Background: an optimization exercise with open tools, aiming at a short achievable clock period and few clock cycles. Do not read the settings as production practice.
Only simulation tests tie the RTL to the original design; equivalence was not proved.
Some runs may be left out. An edit can pass the tests and still lose a function that they never use.
The clock cells of runs 6 and 7 come from the design's own scripts or RTL, not from TritonCTS.
No driver is modelled on the clock port, so clock power and skew are understated where the tree is cut down; a real chip needs a root buffer or a tree.
Power figures rest on the tool's default switching activity, not on a simulated workload.

`config.mk`:
```
export PLATFORM = sky130hd
export DESIGN_NAME = conv
export DESIGN_NICKNAME = conv
export VERILOG_FILES = /design/flow/design.v
export SDC_FILE = /design/flow/constraint.sdc
export NUM_CORES = 8
export LEC_CHECK = 0
export CAP_MARGIN = 20
export CORE_MARGIN = 2
export CORE_UTILIZATION = 40
export SLEW_MARGIN = 20
```
`constraint.sdc`:
```
create_clock -name core_clock -period 12.0 [get_ports {clk}]
set_input_delay 2.4000 -clock core_clock [delete_from_list [all_inputs] [get_ports {clk}]]
set_output_delay 2.4000 -clock core_clock [all_outputs]
set_load 0.01 [all_outputs]
```
`design.v`:
```
module conv(
    input rst,
    input clk,
    output reg M0_R_req,
    output [31:0] M0_addr,
    input [31:0] M0_R_data,
    output [3:0] M0_W_req,
    output [31:0] M0_W_data,
    output reg M1_R_req,
    output [31:0] M1_addr,
    input [31:0] M1_R_data,
    output reg [3:0] M1_W_req,
    output reg [31:0] M1_W_data,
    input start,
    output reg finish
);
    assign M0_W_req  = 4'd0;
    assign M0_W_data = 32'd0;
    reg        busy;           
    reg  [9:0] raddr;          
    reg  [9:0] rcnt;           
    reg        rv;             
    reg  [3:0] wsel;           
    reg  [4:0] col;            
    reg  [4:0] row;            
    reg        colok, rowok;   
    reg        ov0, ov1;       
    reg  [9:0] waddr;          
    assign M0_addr = {20'd0, raddr, 2'b00};
    assign M1_addr = {20'd0, waddr, 2'b00};
    wire pix_in = rv & (wsel == 4'd9);
    always @(posedge clk) begin
        if (rst) begin
            busy     <= 1'b0;
            finish   <= 1'b0;
            M0_R_req <= 1'b0;
            rv       <= 1'b0;
            ov0      <= 1'b0;
            ov1      <= 1'b0;
            M1_R_req <= 1'b0;
            M1_W_req <= 4'd0;
            raddr    <= 10'd784;
            waddr    <= 10'd0;
        end else begin
            if (start && !busy && !finish) begin
                busy     <= 1'b1;
                M0_R_req <= 1'b1;
                raddr    <= 10'd784;
                rcnt     <= 10'd0;
                wsel     <= 4'd0;
                col      <= 5'd0;
                row      <= 5'd0;
                colok    <= 1'b0;
                rowok    <= 1'b0;
                waddr    <= 10'd0;
            end
            if (M0_R_req) begin
                rcnt  <= rcnt + 10'd1;
                raddr <= (raddr == 10'd792) ? 10'd0 : raddr + 10'd1;
                if (rcnt == 10'd792) M0_R_req <= 1'b0;
            end
            rv <= M0_R_req;
            if (rv) begin
                if (wsel != 4'd9) wsel <= wsel + 4'd1;
                if (pix_in) begin
                    if (col == 5'd27) begin
                        col   <= 5'd0;
                        colok <= 1'b0;
                        row   <= row + 5'd1;
                        if (row == 5'd1) rowok <= 1'b1;
                    end else begin
                        col <= col + 5'd1;
                        if (col == 5'd1) colok <= 1'b1;
                    end
                end
            end
            ov0 <= pix_in & colok & rowok;
            ov1 <= ov0;
            M1_R_req <= ov1;
            M1_W_req <= {4{ov1}};
            if (M1_R_req) waddr <= waddr + 10'd1;
            if (M1_R_req && waddr == 10'd675) begin
                finish <= 1'b1;
                busy   <= 1'b0;
            end
        end
    end
    reg [31:0] w [0:8];
    reg [34:0] w3 [0:8];
    integer q;
    always @(posedge clk) begin
        for (q = 0; q < 9; q = q + 1) begin
            if (rv && wsel == q) w[q] <= M0_R_data;
            w3[q] <= {{3{w[q][31]}}, w[q]} + {{2{w[q][31]}}, w[q], 1'b0};
        end
    end
    reg [10:0] bneg, bm1, bm2, bm3, bm4;
    wire [34:0] xe = {M0_R_data[31], M0_R_data[31], M0_R_data, 1'b0};
    integer k;
    always @(posedge clk) begin
        for (k = 0; k < 11; k = k + 1) begin
            case (xe[3*k +: 4])
                4'b0000, 4'b1111: {bneg[k], bm1[k], bm2[k], bm3[k], bm4[k]} <= {xe[3*k+3], 4'b0000};
                4'b0001, 4'b0010, 4'b1101, 4'b1110: {bneg[k], bm1[k], bm2[k], bm3[k], bm4[k]} <= {xe[3*k+3], 4'b1000};
                4'b0011, 4'b0100, 4'b1011, 4'b1100: {bneg[k], bm1[k], bm2[k], bm3[k], bm4[k]} <= {xe[3*k+3], 4'b0100};
                4'b0101, 4'b0110, 4'b1001, 4'b1010: {bneg[k], bm1[k], bm2[k], bm3[k], bm4[k]} <= {xe[3*k+3], 4'b0010};
                default: {bneg[k], bm1[k], bm2[k], bm3[k], bm4[k]} <= {xe[3*k+3], 4'b0001};
            endcase
        end
    end
    wire [47:0] pc0_0;
    reg  [47:0] pr0_0;
    wire [47:0] pc0_1;
    reg  [47:0] pr0_1;
    wire [47:0] pc0_2;
    reg  [47:0] pr0_2;
    conv_mul mul0(.w(w[0]), .w3(w3[0]), .neg(bneg), .m1(bm1), .m2(bm2), .m3(bm3), .m4(bm4), .o0(pc0_0), .o1(pc0_1), .o2(pc0_2));
    wire [47:0] pc1_0;
    reg  [47:0] pr1_0;
    wire [47:0] pc1_1;
    reg  [47:0] pr1_1;
    wire [47:0] pc1_2;
    reg  [47:0] pr1_2;
    conv_mul mul1(.w(w[1]), .w3(w3[1]), .neg(bneg), .m1(bm1), .m2(bm2), .m3(bm3), .m4(bm4), .o0(pc1_0), .o1(pc1_1), .o2(pc1_2));
    wire [47:0] pc2_0;
    reg  [47:0] pr2_0;
    wire [47:0] pc2_1;
    reg  [47:0] pr2_1;
    wire [47:0] pc2_2;
    reg  [47:0] pr2_2;
    conv_mul mul2(.w(w[2]), .w3(w3[2]), .neg(bneg), .m1(bm1), .m2(bm2), .m3(bm3), .m4(bm4), .o0(pc2_0), .o1(pc2_1), .o2(pc2_2));
    wire [47:0] pc3_0;
    reg  [47:0] pr3_0;
    wire [47:0] pc3_1;
    reg  [47:0] pr3_1;
    wire [47:0] pc3_2;
    reg  [47:0] pr3_2;
    conv_mul mul3(.w(w[3]), .w3(w3[3]), .neg(bneg), .m1(bm1), .m2(bm2), .m3(bm3), .m4(bm4), .o0(pc3_0), .o1(pc3_1), .o2(pc3_2));
    wire [47:0] pc4_0;
    reg  [47:0] pr4_0;
    wire [47:0] pc4_1;
    reg  [47:0] pr4_1;
    wire [47:0] pc4_2;
    reg  [47:0] pr4_2;
    conv_mul mul4(.w(w[4]), .w3(w3[4]), .neg(bneg), .m1(bm1), .m2(bm2), .m3(bm3), .m4(bm4), .o0(pc4_0), .o1(pc4_1), .o2(pc4_2));
    wire [47:0] pc5_0;
    reg  [47:0] pr5_0;
    wire [47:0] pc5_1;
    reg  [47:0] pr5_1;
    wire [47:0] pc5_2;
    reg  [47:0] pr5_2;
    conv_mul mul5(.w(w[5]), .w3(w3[5]), .neg(bneg), .m1(bm1), .m2(bm2), .m3(bm3), .m4(bm4), .o0(pc5_0), .o1(pc5_1), .o2(pc5_2));
    wire [47:0] pc6_0;
    reg  [47:0] pr6_0;
    wire [47:0] pc6_1;
    reg  [47:0] pr6_1;
    wire [47:0] pc6_2;
    reg  [47:0] pr6_2;
    conv_mul mul6(.w(w[6]), .w3(w3[6]), .neg(bneg), .m1(bm1), .m2(bm2), .m3(bm3), .m4(bm4), .o0(pc6_0), .o1(pc6_1), .o2(pc6_2));
    wire [47:0] pc7_0;
    reg  [47:0] pr7_0;
    wire [47:0] pc7_1;
    reg  [47:0] pr7_1;
    wire [47:0] pc7_2;
    reg  [47:0] pr7_2;
    conv_mul mul7(.w(w[7]), .w3(w3[7]), .neg(bneg), .m1(bm1), .m2(bm2), .m3(bm3), .m4(bm4), .o0(pc7_0), .o1(pc7_1), .o2(pc7_2));
    wire [47:0] pc8_0;
    reg  [47:0] pr8_0;
    wire [47:0] pc8_1;
    reg  [47:0] pr8_1;
    wire [47:0] pc8_2;
    reg  [47:0] pr8_2;
    conv_mul mul8(.w(w[8]), .w3(w3[8]), .neg(bneg), .m1(bm1), .m2(bm2), .m3(bm3), .m4(bm4), .o0(pc8_0), .o1(pc8_1), .o2(pc8_2));
    always @(posedge clk) begin
        pr0_0 <= pc0_0;
        pr0_1 <= pc0_1;
        pr0_2 <= pc0_2;
        pr1_0 <= pc1_0;
        pr1_1 <= pc1_1;
        pr1_2 <= pc1_2;
        pr2_0 <= pc2_0;
        pr2_1 <= pc2_1;
        pr2_2 <= pc2_2;
        pr3_0 <= pc3_0;
        pr3_1 <= pc3_1;
        pr3_2 <= pc3_2;
        pr4_0 <= pc4_0;
        pr4_1 <= pc4_1;
        pr4_2 <= pc4_2;
        pr5_0 <= pc5_0;
        pr5_1 <= pc5_1;
        pr5_2 <= pc5_2;
        pr6_0 <= pc6_0;
        pr6_1 <= pc6_1;
        pr6_2 <= pc6_2;
        pr7_0 <= pc7_0;
        pr7_1 <= pc7_1;
        pr7_2 <= pc7_2;
        pr8_0 <= pc8_0;
        pr8_1 <= pc8_1;
        pr8_2 <= pc8_2;
    end
    reg [31:0] r [0:7];
    reg [31:0] d2 [0:24];
    reg [31:0] d5 [0:24];
    wire [47:0] s0 = (pr0_0 + pr0_1 + pr0_2);
    wire [47:0] s1 = ({r[0], 16'd0} + pr1_0 + pr1_1 + pr1_2);
    wire [47:0] s2 = ({r[1], 16'd0} + pr2_0 + pr2_1 + pr2_2);
    wire [47:0] s3 = ({d2[24], 16'd0} + pr3_0 + pr3_1 + pr3_2);
    wire [47:0] s4 = ({r[3], 16'd0} + pr4_0 + pr4_1 + pr4_2);
    wire [47:0] s5 = ({r[4], 16'd0} + pr5_0 + pr5_1 + pr5_2);
    wire [47:0] s6 = ({d5[24], 16'd0} + pr6_0 + pr6_1 + pr6_2);
    wire [47:0] s7 = ({r[6], 16'd0} + pr7_0 + pr7_1 + pr7_2);
    wire [47:0] s8 = ({r[7], 16'd0} + pr8_0 + pr8_1 + pr8_2);
    integer j;
    always @(posedge clk) begin
        r[0] <= s0[47:16];
        r[1] <= s1[47:16];
        r[2] <= s2[47:16];
        r[3] <= s3[47:16];
        r[4] <= s4[47:16];
        r[5] <= s5[47:16];
        r[6] <= s6[47:16];
        r[7] <= s7[47:16];
        d2[0] <= r[2];
        d5[0] <= r[5];
        for (j = 1; j < 25; j = j + 1) begin
            d2[j] <= d2[j-1];
            d5[j] <= d5[j-1];
        end
        M1_W_data <= s8[47:16];
    end
endmodule
module conv_mul(
    input  [31:0] w,               
    input  [34:0] w3,               
    input  [10:0] neg,             
    input  [10:0] m1, m2, m3, m4,  
    output [47:0] o0, o1, o2
);
    wire [34:0] w1 = {{3{w[31]}}, w};
    wire [34:0] w2 = {{2{w[31]}}, w, 1'b0};
    wire [34:0] w4 = {{1{w[31]}}, w, 2'b0};
    wire [34:0] mag0 = ({35{m1[0]}} & w1) | ({35{m2[0]}} & w2) | ({35{m3[0]}} & w3) | ({35{m4[0]}} & w4);
    wire [34:0] v0 = mag0 ^ {35{neg[0]}};
    wire [47:0] pp0 = {13'd0, {~v0[34], v0[33:0]}};
    wire [34:0] mag1 = ({35{m1[1]}} & w1) | ({35{m2[1]}} & w2) | ({35{m3[1]}} & w3) | ({35{m4[1]}} & w4);
    wire [34:0] v1 = mag1 ^ {35{neg[1]}};
    wire [47:0] pp1 = {10'd0, {~v1[34], v1[33:0]}, 3'd0};
    wire [34:0] mag2 = ({35{m1[2]}} & w1) | ({35{m2[2]}} & w2) | ({35{m3[2]}} & w3) | ({35{m4[2]}} & w4);
    wire [34:0] v2 = mag2 ^ {35{neg[2]}};
    wire [47:0] pp2 = {7'd0, {~v2[34], v2[33:0]}, 6'd0};
    wire [34:0] mag3 = ({35{m1[3]}} & w1) | ({35{m2[3]}} & w2) | ({35{m3[3]}} & w3) | ({35{m4[3]}} & w4);
    wire [34:0] v3 = mag3 ^ {35{neg[3]}};
    wire [47:0] pp3 = {4'd0, {~v3[34], v3[33:0]}, 9'd0};
    wire [34:0] mag4 = ({35{m1[4]}} & w1) | ({35{m2[4]}} & w2) | ({35{m3[4]}} & w3) | ({35{m4[4]}} & w4);
    wire [34:0] v4 = mag4 ^ {35{neg[4]}};
    wire [47:0] pp4 = {1'd0, {~v4[34], v4[33:0]}, 12'd0};
    wire [34:0] mag5 = ({35{m1[5]}} & w1) | ({35{m2[5]}} & w2) | ({35{m3[5]}} & w3) | ({35{m4[5]}} & w4);
    wire [34:0] v5 = mag5 ^ {35{neg[5]}};
    wire [47:0] pp5 = {v5[32:0], 15'd0};
    wire [34:0] mag6 = ({35{m1[6]}} & w1) | ({35{m2[6]}} & w2) | ({35{m3[6]}} & w3) | ({35{m4[6]}} & w4);
    wire [34:0] v6 = mag6 ^ {35{neg[6]}};
    wire [47:0] pp6 = {v6[29:0], 18'd0};
    wire [34:0] mag7 = ({35{m1[7]}} & w1) | ({35{m2[7]}} & w2) | ({35{m3[7]}} & w3) | ({35{m4[7]}} & w4);
    wire [34:0] v7 = mag7 ^ {35{neg[7]}};
    wire [47:0] pp7 = {v7[26:0], 21'd0};
    wire [34:0] mag8 = ({35{m1[8]}} & w1) | ({35{m2[8]}} & w2) | ({35{m3[8]}} & w3) | ({35{m4[8]}} & w4);
    wire [34:0] v8 = mag8 ^ {35{neg[8]}};
    wire [47:0] pp8 = {v8[23:0], 24'd0};
    wire [34:0] mag9 = ({35{m1[9]}} & w1) | ({35{m2[9]}} & w2) | ({35{m3[9]}} & w3) | ({35{m4[9]}} & w4);
    wire [34:0] v9 = mag9 ^ {35{neg[9]}};
    wire [47:0] pp9 = {v9[20:0], 27'd0};
    wire [34:0] mag10 = ({35{m1[10]}} & w1) | ({35{m2[10]}} & w2) | ({35{m3[10]}} & w3) | ({35{m4[10]}} & w4);
    wire [34:0] v10 = mag10 ^ {35{neg[10]}};
    wire [47:0] pp10 = {v10[17:0], 30'd0};
    wire [47:0] nc = {1'b1, 1'b0, 1'b1, 1'b1, 1'b0, 1'b1, 1'b1, 1'b0, 1'b1, 1'b1, 1'b0, 1'b1, 1'b1, 1'b1, 1'b0, 1'b0, 1'b0, neg[10], 1'b0, 1'b0, neg[9], 1'b0, 1'b0, neg[8], 1'b0, 1'b0, neg[7], 1'b0, 1'b0, neg[6], 1'b0, 1'b0, neg[5], 1'b0, 1'b0, neg[4], 1'b0, 1'b0, neg[3], 1'b0, 1'b0, neg[2], 1'b0, 1'b0, neg[1], 1'b0, 1'b0, neg[0]};
    wire [47:0] tl0s0 = pp0 ^ pp1 ^ pp2;
    wire [47:0] tl0c0 = {(pp0[46:0] & pp1[46:0]) | (pp0[46:0] & pp2[46:0]) | (pp1[46:0] & pp2[46:0]), 1'b0};
    wire [47:0] tl0s1 = pp3 ^ pp4 ^ pp5;
    wire [47:0] tl0c1 = {(pp3[46:0] & pp4[46:0]) | (pp3[46:0] & pp5[46:0]) | (pp4[46:0] & pp5[46:0]), 1'b0};
    wire [47:0] tl0s2 = pp6 ^ pp7 ^ pp8;
    wire [47:0] tl0c2 = {(pp6[46:0] & pp7[46:0]) | (pp6[46:0] & pp8[46:0]) | (pp7[46:0] & pp8[46:0]), 1'b0};
    wire [47:0] tl0s3 = pp9 ^ pp10 ^ nc;
    wire [47:0] tl0c3 = {(pp9[46:0] & pp10[46:0]) | (pp9[46:0] & nc[46:0]) | (pp10[46:0] & nc[46:0]), 1'b0};
    wire [47:0] tl1s0 = tl0s0 ^ tl0c0 ^ tl0s1;
    wire [47:0] tl1c0 = {(tl0s0[46:0] & tl0c0[46:0]) | (tl0s0[46:0] & tl0s1[46:0]) | (tl0c0[46:0] & tl0s1[46:0]), 1'b0};
    wire [47:0] tl1s1 = tl0c1 ^ tl0s2 ^ tl0c2;
    wire [47:0] tl1c1 = {(tl0c1[46:0] & tl0s2[46:0]) | (tl0c1[46:0] & tl0c2[46:0]) | (tl0s2[46:0] & tl0c2[46:0]), 1'b0};
    wire [47:0] tl2s0 = tl1s0 ^ tl1c0 ^ tl1s1;
    wire [47:0] tl2c0 = {(tl1s0[46:0] & tl1c0[46:0]) | (tl1s0[46:0] & tl1s1[46:0]) | (tl1c0[46:0] & tl1s1[46:0]), 1'b0};
    wire [47:0] tl2s1 = tl1c1 ^ tl0s3 ^ tl0c3;
    wire [47:0] tl2c1 = {(tl1c1[46:0] & tl0s3[46:0]) | (tl1c1[46:0] & tl0c3[46:0]) | (tl0s3[46:0] & tl0c3[46:0]), 1'b0};
    wire [47:0] tl3s0 = tl2s0 ^ tl2c0 ^ tl2s1;
    wire [47:0] tl3c0 = {(tl2s0[46:0] & tl2c0[46:0]) | (tl2s0[46:0] & tl2s1[46:0]) | (tl2c0[46:0] & tl2s1[46:0]), 1'b0};
    assign o0 = tl3s0;
    assign o1 = tl3c0;
    assign o2 = tl2c1;
endmodule
```
`run.sh`:
```
#!/bin/bash
# synth_recipe.tcl (not shown) runs the flow's synth.tcl, then flattens the netlist and writes it again
# the make line also repeats each setting of config.mk as NAME=value (left out here)
make -C /OpenROAD-flow-scripts/flow DESIGN_CONFIG=/design/flow/config.mk WORK_HOME=/design/flow/orfs CLKGATE_MAP_FILE= SYNTH_SCRIPT=/design/flow/synth_recipe.tcl finish
```
Fig. 1: run 1, IR drop over the die
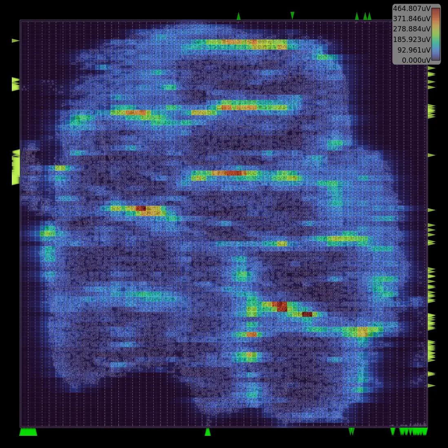
internal power: 48.1 mW
total chip power: 91.8 mW

Fig. 2: run 1, routed clock nets over the placement
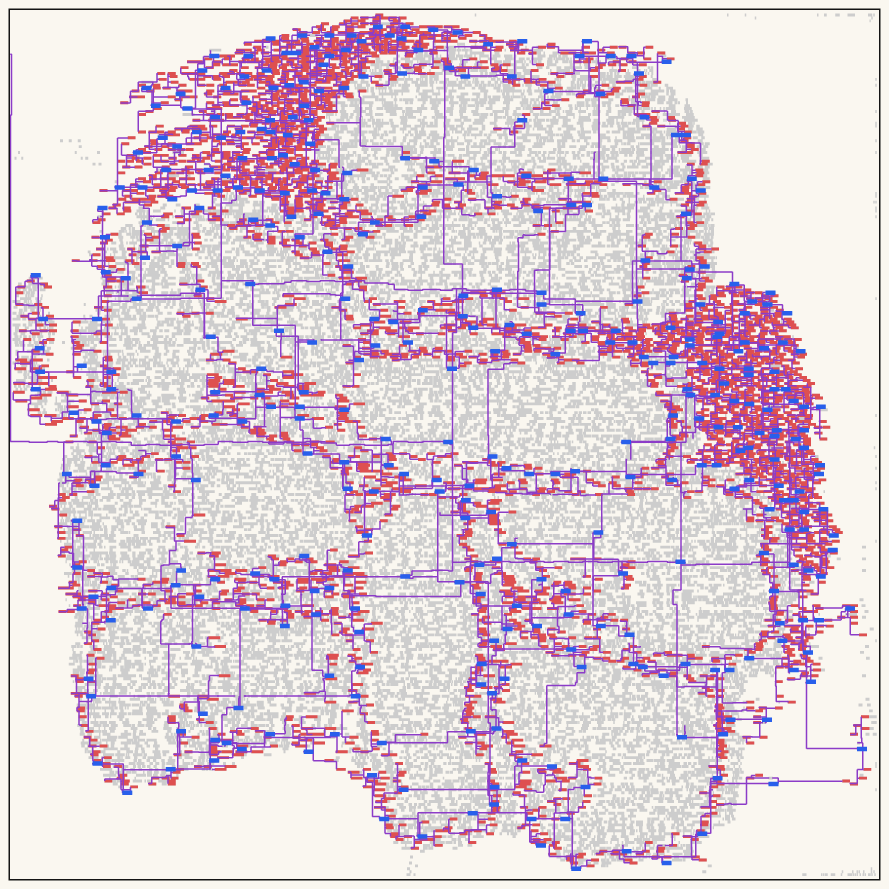
[clock wires] purple | length: 47.4 mm
[clock drivers] blue | count: 393
[flip-flops] red | count: 3597
flops lie	widely spread
worst clock skew: 145 ps
Clk power: 12.8 mW

Fig. 3: run 1, metal 1
Scale bar: 200 um. Cells faint in the background.
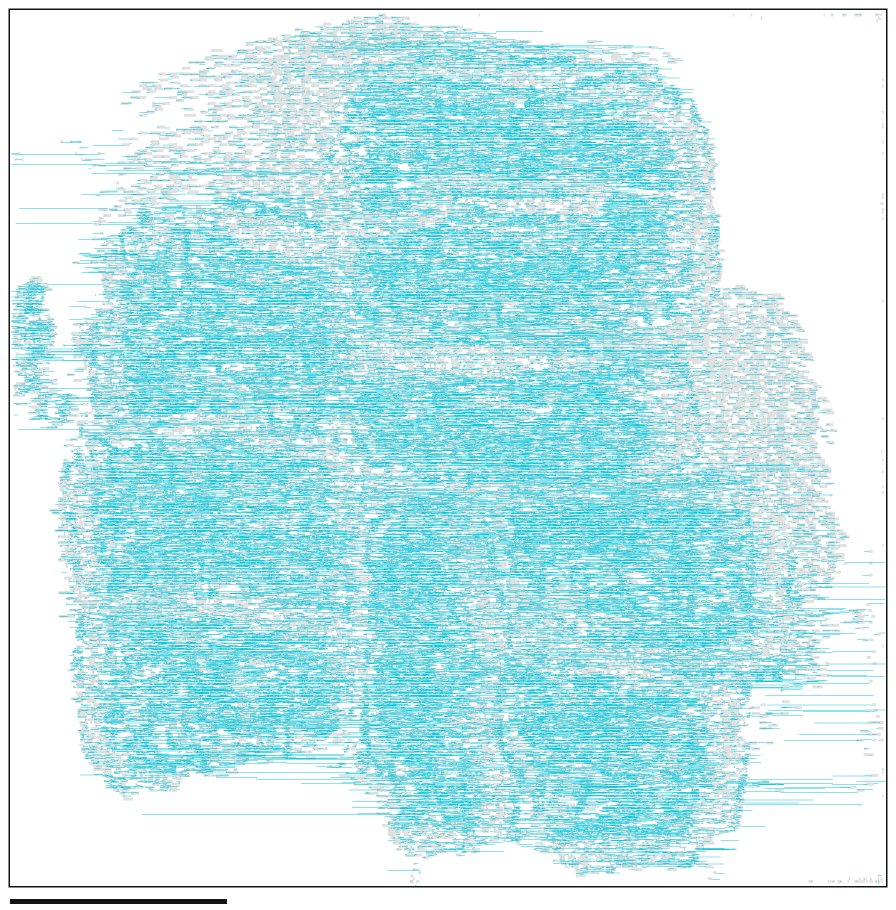
main direction	horizontal
wire length on this layer	359 mm
longest straight run	243 um
met1 Use GR: 0.357
final WL: 951 mm
Vias: 207000

==> metrics.yaml, run 1 <==
outcome:
  status: "complete, but fails checks"
  checkFailReasons: "slew limit"
yosys:
  yosysWarnings: 11
  synthArstFlopShare: 0
  synthAdderAreaFrac: 0.257
  synthSimpleGateAreaFrac: 0.0235
  synth_top_family_by_area: "adder cells"
  synth_most_common_cell: "inv_1"
  synthTopCellsByArea: "dfxtp_1 25%, fa_1 18%, xnor2_1 9.2%"
  synthFlopType: "dfxtp_1"
  avgSynthCellArea_um2: 10.2
clock_network:
  numCtsBuffers: 393
  cts-root-buf: "clkbuf_16"
  postCtsSetupBuffers: 0
  clk_pin_slew_ps: 60
  cts_resized: 0
  clk-insertion-delay-late_ps: 1110
placed_design:
  detailedPlace.worstSlack_ps: 6290
  place_inst: 31900
  numPortBuffers: 93
  gp_congestion: 0.919
global_routing:
  grt_usage: 0.281
  met3_usage: 0.108
  antenna_found_initial: 73
  grt_pass1_wl_mm: 1400
job:
  max_cap_violations: 0
floorplanning:
  start_util: 0.401
routing:
  dr.max_layer_used: "met5"
  routed_via_density: 6.32
  wl_met3_mm: 136
power_and_ir_drop:
  p_leak_nw: 119
  pwr_density_cell_nw_per_um2: 329
  ir_worst_vdd_v: 0.000606
setup_path:
  critPathMaxFanout: 65
  crit_path_end_kind: "flip-flop"
  cp_num_buf_inv: 4
  r2r_start: "bneg[5]"
  path_cells: "inv_8, buf_4, buf_4, xnor2_1, fa_1, fa_1, fa_1, inv_1, fa_1"
sta:
  finalCritPeriodShare: 0.505
  rsz0062_at_grt: "false"
  drv_slew: 27
  final-setup-viol-count: 0
cells_and_area:
  multi_input_area_share: 0.572
  n_all_inverters: 3662
  finalNetCount: 27600
  diodes: 123
  design.seq.count: 3597
  seq_area_um2: 75400
Testbench counts for the RTL of run 1, summed over its fixed seeds: cycles 25,536.
Fig. 4: run 1, placement density heat map
Scale bar: 200 um. The die is cut into 20 by 20 equal tiles; dark blue is low, red is high, 0 to 100% covered.
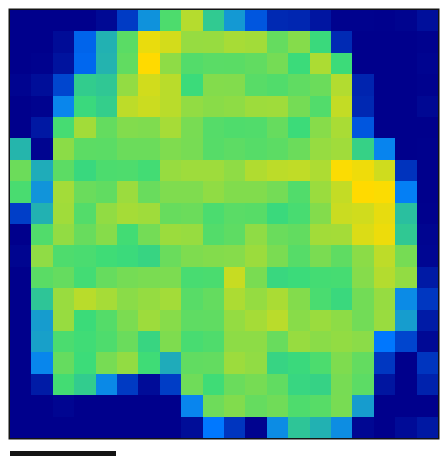

==> run 2: a larger rewrite; changed files in full <==
removed: run.sh
==> design.v <==
module conv(
    input rst,
    input clk,
    output reg M0_R_req,
    output [31:0] M0_addr,
    input [31:0] M0_R_data,
    output [3:0] M0_W_req,
    output [31:0] M0_W_data,
    output reg M1_R_req,
    output [31:0] M1_addr,
    input [31:0] M1_R_data,
    output reg [3:0] M1_W_req,
    output reg [31:0] M1_W_data,
    input start,
    output reg finish
);
    assign M0_W_req  = 4'd0;
    assign M0_W_data = 32'd0;
    reg        busy;           
    reg  [9:0] raddr;          
    reg  [9:0] rcnt;           
    reg        rv;             
    reg  [3:0] wsel;           
    reg  [4:0] col;            
    reg  [4:0] row;            
    reg        colok, rowok;   
    reg  [3:0] ov;             
    reg  [9:0] waddr;          
    assign M0_addr = {20'd0, raddr, 2'b00};
    assign M1_addr = {20'd0, waddr, 2'b00};
    wire pix_in = rv & (wsel == 4'd9);
    always @(posedge clk) begin
        if (rst) begin
            busy     <= 1'b0;
            finish   <= 1'b0;
            M0_R_req <= 1'b0;
            rv       <= 1'b0;
            ov       <= 4'd0;
            M1_R_req <= 1'b0;
            M1_W_req <= 4'd0;
            raddr    <= 10'd784;
            waddr    <= 10'd0;
        end else begin
            if (start && !busy && !finish) begin
                busy     <= 1'b1;
                M0_R_req <= 1'b1;
                raddr    <= 10'd784;
                rcnt     <= 10'd0;
                wsel     <= 4'd0;
                col      <= 5'd0;
                row      <= 5'd0;
                colok    <= 1'b0;
                rowok    <= 1'b0;
                waddr    <= 10'd0;
            end
            if (M0_R_req) begin
                rcnt  <= rcnt + 10'd1;
                raddr <= (raddr == 10'd792) ? 10'd0 : raddr + 10'd1;
                if (rcnt == 10'd792) M0_R_req <= 1'b0;
            end
            rv <= M0_R_req;
            if (rv) begin
                if (wsel != 4'd9) wsel <= wsel + 4'd1;
                if (pix_in) begin
                    if (col == 5'd27) begin
                        col   <= 5'd0;
                        colok <= 1'b0;
                        row   <= row + 5'd1;
                        if (row == 5'd1) rowok <= 1'b1;
                    end else begin
                        col <= col + 5'd1;
                        if (col == 5'd1) colok <= 1'b1;
                    end
                end
            end
            ov <= {ov[2:0], pix_in & colok & rowok};
            M1_R_req <= ov[3];
            M1_W_req <= {4{ov[3]}};
            if (M1_R_req) waddr <= waddr + 10'd1;
            if (M1_R_req && waddr == 10'd675) begin
                finish <= 1'b1;
                busy   <= 1'b0;
            end
        end
    end
    wire [31:0] ph0, pc0;
    wire        pk0;
    conv_mul mul0(.clk(clk), .x(M0_R_data), .wload(rv && wsel == 4'd0), .sh(ph0), .ch(pc0), .c16(pk0));
    wire [31:0] ph1, pc1;
    wire        pk1;
    conv_mul mul1(.clk(clk), .x(M0_R_data), .wload(rv && wsel == 4'd1), .sh(ph1), .ch(pc1), .c16(pk1));
    wire [31:0] ph2, pc2;
    wire        pk2;
    conv_mul mul2(.clk(clk), .x(M0_R_data), .wload(rv && wsel == 4'd2), .sh(ph2), .ch(pc2), .c16(pk2));
    wire [31:0] ph3, pc3;
    wire        pk3;
    conv_mul mul3(.clk(clk), .x(M0_R_data), .wload(rv && wsel == 4'd3), .sh(ph3), .ch(pc3), .c16(pk3));
    wire [31:0] ph4, pc4;
    wire        pk4;
    conv_mul mul4(.clk(clk), .x(M0_R_data), .wload(rv && wsel == 4'd4), .sh(ph4), .ch(pc4), .c16(pk4));
    wire [31:0] ph5, pc5;
    wire        pk5;
    conv_mul mul5(.clk(clk), .x(M0_R_data), .wload(rv && wsel == 4'd5), .sh(ph5), .ch(pc5), .c16(pk5));
    wire [31:0] ph6, pc6;
    wire        pk6;
    conv_mul mul6(.clk(clk), .x(M0_R_data), .wload(rv && wsel == 4'd6), .sh(ph6), .ch(pc6), .c16(pk6));
    wire [31:0] ph7, pc7;
    wire        pk7;
    conv_mul mul7(.clk(clk), .x(M0_R_data), .wload(rv && wsel == 4'd7), .sh(ph7), .ch(pc7), .c16(pk7));
    wire [31:0] ph8, pc8;
    wire        pk8;
    conv_mul mul8(.clk(clk), .x(M0_R_data), .wload(rv && wsel == 4'd8), .sh(ph8), .ch(pc8), .c16(pk8));
    reg [31:0] rs [0:8];
    reg [31:0] rc [0:8];
    reg [31:0] d2 [0:24];
    reg [31:0] d5 [0:24];
    wire [31:0] pkv0 = {31'd0, pk0};
    wire [31:0] ns0 = ph0 ^ pc0 ^ pkv0;
    wire [31:0] nc0 = {(ph0[30:0] & pc0[30:0]) | (ph0[30:0] & pkv0[30:0]) | (pc0[30:0] & pkv0[30:0]), 1'b0};
    wire [31:0] us1 = rs[0] ^ rc[0] ^ ph1;
    wire [31:0] uc1 = {(rs[0][30:0] & rc[0][30:0]) | (rs[0][30:0] & ph1[30:0]) | (rc[0][30:0] & ph1[30:0]), 1'b0};
    wire [31:0] uk1 = {uc1[31:1], pk1};
    wire [31:0] ns1 = us1 ^ uk1 ^ pc1;
    wire [31:0] nc1 = {(us1[30:0] & uk1[30:0]) | (us1[30:0] & pc1[30:0]) | (uk1[30:0] & pc1[30:0]), 1'b0};
    wire [31:0] us2 = rs[1] ^ rc[1] ^ ph2;
    wire [31:0] uc2 = {(rs[1][30:0] & rc[1][30:0]) | (rs[1][30:0] & ph2[30:0]) | (rc[1][30:0] & ph2[30:0]), 1'b0};
    wire [31:0] uk2 = {uc2[31:1], pk2};
    wire [31:0] ns2 = us2 ^ uk2 ^ pc2;
    wire [31:0] nc2 = {(us2[30:0] & uk2[30:0]) | (us2[30:0] & pc2[30:0]) | (uk2[30:0] & pc2[30:0]), 1'b0};
    wire [31:0] ts3 = d2[24] ^ ph3 ^ pc3;
    wire [31:0] tc3 = {(d2[24][30:0] & ph3[30:0]) | (d2[24][30:0] & pc3[30:0]) | (ph3[30:0] & pc3[30:0]), 1'b0};
    wire [31:0] ns3 = ts3;
    wire [31:0] nc3 = {tc3[31:1], pk3};
    wire [31:0] us4 = rs[3] ^ rc[3] ^ ph4;
    wire [31:0] uc4 = {(rs[3][30:0] & rc[3][30:0]) | (rs[3][30:0] & ph4[30:0]) | (rc[3][30:0] & ph4[30:0]), 1'b0};
    wire [31:0] uk4 = {uc4[31:1], pk4};
    wire [31:0] ns4 = us4 ^ uk4 ^ pc4;
    wire [31:0] nc4 = {(us4[30:0] & uk4[30:0]) | (us4[30:0] & pc4[30:0]) | (uk4[30:0] & pc4[30:0]), 1'b0};
    wire [31:0] us5 = rs[4] ^ rc[4] ^ ph5;
    wire [31:0] uc5 = {(rs[4][30:0] & rc[4][30:0]) | (rs[4][30:0] & ph5[30:0]) | (rc[4][30:0] & ph5[30:0]), 1'b0};
    wire [31:0] uk5 = {uc5[31:1], pk5};
    wire [31:0] ns5 = us5 ^ uk5 ^ pc5;
    wire [31:0] nc5 = {(us5[30:0] & uk5[30:0]) | (us5[30:0] & pc5[30:0]) | (uk5[30:0] & pc5[30:0]), 1'b0};
    wire [31:0] ts6 = d5[24] ^ ph6 ^ pc6;
    wire [31:0] tc6 = {(d5[24][30:0] & ph6[30:0]) | (d5[24][30:0] & pc6[30:0]) | (ph6[30:0] & pc6[30:0]), 1'b0};
    wire [31:0] ns6 = ts6;
    wire [31:0] nc6 = {tc6[31:1], pk6};
    wire [31:0] us7 = rs[6] ^ rc[6] ^ ph7;
    wire [31:0] uc7 = {(rs[6][30:0] & rc[6][30:0]) | (rs[6][30:0] & ph7[30:0]) | (rc[6][30:0] & ph7[30:0]), 1'b0};
    wire [31:0] uk7 = {uc7[31:1], pk7};
    wire [31:0] ns7 = us7 ^ uk7 ^ pc7;
    wire [31:0] nc7 = {(us7[30:0] & uk7[30:0]) | (us7[30:0] & pc7[30:0]) | (uk7[30:0] & pc7[30:0]), 1'b0};
    wire [31:0] us8 = rs[7] ^ rc[7] ^ ph8;
    wire [31:0] uc8 = {(rs[7][30:0] & rc[7][30:0]) | (rs[7][30:0] & ph8[30:0]) | (rc[7][30:0] & ph8[30:0]), 1'b0};
    wire [31:0] uk8 = {uc8[31:1], pk8};
    wire [31:0] ns8 = us8 ^ uk8 ^ pc8;
    wire [31:0] nc8 = {(us8[30:0] & uk8[30:0]) | (us8[30:0] & pc8[30:0]) | (uk8[30:0] & pc8[30:0]), 1'b0};
    integer j;
    always @(posedge clk) begin
        rs[0] <= ns0;
        rc[0] <= nc0;
        rs[1] <= ns1;
        rc[1] <= nc1;
        rs[2] <= ns2;
        rc[2] <= nc2;
        rs[3] <= ns3;
        rc[3] <= nc3;
        rs[4] <= ns4;
        rc[4] <= nc4;
        rs[5] <= ns5;
        rc[5] <= nc5;
        rs[6] <= ns6;
        rc[6] <= nc6;
        rs[7] <= ns7;
        rc[7] <= nc7;
        rs[8] <= ns8;
        rc[8] <= nc8;
        d2[0] <= rs[2] + rc[2];
        d5[0] <= rs[5] + rc[5];
        for (j = 1; j < 25; j = j + 1) begin
            d2[j] <= d2[j-1];
            d5[j] <= d5[j-1];
        end
        M1_W_data <= rs[8] + rc[8];
    end
endmodule
module conv_mul(
    input             clk,
    input      [31:0] x,         
    input             wload,     
    output reg [31:0] sh,
    output reg [31:0] ch,
    output reg        c16
);
    reg [31:0] w;                
    reg [34:0] w3;               
    reg [10:0] neg, m1, m2, m3, m4;   
    wire [34:0] xe = {x[31], x[31], x, 1'b0};
    integer k;
    always @(posedge clk) begin
        if (wload) w <= x;
        w3 <= {{3{w[31]}}, w} + {{2{w[31]}}, w, 1'b0};
        for (k = 0; k < 11; k = k + 1) begin
            neg[k] <= xe[3*k+3];
            case (xe[3*k +: 4])
                4'b0000, 4'b1111: {m1[k], m2[k], m3[k], m4[k]} <= 4'b0000;
                4'b0001, 4'b0010, 4'b1101, 4'b1110: {m1[k], m2[k], m3[k], m4[k]} <= 4'b1000;
                4'b0011, 4'b0100, 4'b1011, 4'b1100: {m1[k], m2[k], m3[k], m4[k]} <= 4'b0100;
                4'b0101, 4'b0110, 4'b1001, 4'b1010: {m1[k], m2[k], m3[k], m4[k]} <= 4'b0010;
                default: {m1[k], m2[k], m3[k], m4[k]} <= 4'b0001;
            endcase
        end
    end
    wire [34:0] w1 = {{3{w[31]}}, w};
    wire [34:0] w2 = {{2{w[31]}}, w, 1'b0};
    wire [34:0] w4 = {{1{w[31]}}, w, 2'b0};
    wire [34:0] mag0 = ({35{m1[0]}} & w1) | ({35{m2[0]}} & w2) | ({35{m3[0]}} & w3) | ({35{m4[0]}} & w4);
    wire [34:0] v0 = mag0 ^ {35{neg[0]}};
    wire [47:0] pp0 = {13'd0, {~v0[34], v0[33:0]}};
    wire [34:0] mag1 = ({35{m1[1]}} & w1) | ({35{m2[1]}} & w2) | ({35{m3[1]}} & w3) | ({35{m4[1]}} & w4);
    wire [34:0] v1 = mag1 ^ {35{neg[1]}};
    wire [47:0] pp1 = {10'd0, {~v1[34], v1[33:0]}, 3'd0};
    wire [34:0] mag2 = ({35{m1[2]}} & w1) | ({35{m2[2]}} & w2) | ({35{m3[2]}} & w3) | ({35{m4[2]}} & w4);
    wire [34:0] v2 = mag2 ^ {35{neg[2]}};
    wire [47:0] pp2 = {7'd0, {~v2[34], v2[33:0]}, 6'd0};
    wire [34:0] mag3 = ({35{m1[3]}} & w1) | ({35{m2[3]}} & w2) | ({35{m3[3]}} & w3) | ({35{m4[3]}} & w4);
    wire [34:0] v3 = mag3 ^ {35{neg[3]}};
    wire [47:0] pp3 = {4'd0, {~v3[34], v3[33:0]}, 9'd0};
    wire [34:0] mag4 = ({35{m1[4]}} & w1) | ({35{m2[4]}} & w2) | ({35{m3[4]}} & w3) | ({35{m4[4]}} & w4);
    wire [34:0] v4 = mag4 ^ {35{neg[4]}};
    wire [47:0] pp4 = {1'd0, {~v4[34], v4[33:0]}, 12'd0};
    wire [34:0] mag5 = ({35{m1[5]}} & w1) | ({35{m2[5]}} & w2) | ({35{m3[5]}} & w3) | ({35{m4[5]}} & w4);
    wire [34:0] v5 = mag5 ^ {35{neg[5]}};
    wire [47:0] pp5 = {v5[32:0], 15'd0};
    wire [34:0] mag6 = ({35{m1[6]}} & w1) | ({35{m2[6]}} & w2) | ({35{m3[6]}} & w3) | ({35{m4[6]}} & w4);
    wire [34:0] v6 = mag6 ^ {35{neg[6]}};
    wire [47:0] pp6 = {v6[29:0], 18'd0};
    wire [34:0] mag7 = ({35{m1[7]}} & w1) | ({35{m2[7]}} & w2) | ({35{m3[7]}} & w3) | ({35{m4[7]}} & w4);
    wire [34:0] v7 = mag7 ^ {35{neg[7]}};
    wire [47:0] pp7 = {v7[26:0], 21'd0};
    wire [34:0] mag8 = ({35{m1[8]}} & w1) | ({35{m2[8]}} & w2) | ({35{m3[8]}} & w3) | ({35{m4[8]}} & w4);
    wire [34:0] v8 = mag8 ^ {35{neg[8]}};
    wire [47:0] pp8 = {v8[23:0], 24'd0};
    wire [34:0] mag9 = ({35{m1[9]}} & w1) | ({35{m2[9]}} & w2) | ({35{m3[9]}} & w3) | ({35{m4[9]}} & w4);
    wire [34:0] v9 = mag9 ^ {35{neg[9]}};
    wire [47:0] pp9 = {v9[20:0], 27'd0};
    wire [34:0] mag10 = ({35{m1[10]}} & w1) | ({35{m2[10]}} & w2) | ({35{m3[10]}} & w3) | ({35{m4[10]}} & w4);
    wire [34:0] v10 = mag10 ^ {35{neg[10]}};
    wire [47:0] pp10 = {v10[17:0], 30'd0};
    wire [47:0] nc = {1'b1, 1'b0, 1'b1, 1'b1, 1'b0, 1'b1, 1'b1, 1'b0, 1'b1, 1'b1, 1'b0, 1'b1, 1'b1, 1'b1, 1'b0, 1'b0, 1'b0, neg[10], 1'b0, 1'b0, neg[9], 1'b0, 1'b0, neg[8], 1'b0, 1'b0, neg[7], 1'b0, 1'b0, neg[6], 1'b0, 1'b0, neg[5], 1'b0, 1'b0, neg[4], 1'b0, 1'b0, neg[3], 1'b0, 1'b0, neg[2], 1'b0, 1'b0, neg[1], 1'b0, 1'b0, neg[0]};
    wire [47:0] b0s0 = pp0 ^ pp1 ^ pp2;
    wire [47:0] b0c0 = {(pp0[46:0] & pp1[46:0]) | (pp0[46:0] & pp2[46:0]) | (pp1[46:0] & pp2[46:0]), 1'b0};
    wire [47:0] b0s1 = pp3 ^ pp4 ^ pp5;
    wire [47:0] b0c1 = {(pp3[46:0] & pp4[46:0]) | (pp3[46:0] & pp5[46:0]) | (pp4[46:0] & pp5[46:0]), 1'b0};
    wire [47:0] b0s2 = pp6 ^ pp7 ^ pp8;
    wire [47:0] b0c2 = {(pp6[46:0] & pp7[46:0]) | (pp6[46:0] & pp8[46:0]) | (pp7[46:0] & pp8[46:0]), 1'b0};
    wire [47:0] b0s3 = pp9 ^ pp10 ^ nc;
    wire [47:0] b0c3 = {(pp9[46:0] & pp10[46:0]) | (pp9[46:0] & nc[46:0]) | (pp10[46:0] & nc[46:0]), 1'b0};
    wire [47:0] b1s0 = b0s0 ^ b0c0 ^ b0s1;
    wire [47:0] b1c0 = {(b0s0[46:0] & b0c0[46:0]) | (b0s0[46:0] & b0s1[46:0]) | (b0c0[46:0] & b0s1[46:0]), 1'b0};
    wire [47:0] b1s1 = b0c1 ^ b0s2 ^ b0c2;
    wire [47:0] b1c1 = {(b0c1[46:0] & b0s2[46:0]) | (b0c1[46:0] & b0c2[46:0]) | (b0s2[46:0] & b0c2[46:0]), 1'b0};
    wire [47:0] b2s0 = b1s0 ^ b1c0 ^ b1s1;
    wire [47:0] b2c0 = {(b1s0[46:0] & b1c0[46:0]) | (b1s0[46:0] & b1s1[46:0]) | (b1c0[46:0] & b1s1[46:0]), 1'b0};
    wire [47:0] b2s1 = b1c1 ^ b0s3 ^ b0c3;
    wire [47:0] b2c1 = {(b1c1[46:0] & b0s3[46:0]) | (b1c1[46:0] & b0c3[46:0]) | (b0s3[46:0] & b0c3[46:0]), 1'b0};
    reg [47:0] t0;
    reg [47:0] t1;
    reg [47:0] t2;
    reg [47:0] t3;
    always @(posedge clk) begin
        t0 <= b2s0;
        t1 <= b2c0;
        t2 <= b2s1;
        t3 <= b2c1;
    end
    wire [47:0] c0s0 = t0 ^ t1 ^ t2;
    wire [47:0] c0c0 = {(t0[46:0] & t1[46:0]) | (t0[46:0] & t2[46:0]) | (t1[46:0] & t2[46:0]), 1'b0};
    wire [47:0] c1s0 = c0s0 ^ c0c0 ^ t3;
    wire [47:0] c1c0 = {(c0s0[46:0] & c0c0[46:0]) | (c0s0[46:0] & t3[46:0]) | (c0c0[46:0] & t3[46:0]), 1'b0};
    wire [16:0] lo = {1'b0, c1s0[15:0]} + {1'b0, c1c0[15:0]};
    always @(posedge clk) begin
        sh  <= c1s0[47:16];
        ch  <= c1c0[47:16];
        c16 <= lo[16];
    end
endmodule
==> flow/run.sh <==
#!/bin/bash
set -euo pipefail
MARGIN=${MARGIN:-8.6}
bash standard.sh synth > synth.log 2>&1
bash standard.sh SETUP_SLACK_MARGIN=$MARGIN finish > layout.log 2>&1
==> standard.sh <==
#!/bin/bash
# synth_recipe.tcl (not shown) runs the flow's synth.tcl, then flattens the netlist and writes it again
# the make line also repeats each setting of config.mk as NAME=value (left out here)
make -C /OpenROAD-flow-scripts/flow DESIGN_CONFIG=/design/flow/config.mk WORK_HOME=/design/flow/orfs CLKGATE_MAP_FILE= SYNTH_SCRIPT=/design/flow/synth_recipe.tcl "${@:-finish}"
==> config.mk <==
export PLATFORM = sky130hd
export DESIGN_NAME = conv
export DESIGN_NICKNAME = conv
export VERILOG_FILES = /design/flow/design.v
export SDC_FILE = /design/flow/constraint.sdc
export NUM_CORES = 8
export LEC_CHECK = 0
export CAP_MARGIN = 20
export CORE_MARGIN = 2
export CORE_UTILIZATION = 65
export PLACE_DENSITY = 0.75
export SLEW_MARGIN = 20
export SYNTH_HIERARCHICAL = 1
Fig. 5: run 2, placement density heat map
Scale bar: 200 um. The die is cut into 34 by 34 equal tiles; dark blue is low, red is high, 0 to 100% covered.
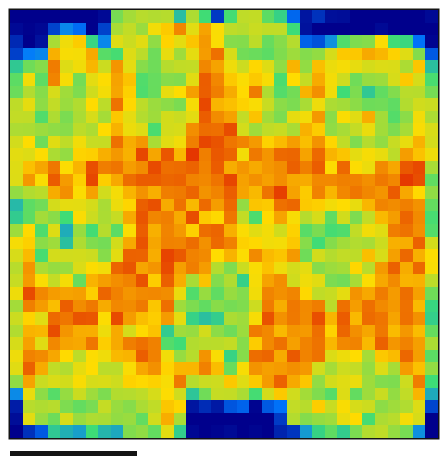
mean over tiles	68%
fullest tile	94%
tiles over 75% full	41%
core box area: 448000 um^2
Starting Density: 0.651
Final Core Density: 0.701

==> run 2 against run 1 <==
Against the previous run:
- the run now finishes clean
- clock power is 34% higher
- die area is 30% lower
- critical path type is now reg2out
- non-clock buffer count is 198 higher
==> metrics.yaml, run 2 <==
outcome:
  status: "finished clean"
yosys:
  avgSynthCellArea_um2: 11.2
  synth_most_common_cell: "dfxtp_1"
  yosysWarnings: 12
  synthSimpleGateAreaFrac: 0.0266
  synth_top_family_by_area: "adder cells"
global_routing:
  grt_pass1_wl_mm: 1360
  use_met1: 0.458
  antenna_found_initial: 69
  met3_usage: 0.115
sta:
  finalCritPeriodShare: 0.331
  rsz0062_at_grt: "true"
  drv_slew: 0
placed_design:
  place_inst: 30000
  detailedPlace.worstSlack_ps: 7240
  gp_congestion: 0.964
  numPortBuffers: 93
clock_network:
  clk_pin_slew_ps: 60
  clk-insertion-delay-late_ps: 1120
  cts-root-buf: "clkbuf_16"
  postCtsSetupBuffers: 62
  cts_resized: 330
  numCtsBuffers: 528
cells_and_area:
  diodes: 53
  seq_area_um2: 108000
  finalNetCount: 28800
  n_all_inverters: 2128
  num-fill-cells: 31500
  multiInputGateArea_um2: 166000
  multi_input_area_share: 0.527
  design.seq.count: 5244
routing:
  dr.max_layer_used: "met5"
  wl_met3_mm: 110
  drt_wl_total_mm: 911
  routed_via_density: 6.86
  vias: 214000
power_and_ir_drop:
  ir_worst_vdd_v: 0.000200
  pwr_density_cell_nw_per_um2: 251
  finalPower_mw: 78.8
  comb_power_share: 0.400
  p_int_mw: 49.0
setup_path:
  path_delay_family: "flip-flops"
  r2r_start: "mul6.w3[5]"
  path_cells: "buf_2"
  critPathMaxFanout: 6
  slowest_delay_ps: 380
  crit_path_end_kind: "output port"
job:
  max_cap_violations: 0
hold_path:
  min_from: "d2[7][14]"
Testbench counts for the RTL of run 2, summed over its fixed seeds: cycles 25,600.
Fig. 6: run 2, routed clock nets over the placement
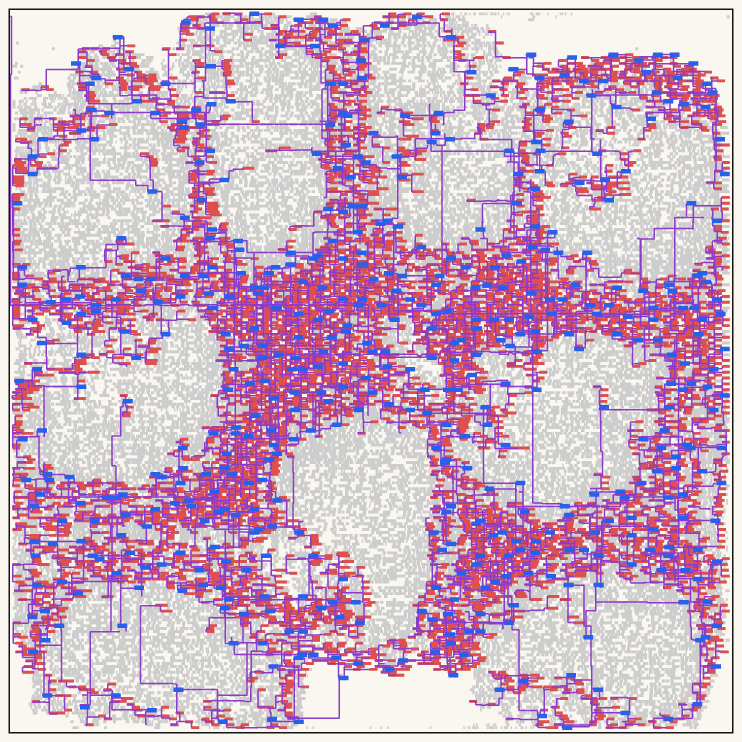
[clock wires] purple | length: 59.2 mm
[clock drivers] blue | count: 528
[flip-flops] red | count: 5244
flops lie	widely spread
routed clock nets	529
worst clock skew: 65.8 ps
Clk power: 17.2 mW

Fig. 7: run 2, metal 1
Scale bar: 200 um. Cells faint in the background.
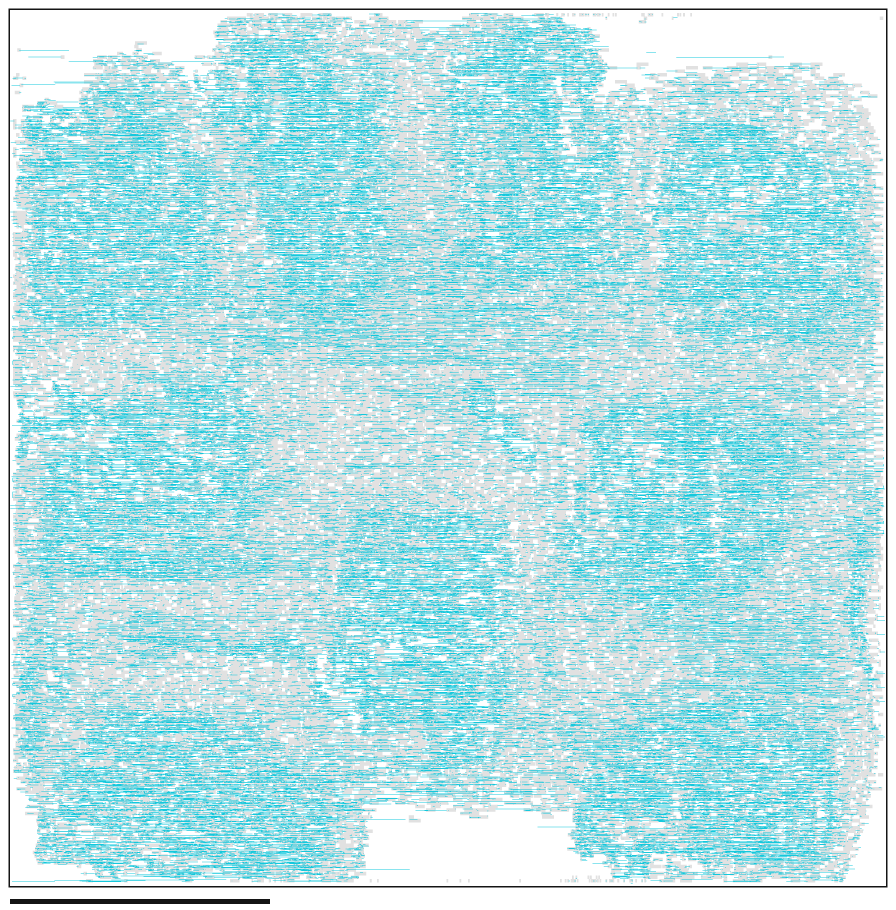

## Run 3: files that changed since run 2, shown whole
==> design.v <==
module conv(
    input rst,
    input clk,
    output reg M0_R_req,
    output [31:0] M0_addr,
    input [31:0] M0_R_data,
    output [3:0] M0_W_req,
    output [31:0] M0_W_data,
    output reg M1_R_req,
    output [31:0] M1_addr,
    input [31:0] M1_R_data,
    output reg [3:0] M1_W_req,
    output reg [31:0] M1_W_data,
    input start,
    output reg finish
);
    assign M0_W_req  = 4'd0;
    assign M0_W_data = 32'd0;
    reg        busy;           
    reg  [9:0] raddr;          
    reg  [9:0] rcnt;           
    reg        rv;             
    reg  [3:0] wsel;           
    reg  [4:0] col;            
    reg  [4:0] row;            
    reg        colok, rowok;   
    reg  [2:0] ov;             
    reg  [9:0] waddr;          
    assign M0_addr = {20'd0, raddr, 2'b00};
    assign M1_addr = {20'd0, waddr, 2'b00};
    wire pix_in = rv & (wsel == 4'd9);
    always @(posedge clk) begin
        if (rst) begin
            busy     <= 1'b0;
            finish   <= 1'b0;
            M0_R_req <= 1'b0;
            rv       <= 1'b0;
            ov       <= 3'd0;
            M1_R_req <= 1'b0;
            M1_W_req <= 4'd0;
            raddr    <= 10'd784;
            waddr    <= 10'd0;
        end else begin
            if (start && !busy && !finish) begin
                busy     <= 1'b1;
                M0_R_req <= 1'b1;
                raddr    <= 10'd784;
                rcnt     <= 10'd0;
                wsel     <= 4'd0;
                col      <= 5'd0;
                row      <= 5'd0;
                colok    <= 1'b0;
                rowok    <= 1'b0;
                waddr    <= 10'd0;
            end
            if (M0_R_req) begin
                rcnt  <= rcnt + 10'd1;
                raddr <= (raddr == 10'd792) ? 10'd0 : raddr + 10'd1;
                if (rcnt == 10'd792) M0_R_req <= 1'b0;
            end
            rv <= M0_R_req;
            if (rv) begin
                if (wsel != 4'd9) wsel <= wsel + 4'd1;
                if (pix_in) begin
                    if (col == 5'd27) begin
                        col   <= 5'd0;
                        colok <= 1'b0;
                        row   <= row + 5'd1;
                        if (row == 5'd1) rowok <= 1'b1;
                    end else begin
                        col <= col + 5'd1;
                        if (col == 5'd1) colok <= 1'b1;
                    end
                end
            end
            ov <= {ov[1:0], pix_in & colok & rowok};
            M1_R_req <= ov[2];
            M1_W_req <= {4{ov[2]}};
            if (M1_R_req) waddr <= waddr + 10'd1;
            if (M1_R_req && waddr == 10'd675) begin
                finish <= 1'b1;
                busy   <= 1'b0;
            end
        end
    end
    wire [47:0] t0_0, t0_1, t0_2, t0_3;
    conv_mul mul0(.clk(clk), .x(M0_R_data), .wload(rv && wsel == 4'd0), .t0(t0_0), .t1(t0_1), .t2(t0_2), .t3(t0_3));
    wire [47:0] t1_0, t1_1, t1_2, t1_3;
    conv_mul mul1(.clk(clk), .x(M0_R_data), .wload(rv && wsel == 4'd1), .t0(t1_0), .t1(t1_1), .t2(t1_2), .t3(t1_3));
    wire [47:0] t2_0, t2_1, t2_2, t2_3;
    conv_mul mul2(.clk(clk), .x(M0_R_data), .wload(rv && wsel == 4'd2), .t0(t2_0), .t1(t2_1), .t2(t2_2), .t3(t2_3));
    wire [47:0] t3_0, t3_1, t3_2, t3_3;
    conv_mul mul3(.clk(clk), .x(M0_R_data), .wload(rv && wsel == 4'd3), .t0(t3_0), .t1(t3_1), .t2(t3_2), .t3(t3_3));
    wire [47:0] t4_0, t4_1, t4_2, t4_3;
    conv_mul mul4(.clk(clk), .x(M0_R_data), .wload(rv && wsel == 4'd4), .t0(t4_0), .t1(t4_1), .t2(t4_2), .t3(t4_3));
    wire [47:0] t5_0, t5_1, t5_2, t5_3;
    conv_mul mul5(.clk(clk), .x(M0_R_data), .wload(rv && wsel == 4'd5), .t0(t5_0), .t1(t5_1), .t2(t5_2), .t3(t5_3));
    wire [47:0] t6_0, t6_1, t6_2, t6_3;
    conv_mul mul6(.clk(clk), .x(M0_R_data), .wload(rv && wsel == 4'd6), .t0(t6_0), .t1(t6_1), .t2(t6_2), .t3(t6_3));
    wire [47:0] t7_0, t7_1, t7_2, t7_3;
    conv_mul mul7(.clk(clk), .x(M0_R_data), .wload(rv && wsel == 4'd7), .t0(t7_0), .t1(t7_1), .t2(t7_2), .t3(t7_3));
    wire [47:0] t8_0, t8_1, t8_2, t8_3;
    conv_mul mul8(.clk(clk), .x(M0_R_data), .wload(rv && wsel == 4'd8), .t0(t8_0), .t1(t8_1), .t2(t8_2), .t3(t8_3));
    reg [31:0] rs [0:8];
    reg [31:0] rc [0:8];
    reg [31:0] d2 [0:24];
    reg [31:0] d5 [0:24];
    wire [47:0] q0_0s0 = t0_0 ^ t0_1 ^ t0_2;
    wire [47:0] q0_0c0 = {(t0_0[46:0] & t0_1[46:0]) | (t0_0[46:0] & t0_2[46:0]) | (t0_1[46:0] & t0_2[46:0]), 1'b0};
    wire [47:0] q0_1s0 = q0_0s0 ^ q0_0c0 ^ t0_3;
    wire [47:0] q0_1c0 = {(q0_0s0[46:0] & q0_0c0[46:0]) | (q0_0s0[46:0] & t0_3[46:0]) | (q0_0c0[46:0] & t0_3[46:0]), 1'b0};
    wire [16:0] lo0 = {1'b0, q0_1s0[15:0]} + {1'b0, q0_1c0[15:0]};
    wire [31:0] ns0 = q0_1s0[47:16] ^ q0_1c0[47:16];
    wire [31:0] nc0 = {q0_1s0[46:16] & q0_1c0[46:16], lo0[16]};
    wire [47:0] as1 = {rs[0], 16'd0};
    wire [47:0] ac1 = {rc[0], 16'd0};
    wire [47:0] q1_0s0 = t1_0 ^ t1_1 ^ t1_2;
    wire [47:0] q1_0c0 = {(t1_0[46:0] & t1_1[46:0]) | (t1_0[46:0] & t1_2[46:0]) | (t1_1[46:0] & t1_2[46:0]), 1'b0};
    wire [47:0] q1_0s1 = t1_3 ^ as1 ^ ac1;
    wire [47:0] q1_0c1 = {(t1_3[46:0] & as1[46:0]) | (t1_3[46:0] & ac1[46:0]) | (as1[46:0] & ac1[46:0]), 1'b0};
    wire [47:0] q1_1s0 = q1_0s0 ^ q1_0c0 ^ q1_0s1;
    wire [47:0] q1_1c0 = {(q1_0s0[46:0] & q1_0c0[46:0]) | (q1_0s0[46:0] & q1_0s1[46:0]) | (q1_0c0[46:0] & q1_0s1[46:0]), 1'b0};
    wire [47:0] q1_2s0 = q1_1s0 ^ q1_1c0 ^ q1_0c1;
    wire [47:0] q1_2c0 = {(q1_1s0[46:0] & q1_1c0[46:0]) | (q1_1s0[46:0] & q1_0c1[46:0]) | (q1_1c0[46:0] & q1_0c1[46:0]), 1'b0};
    wire [16:0] lo1 = {1'b0, q1_2s0[15:0]} + {1'b0, q1_2c0[15:0]};
    wire [31:0] ns1 = q1_2s0[47:16] ^ q1_2c0[47:16];
    wire [31:0] nc1 = {q1_2s0[46:16] & q1_2c0[46:16], lo1[16]};
    wire [47:0] as2 = {rs[1], 16'd0};
    wire [47:0] ac2 = {rc[1], 16'd0};
    wire [47:0] q2_0s0 = t2_0 ^ t2_1 ^ t2_2;
    wire [47:0] q2_0c0 = {(t2_0[46:0] & t2_1[46:0]) | (t2_0[46:0] & t2_2[46:0]) | (t2_1[46:0] & t2_2[46:0]), 1'b0};
    wire [47:0] q2_0s1 = t2_3 ^ as2 ^ ac2;
    wire [47:0] q2_0c1 = {(t2_3[46:0] & as2[46:0]) | (t2_3[46:0] & ac2[46:0]) | (as2[46:0] & ac2[46:0]), 1'b0};
    wire [47:0] q2_1s0 = q2_0s0 ^ q2_0c0 ^ q2_0s1;
    wire [47:0] q2_1c0 = {(q2_0s0[46:0] & q2_0c0[46:0]) | (q2_0s0[46:0] & q2_0s1[46:0]) | (q2_0c0[46:0] & q2_0s1[46:0]), 1'b0};
    wire [47:0] q2_2s0 = q2_1s0 ^ q2_1c0 ^ q2_0c1;
    wire [47:0] q2_2c0 = {(q2_1s0[46:0] & q2_1c0[46:0]) | (q2_1s0[46:0] & q2_0c1[46:0]) | (q2_1c0[46:0] & q2_0c1[46:0]), 1'b0};
    wire [16:0] lo2 = {1'b0, q2_2s0[15:0]} + {1'b0, q2_2c0[15:0]};
    wire [31:0] ns2 = q2_2s0[47:16] ^ q2_2c0[47:16];
    wire [31:0] nc2 = {q2_2s0[46:16] & q2_2c0[46:16], lo2[16]};
    wire [47:0] a3 = {d2[24], 16'd0};
    wire [47:0] q3_0s0 = t3_0 ^ t3_1 ^ t3_2;
    wire [47:0] q3_0c0 = {(t3_0[46:0] & t3_1[46:0]) | (t3_0[46:0] & t3_2[46:0]) | (t3_1[46:0] & t3_2[46:0]), 1'b0};
    wire [47:0] q3_1s0 = q3_0s0 ^ q3_0c0 ^ t3_3;
    wire [47:0] q3_1c0 = {(q3_0s0[46:0] & q3_0c0[46:0]) | (q3_0s0[46:0] & t3_3[46:0]) | (q3_0c0[46:0] & t3_3[46:0]), 1'b0};
    wire [47:0] q3_2s0 = q3_1s0 ^ q3_1c0 ^ a3;
    wire [47:0] q3_2c0 = {(q3_1s0[46:0] & q3_1c0[46:0]) | (q3_1s0[46:0] & a3[46:0]) | (q3_1c0[46:0] & a3[46:0]), 1'b0};
    wire [16:0] lo3 = {1'b0, q3_2s0[15:0]} + {1'b0, q3_2c0[15:0]};
    wire [31:0] ns3 = q3_2s0[47:16] ^ q3_2c0[47:16];
    wire [31:0] nc3 = {q3_2s0[46:16] & q3_2c0[46:16], lo3[16]};
    wire [47:0] as4 = {rs[3], 16'd0};
    wire [47:0] ac4 = {rc[3], 16'd0};
    wire [47:0] q4_0s0 = t4_0 ^ t4_1 ^ t4_2;
    wire [47:0] q4_0c0 = {(t4_0[46:0] & t4_1[46:0]) | (t4_0[46:0] & t4_2[46:0]) | (t4_1[46:0] & t4_2[46:0]), 1'b0};
    wire [47:0] q4_0s1 = t4_3 ^ as4 ^ ac4;
    wire [47:0] q4_0c1 = {(t4_3[46:0] & as4[46:0]) | (t4_3[46:0] & ac4[46:0]) | (as4[46:0] & ac4[46:0]), 1'b0};
    wire [47:0] q4_1s0 = q4_0s0 ^ q4_0c0 ^ q4_0s1;
    wire [47:0] q4_1c0 = {(q4_0s0[46:0] & q4_0c0[46:0]) | (q4_0s0[46:0] & q4_0s1[46:0]) | (q4_0c0[46:0] & q4_0s1[46:0]), 1'b0};
    wire [47:0] q4_2s0 = q4_1s0 ^ q4_1c0 ^ q4_0c1;
    wire [47:0] q4_2c0 = {(q4_1s0[46:0] & q4_1c0[46:0]) | (q4_1s0[46:0] & q4_0c1[46:0]) | (q4_1c0[46:0] & q4_0c1[46:0]), 1'b0};
    wire [16:0] lo4 = {1'b0, q4_2s0[15:0]} + {1'b0, q4_2c0[15:0]};
    wire [31:0] ns4 = q4_2s0[47:16] ^ q4_2c0[47:16];
    wire [31:0] nc4 = {q4_2s0[46:16] & q4_2c0[46:16], lo4[16]};
    wire [47:0] as5 = {rs[4], 16'd0};
    wire [47:0] ac5 = {rc[4], 16'd0};
    wire [47:0] q5_0s0 = t5_0 ^ t5_1 ^ t5_2;
    wire [47:0] q5_0c0 = {(t5_0[46:0] & t5_1[46:0]) | (t5_0[46:0] & t5_2[46:0]) | (t5_1[46:0] & t5_2[46:0]), 1'b0};
    wire [47:0] q5_0s1 = t5_3 ^ as5 ^ ac5;
    wire [47:0] q5_0c1 = {(t5_3[46:0] & as5[46:0]) | (t5_3[46:0] & ac5[46:0]) | (as5[46:0] & ac5[46:0]), 1'b0};
    wire [47:0] q5_1s0 = q5_0s0 ^ q5_0c0 ^ q5_0s1;
    wire [47:0] q5_1c0 = {(q5_0s0[46:0] & q5_0c0[46:0]) | (q5_0s0[46:0] & q5_0s1[46:0]) | (q5_0c0[46:0] & q5_0s1[46:0]), 1'b0};
    wire [47:0] q5_2s0 = q5_1s0 ^ q5_1c0 ^ q5_0c1;
    wire [47:0] q5_2c0 = {(q5_1s0[46:0] & q5_1c0[46:0]) | (q5_1s0[46:0] & q5_0c1[46:0]) | (q5_1c0[46:0] & q5_0c1[46:0]), 1'b0};
    wire [16:0] lo5 = {1'b0, q5_2s0[15:0]} + {1'b0, q5_2c0[15:0]};
    wire [31:0] ns5 = q5_2s0[47:16] ^ q5_2c0[47:16];
    wire [31:0] nc5 = {q5_2s0[46:16] & q5_2c0[46:16], lo5[16]};
    wire [47:0] a6 = {d5[24], 16'd0};
    wire [47:0] q6_0s0 = t6_0 ^ t6_1 ^ t6_2;
    wire [47:0] q6_0c0 = {(t6_0[46:0] & t6_1[46:0]) | (t6_0[46:0] & t6_2[46:0]) | (t6_1[46:0] & t6_2[46:0]), 1'b0};
    wire [47:0] q6_1s0 = q6_0s0 ^ q6_0c0 ^ t6_3;
    wire [47:0] q6_1c0 = {(q6_0s0[46:0] & q6_0c0[46:0]) | (q6_0s0[46:0] & t6_3[46:0]) | (q6_0c0[46:0] & t6_3[46:0]), 1'b0};
    wire [47:0] q6_2s0 = q6_1s0 ^ q6_1c0 ^ a6;
    wire [47:0] q6_2c0 = {(q6_1s0[46:0] & q6_1c0[46:0]) | (q6_1s0[46:0] & a6[46:0]) | (q6_1c0[46:0] & a6[46:0]), 1'b0};
    wire [16:0] lo6 = {1'b0, q6_2s0[15:0]} + {1'b0, q6_2c0[15:0]};
    wire [31:0] ns6 = q6_2s0[47:16] ^ q6_2c0[47:16];
    wire [31:0] nc6 = {q6_2s0[46:16] & q6_2c0[46:16], lo6[16]};
    wire [47:0] as7 = {rs[6], 16'd0};
    wire [47:0] ac7 = {rc[6], 16'd0};
    wire [47:0] q7_0s0 = t7_0 ^ t7_1 ^ t7_2;
    wire [47:0] q7_0c0 = {(t7_0[46:0] & t7_1[46:0]) | (t7_0[46:0] & t7_2[46:0]) | (t7_1[46:0] & t7_2[46:0]), 1'b0};
    wire [47:0] q7_0s1 = t7_3 ^ as7 ^ ac7;
    wire [47:0] q7_0c1 = {(t7_3[46:0] & as7[46:0]) | (t7_3[46:0] & ac7[46:0]) | (as7[46:0] & ac7[46:0]), 1'b0};
    wire [47:0] q7_1s0 = q7_0s0 ^ q7_0c0 ^ q7_0s1;
    wire [47:0] q7_1c0 = {(q7_0s0[46:0] & q7_0c0[46:0]) | (q7_0s0[46:0] & q7_0s1[46:0]) | (q7_0c0[46:0] & q7_0s1[46:0]), 1'b0};
    wire [47:0] q7_2s0 = q7_1s0 ^ q7_1c0 ^ q7_0c1;
    wire [47:0] q7_2c0 = {(q7_1s0[46:0] & q7_1c0[46:0]) | (q7_1s0[46:0] & q7_0c1[46:0]) | (q7_1c0[46:0] & q7_0c1[46:0]), 1'b0};
    wire [16:0] lo7 = {1'b0, q7_2s0[15:0]} + {1'b0, q7_2c0[15:0]};
    wire [31:0] ns7 = q7_2s0[47:16] ^ q7_2c0[47:16];
    wire [31:0] nc7 = {q7_2s0[46:16] & q7_2c0[46:16], lo7[16]};
    wire [47:0] as8 = {rs[7], 16'd0};
    wire [47:0] ac8 = {rc[7], 16'd0};
    wire [47:0] q8_0s0 = t8_0 ^ t8_1 ^ t8_2;
    wire [47:0] q8_0c0 = {(t8_0[46:0] & t8_1[46:0]) | (t8_0[46:0] & t8_2[46:0]) | (t8_1[46:0] & t8_2[46:0]), 1'b0};
    wire [47:0] q8_0s1 = t8_3 ^ as8 ^ ac8;
    wire [47:0] q8_0c1 = {(t8_3[46:0] & as8[46:0]) | (t8_3[46:0] & ac8[46:0]) | (as8[46:0] & ac8[46:0]), 1'b0};
    wire [47:0] q8_1s0 = q8_0s0 ^ q8_0c0 ^ q8_0s1;
    wire [47:0] q8_1c0 = {(q8_0s0[46:0] & q8_0c0[46:0]) | (q8_0s0[46:0] & q8_0s1[46:0]) | (q8_0c0[46:0] & q8_0s1[46:0]), 1'b0};
    wire [47:0] q8_2s0 = q8_1s0 ^ q8_1c0 ^ q8_0c1;
    wire [47:0] q8_2c0 = {(q8_1s0[46:0] & q8_1c0[46:0]) | (q8_1s0[46:0] & q8_0c1[46:0]) | (q8_1c0[46:0] & q8_0c1[46:0]), 1'b0};
    wire [16:0] lo8 = {1'b0, q8_2s0[15:0]} + {1'b0, q8_2c0[15:0]};
    wire [31:0] ns8 = q8_2s0[47:16] ^ q8_2c0[47:16];
    wire [31:0] nc8 = {q8_2s0[46:16] & q8_2c0[46:16], lo8[16]};
    integer j;
    always @(posedge clk) begin
        rs[0] <= ns0;
        rc[0] <= nc0;
        rs[1] <= ns1;
        rc[1] <= nc1;
        rs[2] <= ns2;
        rc[2] <= nc2;
        rs[3] <= ns3;
        rc[3] <= nc3;
        rs[4] <= ns4;
        rc[4] <= nc4;
        rs[5] <= ns5;
        rc[5] <= nc5;
        rs[6] <= ns6;
        rc[6] <= nc6;
        rs[7] <= ns7;
        rc[7] <= nc7;
        rs[8] <= ns8;
        rc[8] <= nc8;
        d2[0] <= rs[2] + rc[2];
        d5[0] <= rs[5] + rc[5];
        for (j = 1; j < 25; j = j + 1) begin
            d2[j] <= d2[j-1];
            d5[j] <= d5[j-1];
        end
        M1_W_data <= rs[8] + rc[8];
    end
endmodule
module conv_mul(
    input             clk,
    input      [31:0] x,         
    input             wload,     
    output reg [47:0] t0,
    output reg [47:0] t1,
    output reg [47:0] t2,
    output reg [47:0] t3
);
    reg [31:0] w;                
    reg [34:0] w3;               
    reg [10:0] neg, m1, m2, m3, m4;   
    wire [34:0] xe = {x[31], x[31], x, 1'b0};
    integer k;
    always @(posedge clk) begin
        if (wload) w <= x;
        w3 <= {{3{w[31]}}, w} + {{2{w[31]}}, w, 1'b0};
        for (k = 0; k < 11; k = k + 1) begin
            neg[k] <= xe[3*k+3];
            case (xe[3*k +: 4])
                4'b0000, 4'b1111: {m1[k], m2[k], m3[k], m4[k]} <= 4'b0000;
                4'b0001, 4'b0010, 4'b1101, 4'b1110: {m1[k], m2[k], m3[k], m4[k]} <= 4'b1000;
                4'b0011, 4'b0100, 4'b1011, 4'b1100: {m1[k], m2[k], m3[k], m4[k]} <= 4'b0100;
                4'b0101, 4'b0110, 4'b1001, 4'b1010: {m1[k], m2[k], m3[k], m4[k]} <= 4'b0010;
                default: {m1[k], m2[k], m3[k], m4[k]} <= 4'b0001;
            endcase
        end
    end
    wire [34:0] w1 = {{3{w[31]}}, w};
    wire [34:0] w2 = {{2{w[31]}}, w, 1'b0};
    wire [34:0] w4 = {{1{w[31]}}, w, 2'b0};
    wire [34:0] mag0 = ({35{m1[0]}} & w1) | ({35{m2[0]}} & w2) | ({35{m3[0]}} & w3) | ({35{m4[0]}} & w4);
    wire [34:0] v0 = mag0 ^ {35{neg[0]}};
    wire [47:0] pp0 = {13'd0, {~v0[34], v0[33:0]}};
    wire [34:0] mag1 = ({35{m1[1]}} & w1) | ({35{m2[1]}} & w2) | ({35{m3[1]}} & w3) | ({35{m4[1]}} & w4);
    wire [34:0] v1 = mag1 ^ {35{neg[1]}};
    wire [47:0] pp1 = {10'd0, {~v1[34], v1[33:0]}, 3'd0};
    wire [34:0] mag2 = ({35{m1[2]}} & w1) | ({35{m2[2]}} & w2) | ({35{m3[2]}} & w3) | ({35{m4[2]}} & w4);
    wire [34:0] v2 = mag2 ^ {35{neg[2]}};
    wire [47:0] pp2 = {7'd0, {~v2[34], v2[33:0]}, 6'd0};
    wire [34:0] mag3 = ({35{m1[3]}} & w1) | ({35{m2[3]}} & w2) | ({35{m3[3]}} & w3) | ({35{m4[3]}} & w4);
    wire [34:0] v3 = mag3 ^ {35{neg[3]}};
    wire [47:0] pp3 = {4'd0, {~v3[34], v3[33:0]}, 9'd0};
    wire [34:0] mag4 = ({35{m1[4]}} & w1) | ({35{m2[4]}} & w2) | ({35{m3[4]}} & w3) | ({35{m4[4]}} & w4);
    wire [34:0] v4 = mag4 ^ {35{neg[4]}};
    wire [47:0] pp4 = {1'd0, {~v4[34], v4[33:0]}, 12'd0};
    wire [34:0] mag5 = ({35{m1[5]}} & w1) | ({35{m2[5]}} & w2) | ({35{m3[5]}} & w3) | ({35{m4[5]}} & w4);
    wire [34:0] v5 = mag5 ^ {35{neg[5]}};
    wire [47:0] pp5 = {v5[32:0], 15'd0};
    wire [34:0] mag6 = ({35{m1[6]}} & w1) | ({35{m2[6]}} & w2) | ({35{m3[6]}} & w3) | ({35{m4[6]}} & w4);
    wire [34:0] v6 = mag6 ^ {35{neg[6]}};
    wire [47:0] pp6 = {v6[29:0], 18'd0};
    wire [34:0] mag7 = ({35{m1[7]}} & w1) | ({35{m2[7]}} & w2) | ({35{m3[7]}} & w3) | ({35{m4[7]}} & w4);
    wire [34:0] v7 = mag7 ^ {35{neg[7]}};
    wire [47:0] pp7 = {v7[26:0], 21'd0};
    wire [34:0] mag8 = ({35{m1[8]}} & w1) | ({35{m2[8]}} & w2) | ({35{m3[8]}} & w3) | ({35{m4[8]}} & w4);
    wire [34:0] v8 = mag8 ^ {35{neg[8]}};
    wire [47:0] pp8 = {v8[23:0], 24'd0};
    wire [34:0] mag9 = ({35{m1[9]}} & w1) | ({35{m2[9]}} & w2) | ({35{m3[9]}} & w3) | ({35{m4[9]}} & w4);
    wire [34:0] v9 = mag9 ^ {35{neg[9]}};
    wire [47:0] pp9 = {v9[20:0], 27'd0};
    wire [34:0] mag10 = ({35{m1[10]}} & w1) | ({35{m2[10]}} & w2) | ({35{m3[10]}} & w3) | ({35{m4[10]}} & w4);
    wire [34:0] v10 = mag10 ^ {35{neg[10]}};
    wire [47:0] pp10 = {v10[17:0], 30'd0};
    wire [47:0] nc = {1'b1, 1'b0, 1'b1, 1'b1, 1'b0, 1'b1, 1'b1, 1'b0, 1'b1, 1'b1, 1'b0, 1'b1, 1'b1, 1'b1, 1'b0, 1'b0, 1'b0, neg[10], 1'b0, 1'b0, neg[9], 1'b0, 1'b0, neg[8], 1'b0, 1'b0, neg[7], 1'b0, 1'b0, neg[6], 1'b0, 1'b0, neg[5], 1'b0, 1'b0, neg[4], 1'b0, 1'b0, neg[3], 1'b0, 1'b0, neg[2], 1'b0, 1'b0, neg[1], 1'b0, 1'b0, neg[0]};
    wire [47:0] b0s0 = pp0 ^ pp1 ^ pp2;
    wire [47:0] b0c0 = {(pp0[46:0] & pp1[46:0]) | (pp0[46:0] & pp2[46:0]) | (pp1[46:0] & pp2[46:0]), 1'b0};
    wire [47:0] b0s1 = pp3 ^ pp4 ^ pp5;
    wire [47:0] b0c1 = {(pp3[46:0] & pp4[46:0]) | (pp3[46:0] & pp5[46:0]) | (pp4[46:0] & pp5[46:0]), 1'b0};
    wire [47:0] b0s2 = pp6 ^ pp7 ^ pp8;
    wire [47:0] b0c2 = {(pp6[46:0] & pp7[46:0]) | (pp6[46:0] & pp8[46:0]) | (pp7[46:0] & pp8[46:0]), 1'b0};
    wire [47:0] b0s3 = pp9 ^ pp10 ^ nc;
    wire [47:0] b0c3 = {(pp9[46:0] & pp10[46:0]) | (pp9[46:0] & nc[46:0]) | (pp10[46:0] & nc[46:0]), 1'b0};
    wire [47:0] b1s0 = b0s0 ^ b0c0 ^ b0s1;
    wire [47:0] b1c0 = {(b0s0[46:0] & b0c0[46:0]) | (b0s0[46:0] & b0s1[46:0]) | (b0c0[46:0] & b0s1[46:0]), 1'b0};
    wire [47:0] b1s1 = b0c1 ^ b0s2 ^ b0c2;
    wire [47:0] b1c1 = {(b0c1[46:0] & b0s2[46:0]) | (b0c1[46:0] & b0c2[46:0]) | (b0s2[46:0] & b0c2[46:0]), 1'b0};
    wire [47:0] b2s0 = b1s0 ^ b1c0 ^ b1s1;
    wire [47:0] b2c0 = {(b1s0[46:0] & b1c0[46:0]) | (b1s0[46:0] & b1s1[46:0]) | (b1c0[46:0] & b1s1[46:0]), 1'b0};
    wire [47:0] b2s1 = b1c1 ^ b0s3 ^ b0c3;
    wire [47:0] b2c1 = {(b1c1[46:0] & b0s3[46:0]) | (b1c1[46:0] & b0c3[46:0]) | (b0s3[46:0] & b0c3[46:0]), 1'b0};
    always @(posedge clk) begin
        t0 <= b2s0;
        t1 <= b2c0;
        t2 <= b2s1;
        t3 <= b2c1;
    end
endmodule
==> flow/run.sh <==
#!/bin/bash
set -euo pipefail
MARGIN=${MARGIN:-8.6}
HERE=$(pwd)
bash standard.sh synth > synth.log 2>&1
bash standard.sh SETUP_SLACK_MARGIN=$MARGIN POST_CTS_TCL=$HERE/flow/post_cts.tcl finish > layout.log 2>&1
==> flow/post_cts.tcl <==
set block [ord::get_db_block]
set clk_net [$block findNet clk]
set root {}
set loads [$clk_net getITerms]
if {[llength $loads] == 1} {
  set it [lindex $loads 0]
  set inst [$it getInst]
  if {[string match "sky130_fd_sc_hd__clkbuf_*" [[$inst getMaster] getName]]} {
    set root $inst
  }
}
if {$root ne {}} {
  set out_net [[$root findITerm X] getNet]
  set sinks {}
  foreach it [$out_net getITerms] {
    if {[$it getInst] ne $root} { lappend sinks $it }
  }
  if {[llength $sinks] <= 4 && [llength [$out_net getBTerms]] == 0} {
    puts "post_cts: removing root clock buffer [$root getName] ([llength $sinks] loads)"
    foreach it $sinks {
      $it disconnect
      $it connect $clk_net
    }
    [$root findITerm A] disconnect
    [$root findITerm X] disconnect
    odb::dbInst_destroy $root
    odb::dbNet_destroy $out_net
  } else {
    puts "post_cts: root buffer kept ([llength $sinks] loads)"
  }
}
estimate_parasitics -placement
report_clock_skew
repair_timing_helper
detailed_placement
check_placement -verbose
report_clock_skew
report_worst_slack -max
==> config.mk <==
export PLATFORM = sky130hd
export DESIGN_NAME = conv
export DESIGN_NICKNAME = conv
export VERILOG_FILES = /design/flow/design.v
export SDC_FILE = /design/flow/constraint.sdc
export NUM_CORES = 8
export LEC_CHECK = 0
export CAP_MARGIN = 30
export CORE_MARGIN = 2
export CORE_UTILIZATION = 65
export PLACE_DENSITY = 0.75
export SLEW_MARGIN = 30
export SYNTH_HIERARCHICAL = 1
Fig. 8: run 3, metal 1
Scale bar: 200 um. Cells faint in the background.
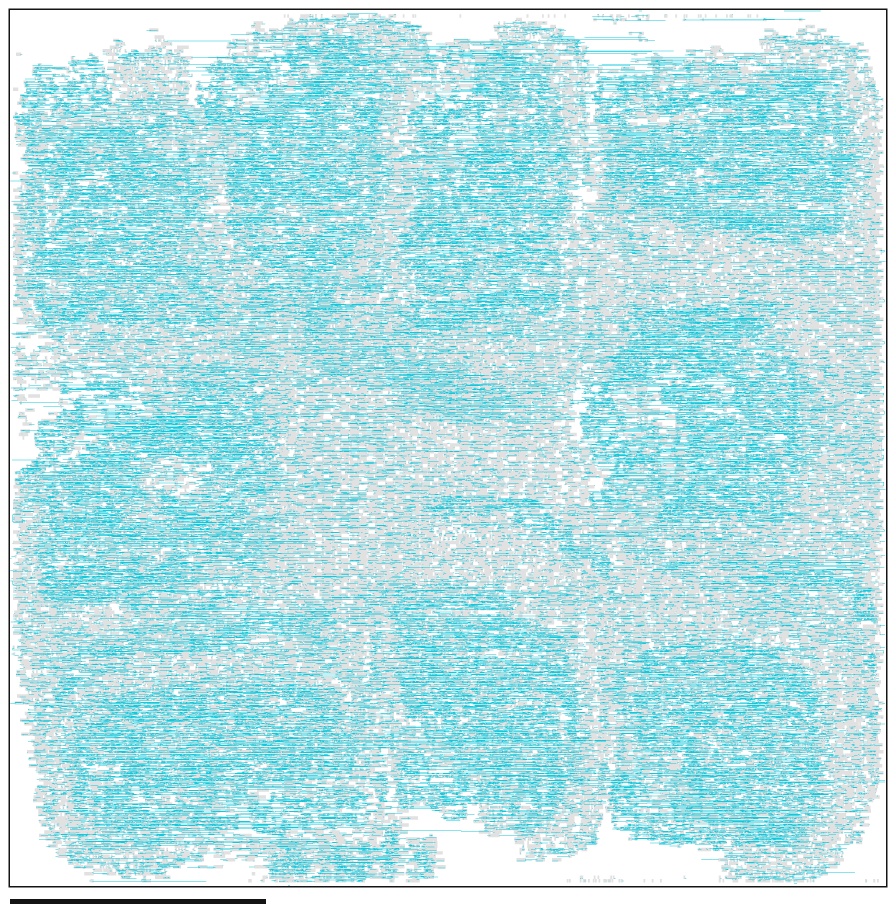
share of all routed wire	34%
longest straight run	181 um

Fig. 9: run 3, IR drop over the die
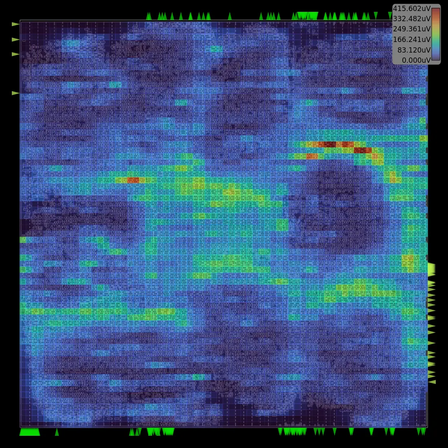
sw power: 39.7 mW
pwr dens: 289 nW/um^2

==> run 3 against run 2 <==
Against the previous run:
- synthesized cell count rose by 8.6%
- clock power is 13% lower
- sequential share of layout area down 4.1 points
- final cell count increased by 7.4%
- sequential power shrank 11%
- maximum frequency rose by 4.3%
- setup slack gained 160 ps
- non-clock buffer count is 8 lower
- cell area increased by 1.4%
- total power is 17% higher
- sequential cell count shrank 579
- highest routed layer unchanged
==> metrics.yaml, run 3 <==
power_and_ir_drop:
  ir_worst_vdd_v: 0.000568
  p_int_mw: 52.4
  comb_power_share: 0.547
  p_leak_nw: 138
  finalPower_mw: 92.1
routing:
  wl_met3_mm: 104
  routed_via_density: 6.65
  drt_wl_total_mm: 919
  dr.max_layer_used: "met5"
  route.detailed.drc: 0
  vias: 222000
yosys:
  netlist.area_leader.share: 0.290
  synthSimpleGateAreaFrac: 0.0276
  ys_ff_latch: 4665
  synthAdderAreaFrac: 0.262
  avgSynthCellArea_um2: 10.6
  synthArstFlopShare: 0
  yosysWarnings: 12
  synth_most_common_cell: "dfxtp_1"
  synthTopCellsByArea: "dfxtp_1 29%, fa_1 19%, a221oi_1 7.2%"
clock_network:
  clk_pin_slew_ps: 70
  clk-insertion-delay-late_ps: 850
  clock_sinks: 4665
setup_path:
  r2r_start: "mul1.m4[4]"
  crit_path_end_kind: "output port"
  cp_num_buf_inv: 2
  path_depth: 2
  path_delay_family: "flip-flops"
  path_cells: "buf_12, buf_6"
  slowest_delay_ps: 330
outcome:
  status: "finished clean"
placed_design:
  place_inst: 32400
  detailedPlace.worstSlack_ps: 7140
  gp_congestion: 0.978
  numPortBuffers: 93
global_routing:
  use_met1: 0.459
  antenna_found_initial: 48
  grt_usage: 0.385
  grt_pass1_wl_mm: 1390
  met3_usage: 0.0978
sta:
  finalCritPeriodShare: 0.318
  fin_ws_ps: 8190
  drv_slew: 0
  rsz0062_at_grt: "true"
  final-setup-viol-count: 0
hold_path:
  min_from: "d5[0][23]"
cells_and_area:
  nonClkBufAreaFrac: 0.0202
  finalNetCount: 31400
  n_all_inverters: 3802
  diodes: 73
  post-route-util: 0.693
  seq_area_um2: 96900
floorplanning:
  io_pins: 206
  core_region_area_um2: 460000
  start_util: 0.652
job:
  max_cap_violations: 0
Testbench counts for the RTL of run 3, summed over its fixed seeds: cycles 25,568.
Fig. 10: run 3, placement density heat map
Scale bar: 200 um. The die is cut into 34 by 34 equal tiles; dark blue is low, red is high, 0 to 100% covered.
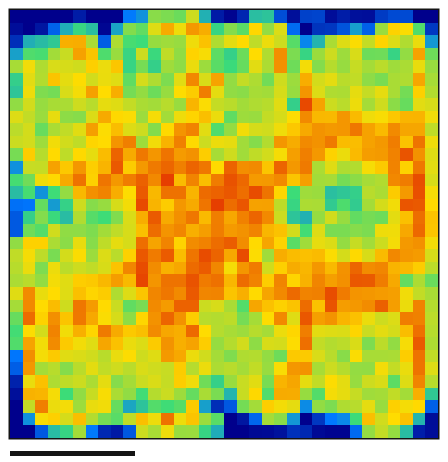

## Run 4: what changed since run 3
--- a/design.v
+++ b/design.v
@@ -3,3 +3,3 @@
     input clk,
-    output reg M0_R_req,
+    output M0_R_req,
     output [31:0] M0_addr,
@@ -8,9 +8,9 @@
     output [31:0] M0_W_data,
-    output reg M1_R_req,
+    output M1_R_req,
     output [31:0] M1_addr,
     input [31:0] M1_R_data,
-    output reg [3:0] M1_W_req,
+    output [3:0] M1_W_req,
     output reg [31:0] M1_W_data,
     input start,
-    output reg finish
+    output finish
 );
@@ -19,2 +19,4 @@
     reg        busy;           
+    reg        done;           
+    reg        req;            
     reg  [9:0] raddr;          
@@ -27,36 +29,36 @@
     reg  [2:0] ov;             
+    reg        wr;             
     reg  [9:0] waddr;          
-    assign M0_addr = {20'd0, raddr, 2'b00};
-    assign M1_addr = {20'd0, waddr, 2'b00};
+    wire go      = start & ~busy & ~done;           
+    wire lastw   = wr & (waddr == 10'd675);         
+    wire n_busy  = ~rst & ((busy & ~lastw) | go);
+    wire n_done  = ~rst & (done | lastw);
+    wire n_req   = ~rst & ((req & (rcnt != 10'd792)) | go);
+    wire [9:0] n_raddr = rst ? 10'd784 :
+                         req ? ((raddr == 10'd792) ? 10'd0 : raddr + 10'd1) :
+                         go ? 10'd784 : raddr;
+    wire n_wr    = ~rst & ov[2];
+    wire [9:0] n_waddr = rst ? 10'd0 : wr ? waddr + 10'd1 : go ? 10'd0 : waddr;
     wire pix_in = rv & (wsel == 4'd9);
     always @(posedge clk) begin
+        busy  <= n_busy;
+        done  <= n_done;
+        req   <= n_req;
+        raddr <= n_raddr;
+        wr    <= n_wr;
+        waddr <= n_waddr;
         if (rst) begin
-            busy     <= 1'b0;
-            finish   <= 1'b0;
-            M0_R_req <= 1'b0;
-            rv       <= 1'b0;
-            ov       <= 3'd0;
-            M1_R_req <= 1'b0;
-            M1_W_req <= 4'd0;
-            raddr    <= 10'd784;
-            waddr    <= 10'd0;
+            rv <= 1'b0;
+            ov <= 3'd0;
         end else begin
-            if (start && !busy && !finish) begin
-                busy     <= 1'b1;
-                M0_R_req <= 1'b1;
-                raddr    <= 10'd784;
-                rcnt     <= 10'd0;
-                wsel     <= 4'd0;
-                col      <= 5'd0;
-                row      <= 5'd0;
-                colok    <= 1'b0;
-                rowok    <= 1'b0;
-                waddr    <= 10'd0;
+            if (go) begin
+                rcnt  <= 10'd0;
+                wsel  <= 4'd0;
+                col   <= 5'd0;
+                row   <= 5'd0;
+                colok <= 1'b0;
+                rowok <= 1'b0;
             end
-            if (M0_R_req) begin
-                rcnt  <= rcnt + 10'd1;
-                raddr <= (raddr == 10'd792) ? 10'd0 : raddr + 10'd1;
-                if (rcnt == 10'd792) M0_R_req <= 1'b0;
-            end
-            rv <= M0_R_req;
+            if (req) rcnt <= rcnt + 10'd1;
+            rv <= req;
             if (rv) begin
@@ -76,11 +78,16 @@
             ov <= {ov[1:0], pix_in & colok & rowok};
-            M1_R_req <= ov[2];
-            M1_W_req <= {4{ov[2]}};
-            if (M1_R_req) waddr <= waddr + 10'd1;
-            if (M1_R_req && waddr == 10'd675) begin
-                finish <= 1'b1;
-                busy   <= 1'b0;
-            end
         end
     end
+    wire [9:0] oraddr, owaddr;
+    conv_oreg #(1)  o_finish (.clk(clk), .d(n_done), .q(finish));
+    conv_oreg #(1)  o_m0req  (.clk(clk), .d(n_req), .q(M0_R_req));
+    conv_oreg #(10) o_m0addr (.clk(clk), .d(n_raddr), .q(oraddr));
+    conv_oreg #(1)  o_m1req  (.clk(clk), .d(n_wr), .q(M1_R_req));
+    conv_oreg #(1)  o_m1we0  (.clk(clk), .d(n_wr), .q(M1_W_req[0]));
+    conv_oreg #(1)  o_m1we1  (.clk(clk), .d(n_wr), .q(M1_W_req[1]));
+    conv_oreg #(1)  o_m1we2  (.clk(clk), .d(n_wr), .q(M1_W_req[2]));
+    conv_oreg #(1)  o_m1we3  (.clk(clk), .d(n_wr), .q(M1_W_req[3]));
+    conv_oreg #(10) o_m1addr (.clk(clk), .d(n_waddr), .q(owaddr));
+    assign M0_addr = {20'd0, oraddr, 2'b00};
+    assign M1_addr = {20'd0, owaddr, 2'b00};
     wire [47:0] t0_0, t0_1, t0_2, t0_3;
@@ -329 +336,8 @@
 endmodule
+module conv_oreg #(parameter N = 1) (
+    input              clk,
+    input      [N-1:0] d,
+    output reg [N-1:0] q
+);
+    always @(posedge clk) q <= d;
+endmodule
--- a/config.mk
+++ b/config.mk
@@ -10,2 +10,4 @@
 export CORE_UTILIZATION = 65
+export CTS_CLUSTER_DIAMETER = 70
+export CTS_CLUSTER_SIZE = 22
 export PLACE_DENSITY = 0.75
Fig. 11: run 4, placement density heat map
Scale bar: 200 um. The die is cut into 34 by 34 equal tiles; dark blue is low, red is high, 0 to 100% covered.
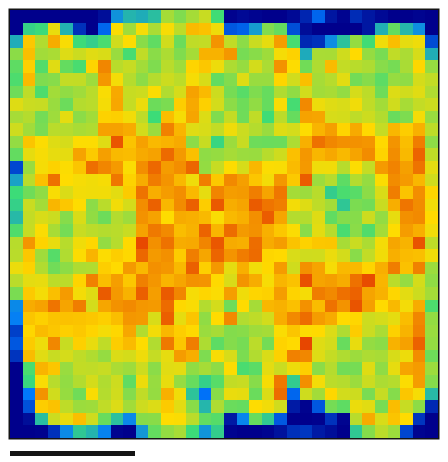
fullest tile	92%
nearly empty tiles	4.2%
tiles over 75% full	35%
densest ninth of the die	center
mean over tiles	65%

==> run 4 against run 3 <==
Against the previous run:
- still clean
- final cell count down 1.8%
- routed wire length down 3.7%
- synthesized cell count down 0.91%
- maximum frequency up 4.2%
- clock power down 25%
- die area down 0.29%
- cell area down 2.0%
- sequential power about the same
- sequential share of layout area up 0.79 points
- critical path type unchanged
- highest routed layer unchanged
==> metrics.yaml, run 4 <==
clock_network:
  clk_pin_slew_ps: 90
  clk-insertion-delay-late_ps: 760
  clock_sinks: 4692
cells_and_area:
  n_all_inverters: 3807
  diodes: 58
  nonClkBufAreaFrac: 0.0204
  multi_input_area_share: 0.564
  num-fill-cells: 34200
  post-route-util: 0.680
  multiInputGateArea_um2: 176000
  clock_cell_area_share: 0.0330
  design.seq.count: 4692
  finalNetCount: 31000
power_and_ir_drop:
  p_int_mw: 49.4
  pwr_density_cell_nw_per_um2: 283
  p_sw_mw: 39.0
  finalPower_mw: 88.4
  ir_worst_vdd_v: 0.000415
  power_leader: "combinational cells"
  clk-power_mw: 11.3
  comb_power_share: 0.571
yosys:
  netlist.area_leader.share: 0.293
  synth_most_common_cell: "dfxtp_1"
  synth_commonest_cells: "4378 x dfxtp_1, 3805 x inv_1, 2897 x fa_1"
  synthAdderAreaFrac: 0.263
  synthTopCellsByArea: "dfxtp_1 29%, fa_1 19%, xnor2_1 7.2%"
  synthFlopType: "dfxtp_1"
  ys_ff_latch: 4692
  synth_cell_type_count: 93
  synth_top_family_by_area: "adder cells"
  yosysWarnings: 14
  synthArstFlopShare: 0
  avgSynthCellArea_um2: 10.7
  synthSimpleGateAreaFrac: 0.0236
routing:
  routed_via_density: 6.60
  route.detailed.drc: 0
  drtIter0Drc: 28800
  dr.max_layer_used: "met5"
  wl_met3_mm: 101
global_routing:
  antenna_found_initial: 48
  grt_usage: 0.375
setup_path:
  path_cells: "buf_6"
  r2r_start: "mul1.w3[15]"
  critPathMaxFanout: 1
  crit_path_end_kind: "output port"
  path_depth: 1
  path_delay_family: "flip-flops"
  slowest_delay_ps: 370
  cp_num_buf_inv: 1
sta:
  finClkSkew_ps: 51.6
  final-setup-viol-count: 0
  fin_ws_ps: 8340
  finalCritPeriodShare: 0.305
  drv_slew: 0
job:
  max_cap_violations: 0
placed_design:
  numPortBuffers: 93
  detailedPlace.worstSlack_ps: 7200
  place_inst: 32200
outcome:
  status: "finished clean"
hold_path:
  min_from: "d5[13][14]"
floorplanning:
  start_util: 0.652
  core_region_area_um2: 459000
  io_pins: 206
Testbench counts for the RTL of run 4, summed over its fixed seeds: cycles 25,568.
Fig. 12: run 4, metal 1
Scale bar: 200 um. Cells faint in the background.
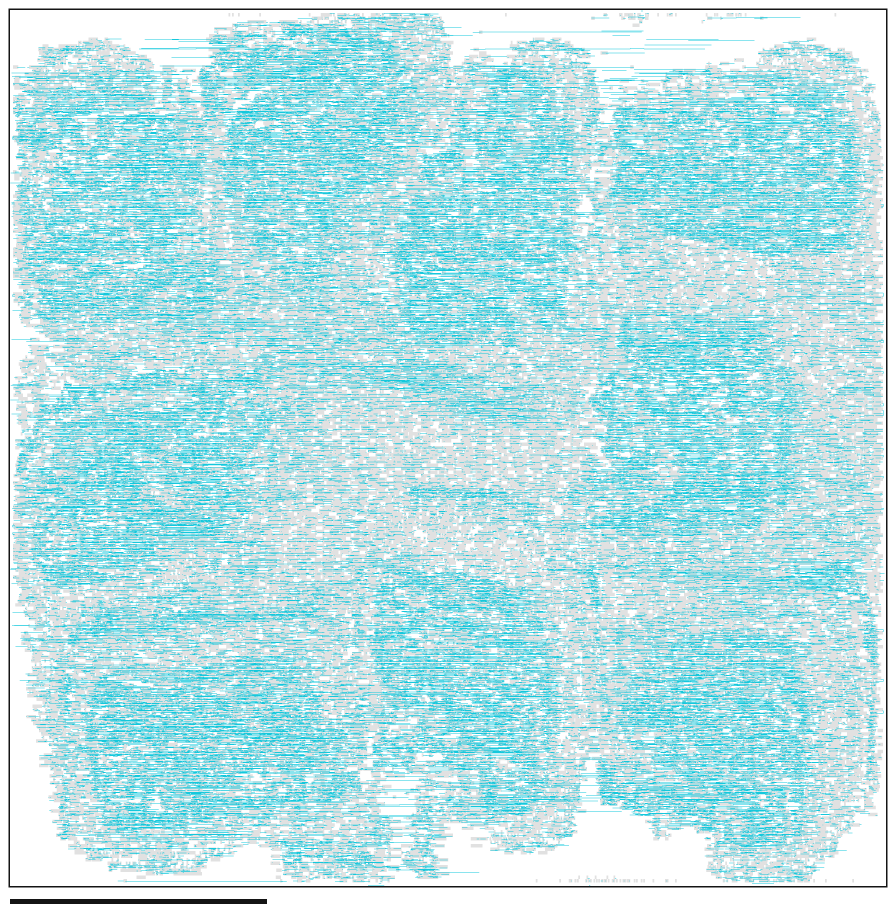
final WL: 885 mm
Vias: 217000
met1 Use GR: 0.452

Fig. 13: run 4, IR drop over the die
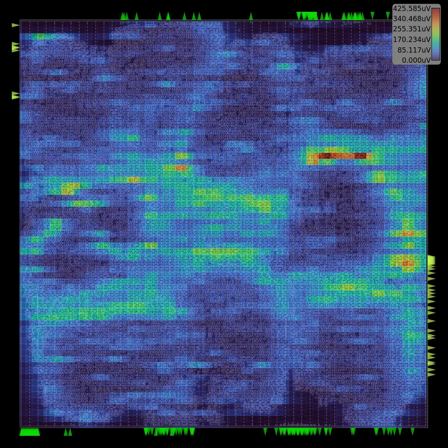

--- run 5 (changed files replaced; the others as in run 4) ---
removed: flow/run.sh
removed: flow/post_cts.tcl
removed: standard.sh
==> design.v <==
module conv(
    input rst,
    input clk, 
    output reg M0_R_req, 
    output reg [31:0]M0_addr, 
    input [31:0]M0_R_data, 
    output reg [3:0]M0_W_req, 
    output [31:0]M0_W_data,
    output reg M1_R_req, 
    output reg [31:0]M1_addr, 
    input [31:0]M1_R_data, 
    output reg [3:0]M1_W_req, 
    output reg [31:0]M1_W_data,
    input start,
    output reg finish
);
    reg [31:0]window[8:0];
    reg [31:0]weight[8:0];
    reg [31:0]bias;
    reg [3:0]state;
    reg [4:0]weight_index;
    reg [5:0]window_index;
    reg [2:0]array_index;
    reg [9:0]window_head;
    reg [2:0]move_state;
    reg [2:0]cal_state;
    reg signed [63:0]product[8:0];
    reg signed [31:0]ans;
    reg [9:0]write_back_index;
    reg stall;
    reg send;
    integer i;
    assign M0_W_data = 32'd0;
    always@(posedge clk)begin
        if(rst)begin
            state <= 0;
            finish <= 0;
            M0_R_req <= 0;
            M0_W_req <= 0;
            M1_R_req <= 0;
            M1_W_req <= 0;
        end else begin
        if(start==1&&state==0)begin
            state <= 1;
            array_index <= 0;
            window_index <= 0;
            weight_index <= 0;
            window_head <= 0;
            move_state <= 0;
            cal_state <= 0;
            write_back_index <= 0;
            send <= 1;
            stall <= 1;
        end 
        if(state==1&&start==0)begin
            if(weight_index>=10)begin
                state <= 2;
                send <= 1;
            end else if(send)begin
                M0_R_req <= 1;
                M0_W_req <= 0;
                M0_addr <= (784+weight_index)*4;
                send <= 0;
            end else begin
                M0_R_req <= 0;
                M0_W_req <= 0;
                weight_index <= weight_index + 1;
                weight[weight_index-1] <= M0_R_data;
                send <= 1;
            end
        end else if(state==2)begin
            if(send)begin
                M0_R_req <= 1;
                M0_W_req <= 0;
                M0_addr <= 793*4;
                send <= 0;
            end else begin
                bias <= M0_R_data;
                send <= 1;
                state <= 3;
            end
        end else if(state==3)begin
            if(window_index>=58)begin
                send <= 1;
                state <= 4;
                window_index <= 0;
            end else if(send)begin
                M0_R_req <= 1;
                M0_W_req <= 0;
                M0_addr <= window_index*4;
                send <= 0;
            end else begin
                if(stall)begin
                    stall <= 0;
                end else begin
                if(window_index==1)begin
                    window_index <= 28;
                    array_index <= 3;
                end else if(window_index==29)begin
                    window_index <= 56;
                    array_index <= 6;
                end else begin
                    window_index <= window_index + 1;
                    array_index <= array_index + 1;
                end
                M0_R_req <= 0;
                window[array_index] = M0_R_data;
                send <= 1;
                stall <= 1;
                end
            end
        end else if(state==4)begin
            if(send==1)begin
                if(move_state==0)begin
                    M0_addr <= (window_head+2)*4;
                end else if(move_state==1)begin
                    M0_addr <= (window_head+30)*4;
                end else begin
                    M0_addr <= (window_head+58)*4;
                end               
                M0_R_req <= 1;
                M0_W_req <= 0;
                send <= 0;
            end else begin 
                if(stall)begin
                    stall <= 0;
                end else begin
                if(move_state==0)begin
                    window[2] <= M0_R_data;
                    move_state <= move_state + 1;
                end else if(move_state==1)begin
                    window[5] <= M0_R_data;
                    move_state <= move_state + 1;
                end else begin
                    window[8] <= M0_R_data;
                    move_state <= 0;
                    state <= 5;
                end
                send <= 1;
                stall <= 1;
                end
            end
        end else if(state==5)begin
            if(cal_state==0)begin
                for(i=0; i<9; i=i+1)begin
                    product[i] <= $signed(window[i])*$signed(weight[i]);
                end
                cal_state <= 1;
            end else if(cal_state==1)begin
                for(i=0; i<9; i=i+1)begin
                    product[i][31:0] <= product[i][47:16];
                end
                cal_state <= 2;
            end else begin
                ans <= $signed(product[0][31:0])+$signed(product[1][31:0])+
                        $signed(product[2][31:0])+$signed(product[3][31:0])+
                        $signed(product[4][31:0])+$signed(product[5][31:0])+
                        $signed(product[6][31:0])+$signed(product[7][31:0])+
                        $signed(product[8][31:0]);
                cal_state <= 0;
                state <= 6;
            end
        end else if(state==6)begin
            M1_R_req <= 1;
            M1_W_req <= 4'b1111;
            M1_addr <= write_back_index*4;
            M1_W_data <= ans;
            state <= 7;
            write_back_index <= write_back_index + 1;
        end else if(state==7)begin
            if(write_back_index>=676)begin
                finish <= 1;
            end else begin
                window[0] <= window[1];
                window[1] <= window[2];
                window[3] <= window[4];
                window[4] <= window[5];
                window[6] <= window[7];
                window[7] <= window[8];
                if(window_head%28 >= 25)begin
                    window_head <= window_head + 3;
                    state <= 8;
                end else begin 
                    window_head <= window_head + 1;
                    state <= 4;
                end
            end
        end else if(state==8)begin
            if(window_index>=58)begin
                send <= 1;
                state <= 4;
                window_index <= 0;
            end else begin
                if(send)begin
                    M0_R_req <= 1;
                    M0_W_req <= 0;
                    M0_addr <= (window_head+window_index)*4;
                    send <= 0;
                end else begin
                    if(stall)begin
                        stall <= 0;
                    end else begin
                    if(window_index==1)begin
                        window_index <= 28;
                        array_index <= 3;
                    end else if(window_index==29)begin
                        window_index <= 56;
                        array_index <= 6;
                    end else begin
                        window_index <= window_index + 1;
                        array_index <= array_index + 1;
                    end
                    M0_R_req <= 0;
                    window[array_index] <= M0_R_data;
                    send <= 1;
                    stall <= 1;
                    end
                end
            end
        end
    end
    end
endmodule
==> run.sh <==
#!/bin/bash
# synth_recipe.tcl (not shown) runs the flow's synth.tcl, then flattens the netlist and writes it again
# the make line also repeats each setting of config.mk as NAME=value (left out here)
make -C /OpenROAD-flow-scripts/flow DESIGN_CONFIG=/design/flow/config.mk WORK_HOME=/design/flow/orfs CLKGATE_MAP_FILE= SYNTH_SCRIPT=/design/flow/synth_recipe.tcl finish
==> config.mk <==
export PLATFORM = sky130hd
export DESIGN_NAME = conv
export DESIGN_NICKNAME = conv
export VERILOG_FILES = /design/flow/design.v
export SDC_FILE = /design/flow/constraint.sdc
export NUM_CORES = 8
export LEC_CHECK = 0
export CAP_MARGIN = 20
export CORE_MARGIN = 2
export CORE_UTILIZATION = 40
export SLEW_MARGIN = 20
Fig. 14: run 5, IR drop over the die
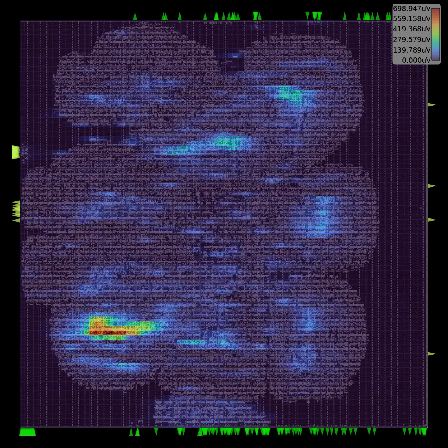
pwr dens: 124 nW/um^2
total chip power: 40.2 mW

==> run 5 against run 4 <==
Against the previous run:
- combinational power is 41% lower
- routed wire length is 12% higher
- still clean on timing, DRC and antenna
- area after synthesis is 2.9% higher
- first-iteration DRC count is 37% lower
- worst hold slack better by 110 ps
- setup slack worse by 5900 ps
- critical path type is now reg2reg
- maximum frequency is 62% lower
- total power is 55% lower
- final cell count is 30% higher
- count of clock-buffer cells in the layout is 193 lower
- synthesized cell count is 18% higher
==> metrics.yaml, run 5 <==
outcome:
  status: "finished clean"
yosys:
  synthXorXnorAreaFrac: 0.0230
  synth_most_common_cell: "inv_1"
  avgSynthCellArea_um2: 9.33
  ys_ff_latch: 1146
  synthAdderAreaFrac: 0.569
  synthSimpleGateAreaFrac: 0.139
  synth_top_family_by_area: "adder cells"
  synthTopCellsByArea: "fa_1 51%, edfxtp_1 11%, inv_1 10%"
  synthArstFlopShare: 0
  netlist.area_leader.share: 0.505
  synth_commonest_cells: "8545 x inv_1, 7767 x fa_1, 7293 x nand2_1"
  synth_cell_type_count: 87
  synthFlopType: "edfxtp_1"
  yosysWarnings: 3
power_and_ir_drop:
  p_sw_mw: 19.9
  ir_worst_vdd_v: 0.000709
  p_leak_nw: 164
  comb_power_share: 0.739
  clk-power_mw: 4.86
global_routing:
  antenna_found_initial: 121
  grt_pass1_wl_mm: 1510
  met3_usage: 0.0662
setup_path:
  critPathMaxFanout: 26
  slowest_delay_ps: 770
  r2r_slack_ps: 2460
  path_depth: 26
  r2r_start: "window[4][5]"
  crit_path_end_kind: "flip-flop"
floorplanning:
  start_util: 0.401
  io_pins: 206
  core_region_area_um2: 768000
placed_design:
  numPortBuffers: 98
  gp_congestion: 0.977
  place_inst: 42200
routing:
  dr.max_layer_used: "met5"
  first_pass_iters: 9
  wl_met3_mm: 99.2
  routed_via_density: 5.18
  route.detailed.drc: 0
  drtIter0Drc: 18100
  wl_met1_mm: 376
hold_path:
  hold_path_class: "reg2reg"
  min_from: "ans[2]"
clock_network:
  clk-insertion-delay-late_ps: 950
  clk_pin_slew_ps: 70
  hold_buffers: 0
  clock_sinks: 1146
  cts-root-buf: "clkbuf_16"
cells_and_area:
  multiInputGateArea_um2: 235000
  design.seq.count: 1146
  n_all_inverters: 8545
  nonClkBufAreaFrac: 0.0185
  finalNetCount: 41600
  multi_input_area_share: 0.722
  diodes: 158
  num-fill-cells: 75100
sta:
  final-setup-viol-count: 0
  fin_ws_ps: 2460
  rsz0062_at_grt: "false"
  finalCritPeriodShare: 0.795
job:
  max_cap_violations: 0
Fig. 15: run 5, metal 1
Scale bar: 200 um. Cells faint in the background.
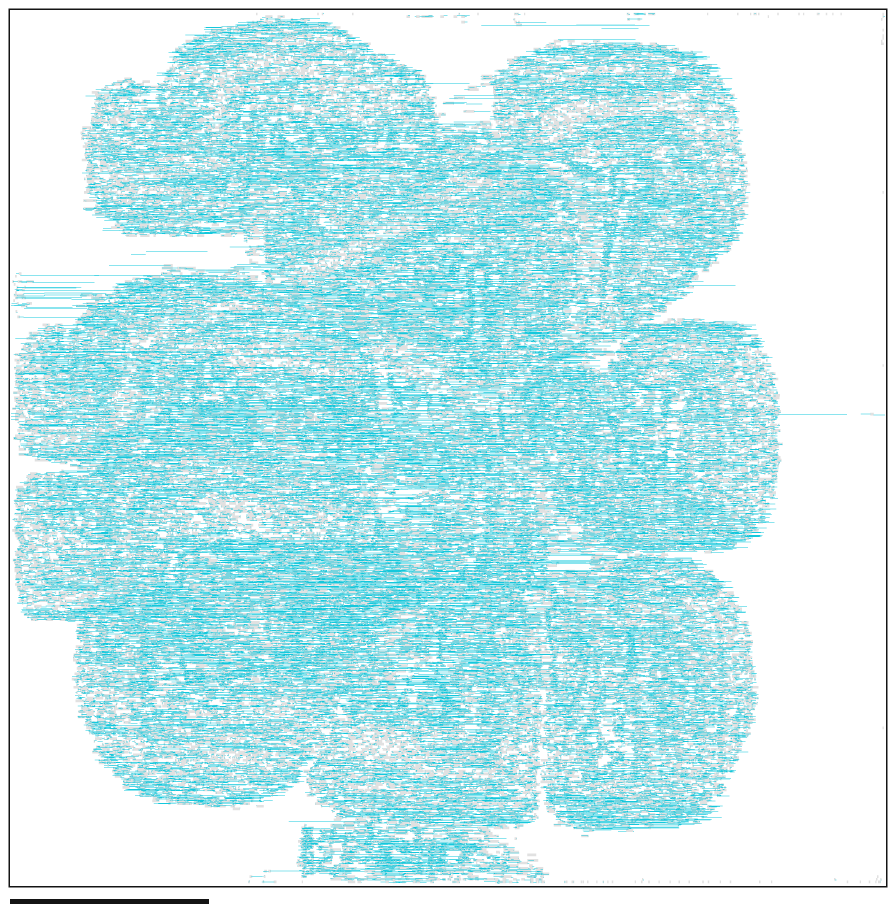
final WL: 989 mm
Vias: 221000
met1 Use GR: 0.333

Fig. 16: run 5, routed clock nets over the placement
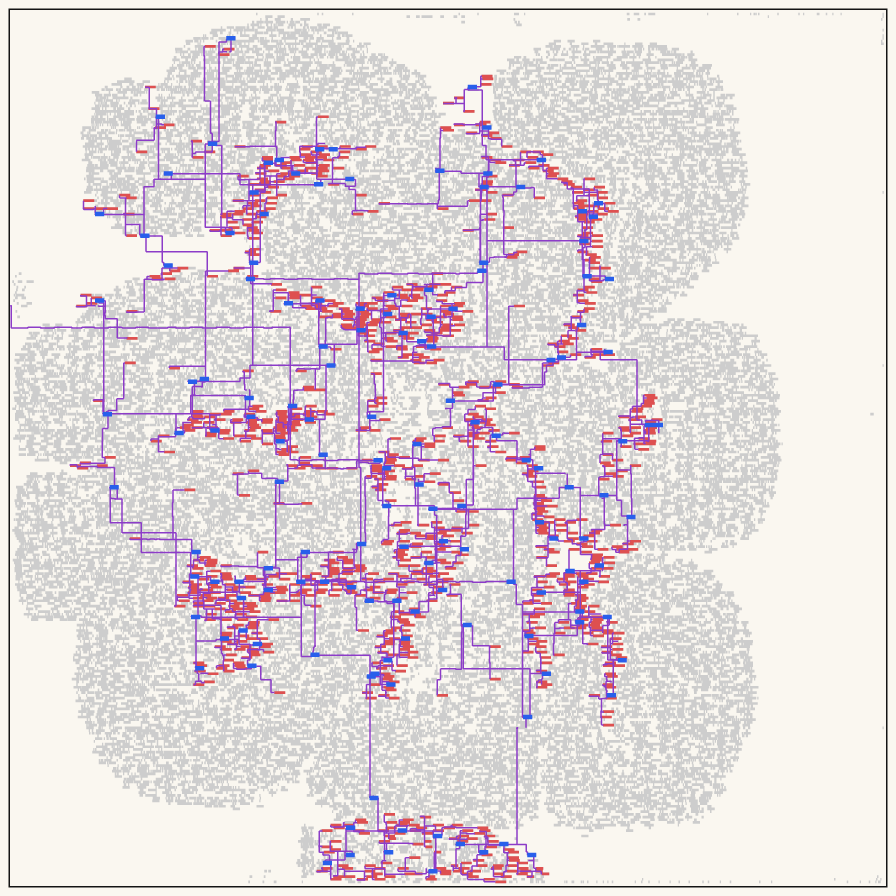

==> run 6: too many edits to list; what changed since run 5 <==
design.v: 223 -> 360 lines; modules unchanged: 0
  conv: edited, 223 -> 263 lines
  conv_mul: new, 90 lines
  conv_oreg: new, 7 lines
==> module conv_oreg as of run 6 <==
module conv_oreg #(parameter N = 1) (
    input              clk,
    input      [N-1:0] d,
    output reg [N-1:0] q
);
    always @(posedge clk) q <= d;
endmodule
==> flow/run.sh (new file) <==
#!/bin/bash
set -euo pipefail
MARGIN=${MARGIN:-9.0}
export CT_BITS=${CT_BITS:-"2 2 2 2"}
export CT_CELLS=${CT_CELLS:-"clkinv_16 clkinv_16 clkinv_16 clkinv_16"}
HERE=$(pwd)
bash standard.sh synth > synth.log 2>&1
bash standard.sh SETUP_SLACK_MARGIN=$MARGIN POST_CTS_TCL=$HERE/flow/post_cts.tcl finish > layout.log 2>&1
==> flow/ctree.tcl (new file) <==

proc ct_env {name default} {
  if {[info exists ::env($name)]} { return $::env($name) }
  return $default
}

# bisect a list of {x y payload} into 2^levels groups, splitting each group at
# the median of its wider side
proc ct_split {items levels} {
  if {$levels == 0 || [llength $items] < 2} { return [list $items] }
  set xs [lmap it $items {lindex $it 0}]
  set ys [lmap it $items {lindex $it 1}]
  set dx [expr {[tcl::mathfunc::max {*}$xs] - [tcl::mathfunc::min {*}$xs]}]
  set dy [expr {[tcl::mathfunc::max {*}$ys] - [tcl::mathfunc::min {*}$ys]}]
  set k [expr {$dx >= $dy ? 0 : 1}]
  set sorted [lsort -real -index $k $items]
  set h [expr {[llength $sorted] / 2}]
  set a [ct_split [lrange $sorted 0 [expr {$h - 1}]] [expr {$levels - 1}]]
  set b [ct_split [lrange $sorted $h end] [expr {$levels - 1}]]
  return [concat $a $b]
}

proc ct_centre {pts} {
  set sx 0.0; set sy 0.0
  foreach it $pts {
    set sx [expr {$sx + [lindex $it 0]}]
    set sy [expr {$sy + [lindex $it 1]}]
  }
  set n [llength $pts]
  return [list [expr {round($sx / $n)}] [expr {round($sy / $n)}]]
}

# a tree node: {x y kids} where kids are nodes, or {x y sinks} at the last level
proc ct_node {items lvl} {
  if {$lvl == [llength $::ct_bits] - 1} {
    set xy [ct_centre $items]
    return [list [lindex $xy 0] [lindex $xy 1] $items]
  }
  set kids {}
  foreach g [ct_split $items [lindex $::ct_bits [expr {$lvl + 1}]]] {
    if {[llength $g]} { lappend kids [ct_node $g [expr {$lvl + 1}]] }
  }
  set xy [ct_centre $kids]
  return [list [lindex $xy 0] [lindex $xy 1] $kids]
}

proc ct_pin {inst dir} {
  foreach it [$inst getITerms] {
    if {$dir eq "in" && [$it isInputSignal]} { return $it }
    if {$dir eq "out" && [$it isOutputSignal]} { return $it }
  }
  error "ctree: no $dir pin on [$inst getName]"
}

proc ct_inst {node parent_net lvl} {
  set master [lindex $::ct_masters $lvl]
  set name "ctree_${lvl}_${::ct_count}"
  incr ::ct_count
  set inst [odb::dbInst_create $::ct_block $master $name]
  set w [$master getWidth]
  set h [$master getHeight]
  $inst setLocation [expr {[lindex $node 0] - $w / 2}] [expr {[lindex $node 1] - $h / 2}]
  $inst setPlacementStatus PLACED
  [ct_pin $inst in] connect $parent_net
  set net [odb::dbNet_create $::ct_block "ctnet_${lvl}_${::ct_count}"]
  $net setSigType CLOCK
  [ct_pin $inst out] connect $net
  if {$lvl == [llength $::ct_bits] - 1} {
    foreach s [lindex $node 2] { [lindex $s 2] connect $net }
    incr ::ct_leaves
  } else {
    foreach k [lindex $node 2] { ct_inst $k $net [expr {$lvl + 1}] }
  }
}

set ::ct_block [ord::get_db_block]
set ::ct_bits [ct_env CT_BITS "2 3 3"]
set ::ct_masters {}
set ninv 0
foreach c [ct_env CT_CELLS "clkbuf_16 clkbuf_16 clkbuf_16"] {
  set m [[ord::get_db] findMaster "sky130_fd_sc_hd__$c"]
  if {$m eq "NULL"} { error "ctree: no cell $c" }
  if {[string match "*inv*" $c]} { incr ninv }
  lappend ::ct_masters $m
}
if {[llength $::ct_masters] != [llength $::ct_bits]} { error "ctree: CT_CELLS and CT_BITS differ in length" }
if {$ninv % 2} { error "ctree: odd number of inverting levels" }
if {[lindex $::ct_bits 0] != 2} { error "ctree: the port drives 4 cells: CT_BITS must start with 2" }
set clk [$::ct_block findNet clk]

# the existing tree: cells reached from the clock port, and the sinks
set bufs {}
set nets {}
set sinks {}
set queue [list $clk]
while {[llength $queue]} {
  set n [lindex $queue 0]
  set queue [lrange $queue 1 end]
  foreach it [$n getITerms] {
    if {[$it isOutputSignal]} { continue }
    set inst [$it getInst]
    set m [[$inst getMaster] getName]
    if {[string match "sky130_fd_sc_hd__clkbuf_*" $m] || [string match "sky130_fd_sc_hd__clkinv*" $m]} {
      lappend bufs $inst
      set out {}
      foreach o [$inst getITerms] {
        if {[$o isOutputSignal] && [$o getNet] ne "NULL"} { set out [$o getNet] }
      }
      # TritonCTS's dummy loads have no output net
      if {$out eq {}} { continue }
      if {[string match "sky130_fd_sc_hd__clkinv*" $m]} { error "ctree: clock inverter [$inst getName]" }
      lappend nets $out
      lappend queue $out
    } else {
      lappend sinks $it
    }
  }
}
puts "ctree: removing [llength $bufs] clock tree cells; [llength $sinks] sinks"
foreach it $sinks { $it disconnect }
foreach b $bufs {
  foreach it [$b getITerms] { if {[$it getNet] ne "NULL"} { $it disconnect } }
  odb::dbInst_destroy $b
}
foreach n $nets { odb::dbNet_destroy $n }

set items {}
foreach it $sinks {
  set xy [$it getAvgXY]
  if {[lindex $xy 0] == 0} {
    set loc [[$it getInst] getLocation]
    set xy [list 1 [lindex $loc 0] [lindex $loc 1]]
  }
  lappend items [list [lindex $xy 1] [lindex $xy 2] $it]
}

set ::ct_count 0
set ::ct_leaves 0
foreach g [ct_split $items 2] {
  ct_inst [ct_node $g 0] $clk 0
}
puts "ctree: built $::ct_count cells ($::ct_leaves driving flip-flops), levels {$::ct_bits}, cells {[ct_env CT_CELLS {clkbuf_16 clkbuf_16 clkbuf_16}]}"
==> flow/post_cts.tcl (new file) <==
# Replace TritonCTS's clock tree with flow/ctree.tcl's, then legalize and
# repair timing again.
source [file join [file dirname [info script]] ctree.tcl]
detailed_placement
estimate_parasitics -placement
report_clock_skew
repair_timing_helper
detailed_placement
check_placement -verbose
report_clock_skew
report_worst_slack -max
==> standard.sh (new file) <==
#!/bin/bash
# synth_recipe.tcl (not shown) runs the flow's synth.tcl, then flattens the netlist and writes it again
# the make line also repeats each setting of config.mk as NAME=value (left out here)
make -C /OpenROAD-flow-scripts/flow DESIGN_CONFIG=/design/flow/config.mk WORK_HOME=/design/flow/orfs CLKGATE_MAP_FILE= SYNTH_SCRIPT=/design/flow/synth_recipe.tcl "${@:-finish}"
--- a/config.mk
+++ b/config.mk
@@ -6,6 +6,8 @@
 export NUM_CORES = 8
 export LEC_CHECK = 0
-export CAP_MARGIN = 20
+export CAP_MARGIN = 30
 export CORE_MARGIN = 2
-export CORE_UTILIZATION = 40
-export SLEW_MARGIN = 20
+export CORE_UTILIZATION = 65
+export PLACE_DENSITY = 0.75
+export SLEW_MARGIN = 30
+export SYNTH_HIERARCHICAL = 1
removed: run.sh
Fig. 17: run 6, routed clock nets over the placement
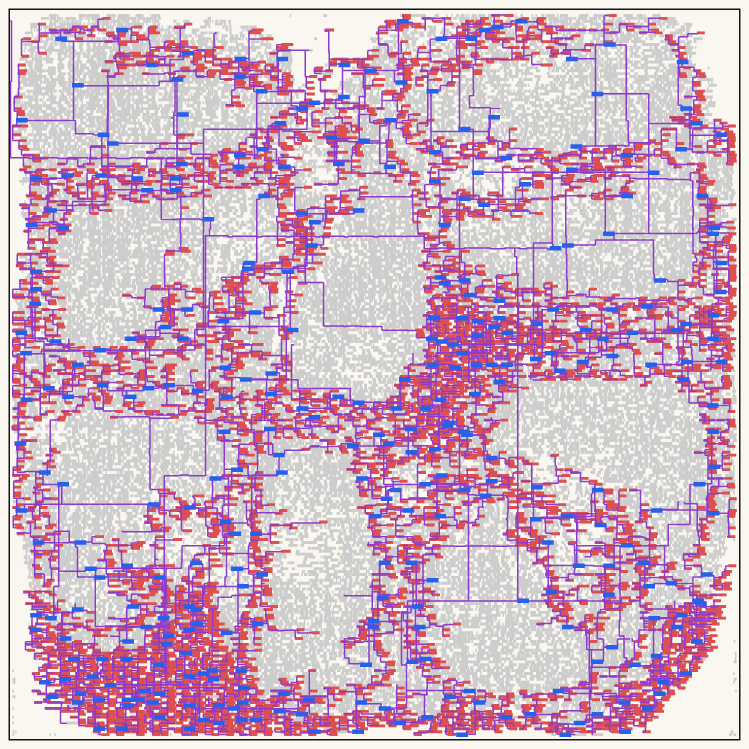
worst clock skew: 80.2 ps
clock power share: 0.145
Clk power: 11.9 mW
clock latency (worst-skew pair): 640 ps

==> run 6 against run 5 <==
Against the previous run:
- largest cell class unchanged
- critical path type is now reg2out
- total power is 100% higher
- worst hold slack got worse by 140 ps
- clock power is 140% higher
- routed wire length decreased by 5.4%
- sequential power increased to 4.9 times the previous value
- sequential share of layout area is 21 points higher
- first-iteration DRC count is 74% higher
- via count decreased by 1.5%
- critical endpoint is now M1_addr[2]
- sequential cell count rose by 3849
- setup slack better by 6100 ps
- combinational power up 41%
- final cell count decreased by 25%
==> metrics.yaml, run 6 <==
placed_design:
  gp_congestion: 0.980
  numPortBuffers: 93
power_and_ir_drop:
  p_int_mw: 45.2
  comb_power_share: 0.514
  finalPower_mw: 81.5
  p_sw_mw: 36.3
yosys:
  synthXorXnorAreaFrac: 0.101
  synth_cell_type_count: 98
  synth_commonest_cells: "4681 x dfxtp_1, 2897 x fa_1, 2801 x inv_1"
  synthTopCellsByArea: "dfxtp_1 31%, fa_1 19%, a22o_1 7.2%"
  synthAdderAreaFrac: 0.249
  avgSynthCellArea_um2: 11.0
  synth_top_family_by_area: "adder cells"
  synthSimpleGateAreaFrac: 0.0263
cells_and_area:
  seq_area_um2: 105000
  design.seq.count: 4995
  multiInputGateArea_um2: 180000
  n_all_inverters: 3141
  post-route-util: 0.719
floorplanning:
  core_region_area_um2: 456000
  io_pins: 206
  start_util: 0.653
setup_path:
  cp_num_buf_inv: 1
  critPathMaxFanout: 1
  slowest_delay_ps: 320
  path_delay_family: "flip-flops"
  crit_path_end_kind: "output port"
  r2r_start: "mul4.m4[5]"
hold_path:
  min_from: "d2[19][17]"
  hold_path_class: "reg2reg"
outcome:
  status: "finished clean"
sta:
  final-setup-viol-count: 0
  drv_slew: 0
  fin_ws_ps: 8560
global_routing:
  met3_usage: 0.0964
  grt_pass1_wl_mm: 1350
  grt_usage: 0.382
routing:
  routed_via_density: 6.79
  route.detailed.drc: 0
  first_pass_iters: 11
  wl_met3_mm: 115
job:
  max_cap_violations: 0
clock_network:
  clock_sinks: 4995
  clk_pin_slew_ps: 60
Testbench counts for the RTL of run 6, summed over its fixed seeds: cycles 25,600.
Fig. 18: run 6, metal 1
Scale bar: 200 um. Cells faint in the background.
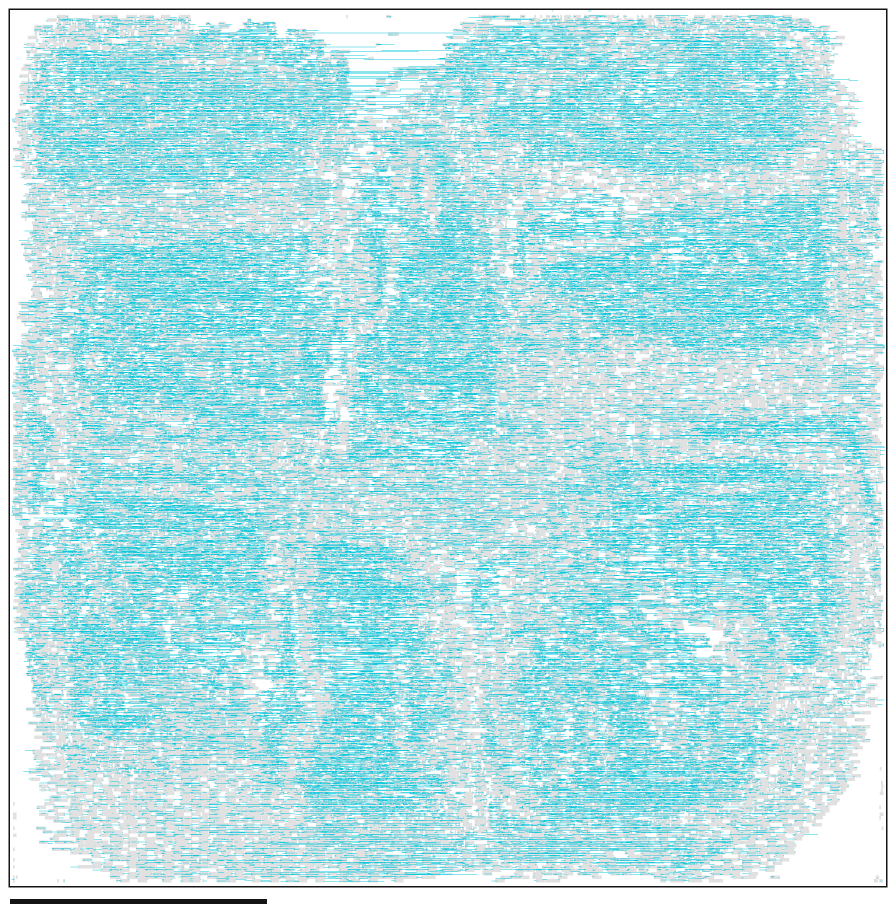
nets with wire on the layer	27832
share of all routed wire	34%
met1 Use GR: 0.472
Vias: 218000
final WL: 936 mm

Fig. 19: run 6, placement density heat map
Scale bar: 200 um. The die is cut into 34 by 34 equal tiles; dark blue is low, red is high, 0 to 100% covered.
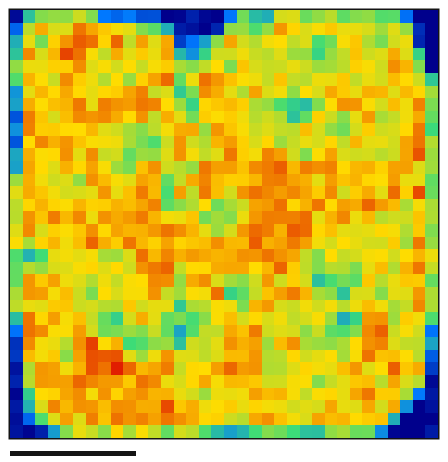

## Run 7: what changed since run 6
--- a/design.v
+++ b/design.v
@@ -24,4 +24,2 @@
     reg        rv;             
-    reg [31:0] xin;            
-    reg        xv;             
     reg  [3:0] wsel;           
@@ -43,3 +41,3 @@
     wire [9:0] n_waddr = rst ? 10'd0 : wr ? waddr + 10'd1 : go ? 10'd0 : waddr;
-    wire pix_in = xv & (wsel == 4'd9);
+    wire pix_in = rv & (wsel == 4'd9);
     always @(posedge clk) begin
@@ -51,6 +49,4 @@
         waddr <= n_waddr;
-        xin <= M0_R_data;
         if (rst) begin
             rv <= 1'b0;
-            xv <= 1'b0;
             ov <= 3'd0;
@@ -67,4 +63,3 @@
             rv <= req;
-            xv <= rv;
-            if (xv) begin
+            if (rv) begin
                 if (wsel != 4'd9) wsel <= wsel + 4'd1;
@@ -98,19 +93,19 @@
     wire [47:0] t0_0, t0_1, t0_2, t0_3;
-    conv_mul mul0(.clk(clk), .x(xin), .wload(xv && wsel == 4'd0), .t0(t0_0), .t1(t0_1), .t2(t0_2), .t3(t0_3));
+    conv_mul mul0(.clk(clk), .x(M0_R_data), .wload(rv && wsel == 4'd0), .t0(t0_0), .t1(t0_1), .t2(t0_2), .t3(t0_3));
     wire [47:0] t1_0, t1_1, t1_2, t1_3;
-    conv_mul mul1(.clk(clk), .x(xin), .wload(xv && wsel == 4'd1), .t0(t1_0), .t1(t1_1), .t2(t1_2), .t3(t1_3));
+    conv_mul mul1(.clk(clk), .x(M0_R_data), .wload(rv && wsel == 4'd1), .t0(t1_0), .t1(t1_1), .t2(t1_2), .t3(t1_3));
     wire [47:0] t2_0, t2_1, t2_2, t2_3;
-    conv_mul mul2(.clk(clk), .x(xin), .wload(xv && wsel == 4'd2), .t0(t2_0), .t1(t2_1), .t2(t2_2), .t3(t2_3));
+    conv_mul mul2(.clk(clk), .x(M0_R_data), .wload(rv && wsel == 4'd2), .t0(t2_0), .t1(t2_1), .t2(t2_2), .t3(t2_3));
     wire [47:0] t3_0, t3_1, t3_2, t3_3;
-    conv_mul mul3(.clk(clk), .x(xin), .wload(xv && wsel == 4'd3), .t0(t3_0), .t1(t3_1), .t2(t3_2), .t3(t3_3));
+    conv_mul mul3(.clk(clk), .x(M0_R_data), .wload(rv && wsel == 4'd3), .t0(t3_0), .t1(t3_1), .t2(t3_2), .t3(t3_3));
     wire [47:0] t4_0, t4_1, t4_2, t4_3;
-    conv_mul mul4(.clk(clk), .x(xin), .wload(xv && wsel == 4'd4), .t0(t4_0), .t1(t4_1), .t2(t4_2), .t3(t4_3));
+    conv_mul mul4(.clk(clk), .x(M0_R_data), .wload(rv && wsel == 4'd4), .t0(t4_0), .t1(t4_1), .t2(t4_2), .t3(t4_3));
     wire [47:0] t5_0, t5_1, t5_2, t5_3;
-    conv_mul mul5(.clk(clk), .x(xin), .wload(xv && wsel == 4'd5), .t0(t5_0), .t1(t5_1), .t2(t5_2), .t3(t5_3));
+    conv_mul mul5(.clk(clk), .x(M0_R_data), .wload(rv && wsel == 4'd5), .t0(t5_0), .t1(t5_1), .t2(t5_2), .t3(t5_3));
     wire [47:0] t6_0, t6_1, t6_2, t6_3;
-    conv_mul mul6(.clk(clk), .x(xin), .wload(xv && wsel == 4'd6), .t0(t6_0), .t1(t6_1), .t2(t6_2), .t3(t6_3));
+    conv_mul mul6(.clk(clk), .x(M0_R_data), .wload(rv && wsel == 4'd6), .t0(t6_0), .t1(t6_1), .t2(t6_2), .t3(t6_3));
     wire [47:0] t7_0, t7_1, t7_2, t7_3;
-    conv_mul mul7(.clk(clk), .x(xin), .wload(xv && wsel == 4'd7), .t0(t7_0), .t1(t7_1), .t2(t7_2), .t3(t7_3));
+    conv_mul mul7(.clk(clk), .x(M0_R_data), .wload(rv && wsel == 4'd7), .t0(t7_0), .t1(t7_1), .t2(t7_2), .t3(t7_3));
     wire [47:0] t8_0, t8_1, t8_2, t8_3;
-    conv_mul mul8(.clk(clk), .x(xin), .wload(xv && wsel == 4'd8), .t0(t8_0), .t1(t8_1), .t2(t8_2), .t3(t8_3));
+    conv_mul mul8(.clk(clk), .x(M0_R_data), .wload(rv && wsel == 4'd8), .t0(t8_0), .t1(t8_1), .t2(t8_2), .t3(t8_3));
     reg [31:0] rs [0:8];
Fig. 20: run 7, placement density heat map
Scale bar: 200 um. The die is cut into 34 by 34 equal tiles; dark blue is low, red is high, 0 to 100% covered.
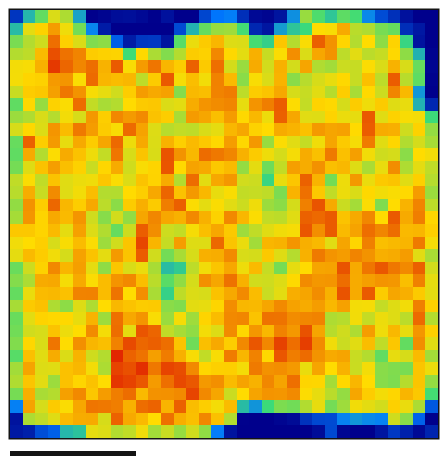
fullest tile	96%
mean over tiles	70%
nearly empty tiles	3.1%
tiles over 75% full	51%
core box area: 453000 um^2
Final Core Density: 0.725
Starting Density: 0.653

Fig. 21: run 7, metal 1
Scale bar: 200 um. Cells faint in the background.
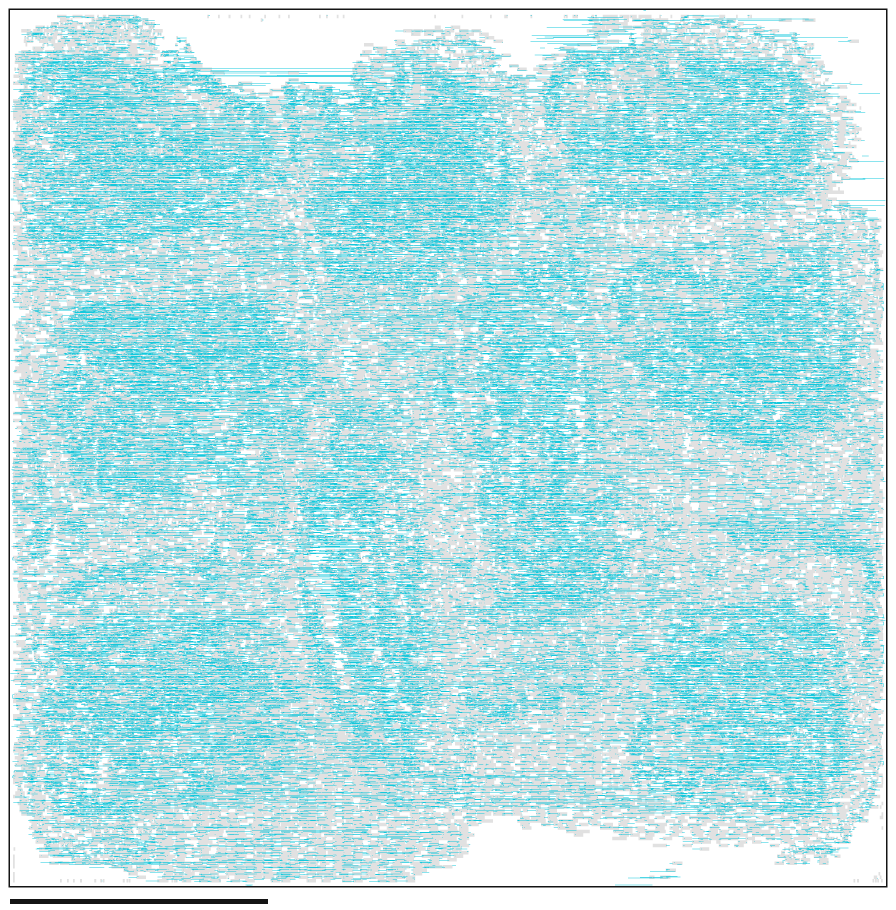
share of all routed wire	32%
wire length on this layer	312 mm
longest straight run	146 um

==> run 7 against run 6 <==
Against the previous run:
- maximum frequency shrank 1.1%
- synthesized cell count shrank 0.62%
- sequential cell count shrank 33
- worst hold slack gained 20 ps
- clock skew grew 3.4 ps
- via count grew 1.5%
- critical endpoint is now M0_addr[4]
- sequential share of layout area shrank 0.22 points
==> metrics.yaml, run 7 <==
outcome:
  status: "finished clean"
setup_path:
  crit_path_end_kind: "output port"
  slowest_delay_ps: 360
  required_ps: 9600
  r2r_start: "mul4.m3[1]"
  critPathKind: "reg2out"
  start_kind: "flip-flop"
  r2r_cells: 10
  critPathMaxFanout: 1
  path_cells: "buf_6"
  r2r_slack_ps: 8810
  path_depth: 1
  path_delay_family: "flip-flops"
  cp_num_buf_inv: 1
yosys:
  synthXorXnorAreaFrac: 0.103
  muxShareOfSynthArea: 0.00395
  synthCells: 26900
  synth_top_family_by_area: "adder cells"
  yosysWarnings: 14
  ys_seq_area_frac: 0.347
  synthArstFlopShare: 0
  synthTopCellsByArea: "dfxtp_1 31%, fa_1 20%, a221oi_1 7.3%"
  synth_area_um2: 296000
  synthFlopType: "dfxtp_1"
  avgSynthCellArea_um2: 11.0
  netlist.area_leader.share: 0.315
  ys_ff_latch: 4962
  synthAdderAreaFrac: 0.251
  synthSimpleGateAreaFrac: 0.0272
  synth_commonest_cells: "4648 x dfxtp_1, 2897 x fa_1, 2736 x inv_1"
  synth_cell_type_count: 90
  synth_most_common_cell: "dfxtp_1"
  synth_compound_area_frac: 0.188
clock_network:
  clk-insertion-delay-late_ps: 670
  clk_pin_slew_ps: 60
  clock_sinks: 4962
cells_and_area:
  n_all_inverters: 3085
  layout_common_cells: "4043 x dfxtp_1, 2861 x fa_1, 2656 x inv_1"
  finalNetCount: 30000
  seq_area_um2: 104000
  design.seq.count: 4962
  num-fill-cells: 30100
  fin_area_um2: 328000
  diodes: 151
  multiInputGateArea_um2: 179000
  multi_input_area_share: 0.545
routing:
  route.detailed.drc: 0
  dr.max_layer_used: "met5"
  wl_met1_mm: 312
  routed_via_density: 6.93
  drtIter0Drc: 32100
  met2_length_mm: 425
  first_pass_iters: 17
  drt_wl_total_mm: 983
  wl_met3_mm: 123
  ant_nets: 0
  vias: 221000
global_routing:
  grt_max_degree: 36
  use_met1: 0.453
  grt_pass1_vias: 216000
  met3_usage: 0.117
  grt_usage: 0.401
  top_usage_layer: "met2"
  antenna_found_initial: 89
  grt_pass1_wl_mm: 1390
sta:
  finClkSkew_ps: 83.6
  fin_crit_ps: 3480
  finalCritPeriodShare: 0.290
  final-setup-viol-count: 0
  fmax_mhz: 287
  hold_violations: 0
  rsz0062_at_grt: "true"
  max-slew-margin-rel: 0.326
  drv_slew: 0
  fin_ws_ps: 8520
power_and_ir_drop:
  finalPower_mw: 83.9
  comb_power_share: 0.530
  p_int_mw: 45.6
  clkPwrFrac: 0.140
  power_leader: "combinational cells"
  p_leak_nw: 134
  pwr_density_cell_nw_per_um2: 256
  ir_worst_vdd_v: 0.000516
  p_sw_mw: 38.3
  clk-power_mw: 11.7
job:
  max_cap_violations: 0
placed_design:
  place_inst: 30900
  gp_congestion: 0.985
  detailedPlace.worstSlack_ps: 7280
  hpwl_mm: 600
  numPortBuffers: 93
hold_path:
  hold_path_depth: 0
  hold_path_class: "reg2reg"
  min_from: "d2[3][27]"
floorplanning:
  io_pins: 206
  dieWidth_um: 678
Testbench counts for the RTL of run 7, summed over its fixed seeds: cycles 25,568.

## what the ideal ports hide
No port has a modelled driver above. Below, the same layouts with a new extraction and two added sets of constraints.
Step 1 assumes that a clkbuf_16 drives the clock port and a buf_2 every other input.
Step 2 also shifts input and output timing later by t, the mid clock arrival at the registers, as if the neighbouring blocks saw the same clock.
Three values: ideal, step 1, step 2; two values: the first two.
run | t, ns | setup WS [ns]
run 1 | 1.176 | 5.941 / 5.941 / 5.941
run 2 | 1.207 | 8.025 / 7.901 / 7.454
run 3 | 1.031 | 8.190 / 7.945 / 7.668
run 4 | 0.976 | 8.344 / 8.105 / 7.767
run 5 | 1.015 | 2.461 / 2.461 / 2.461
run 6 | 1.002 | 8.556 / 8.139 / 8.408
run 7 | 1.004 | 8.518 / 8.125 / 7.899
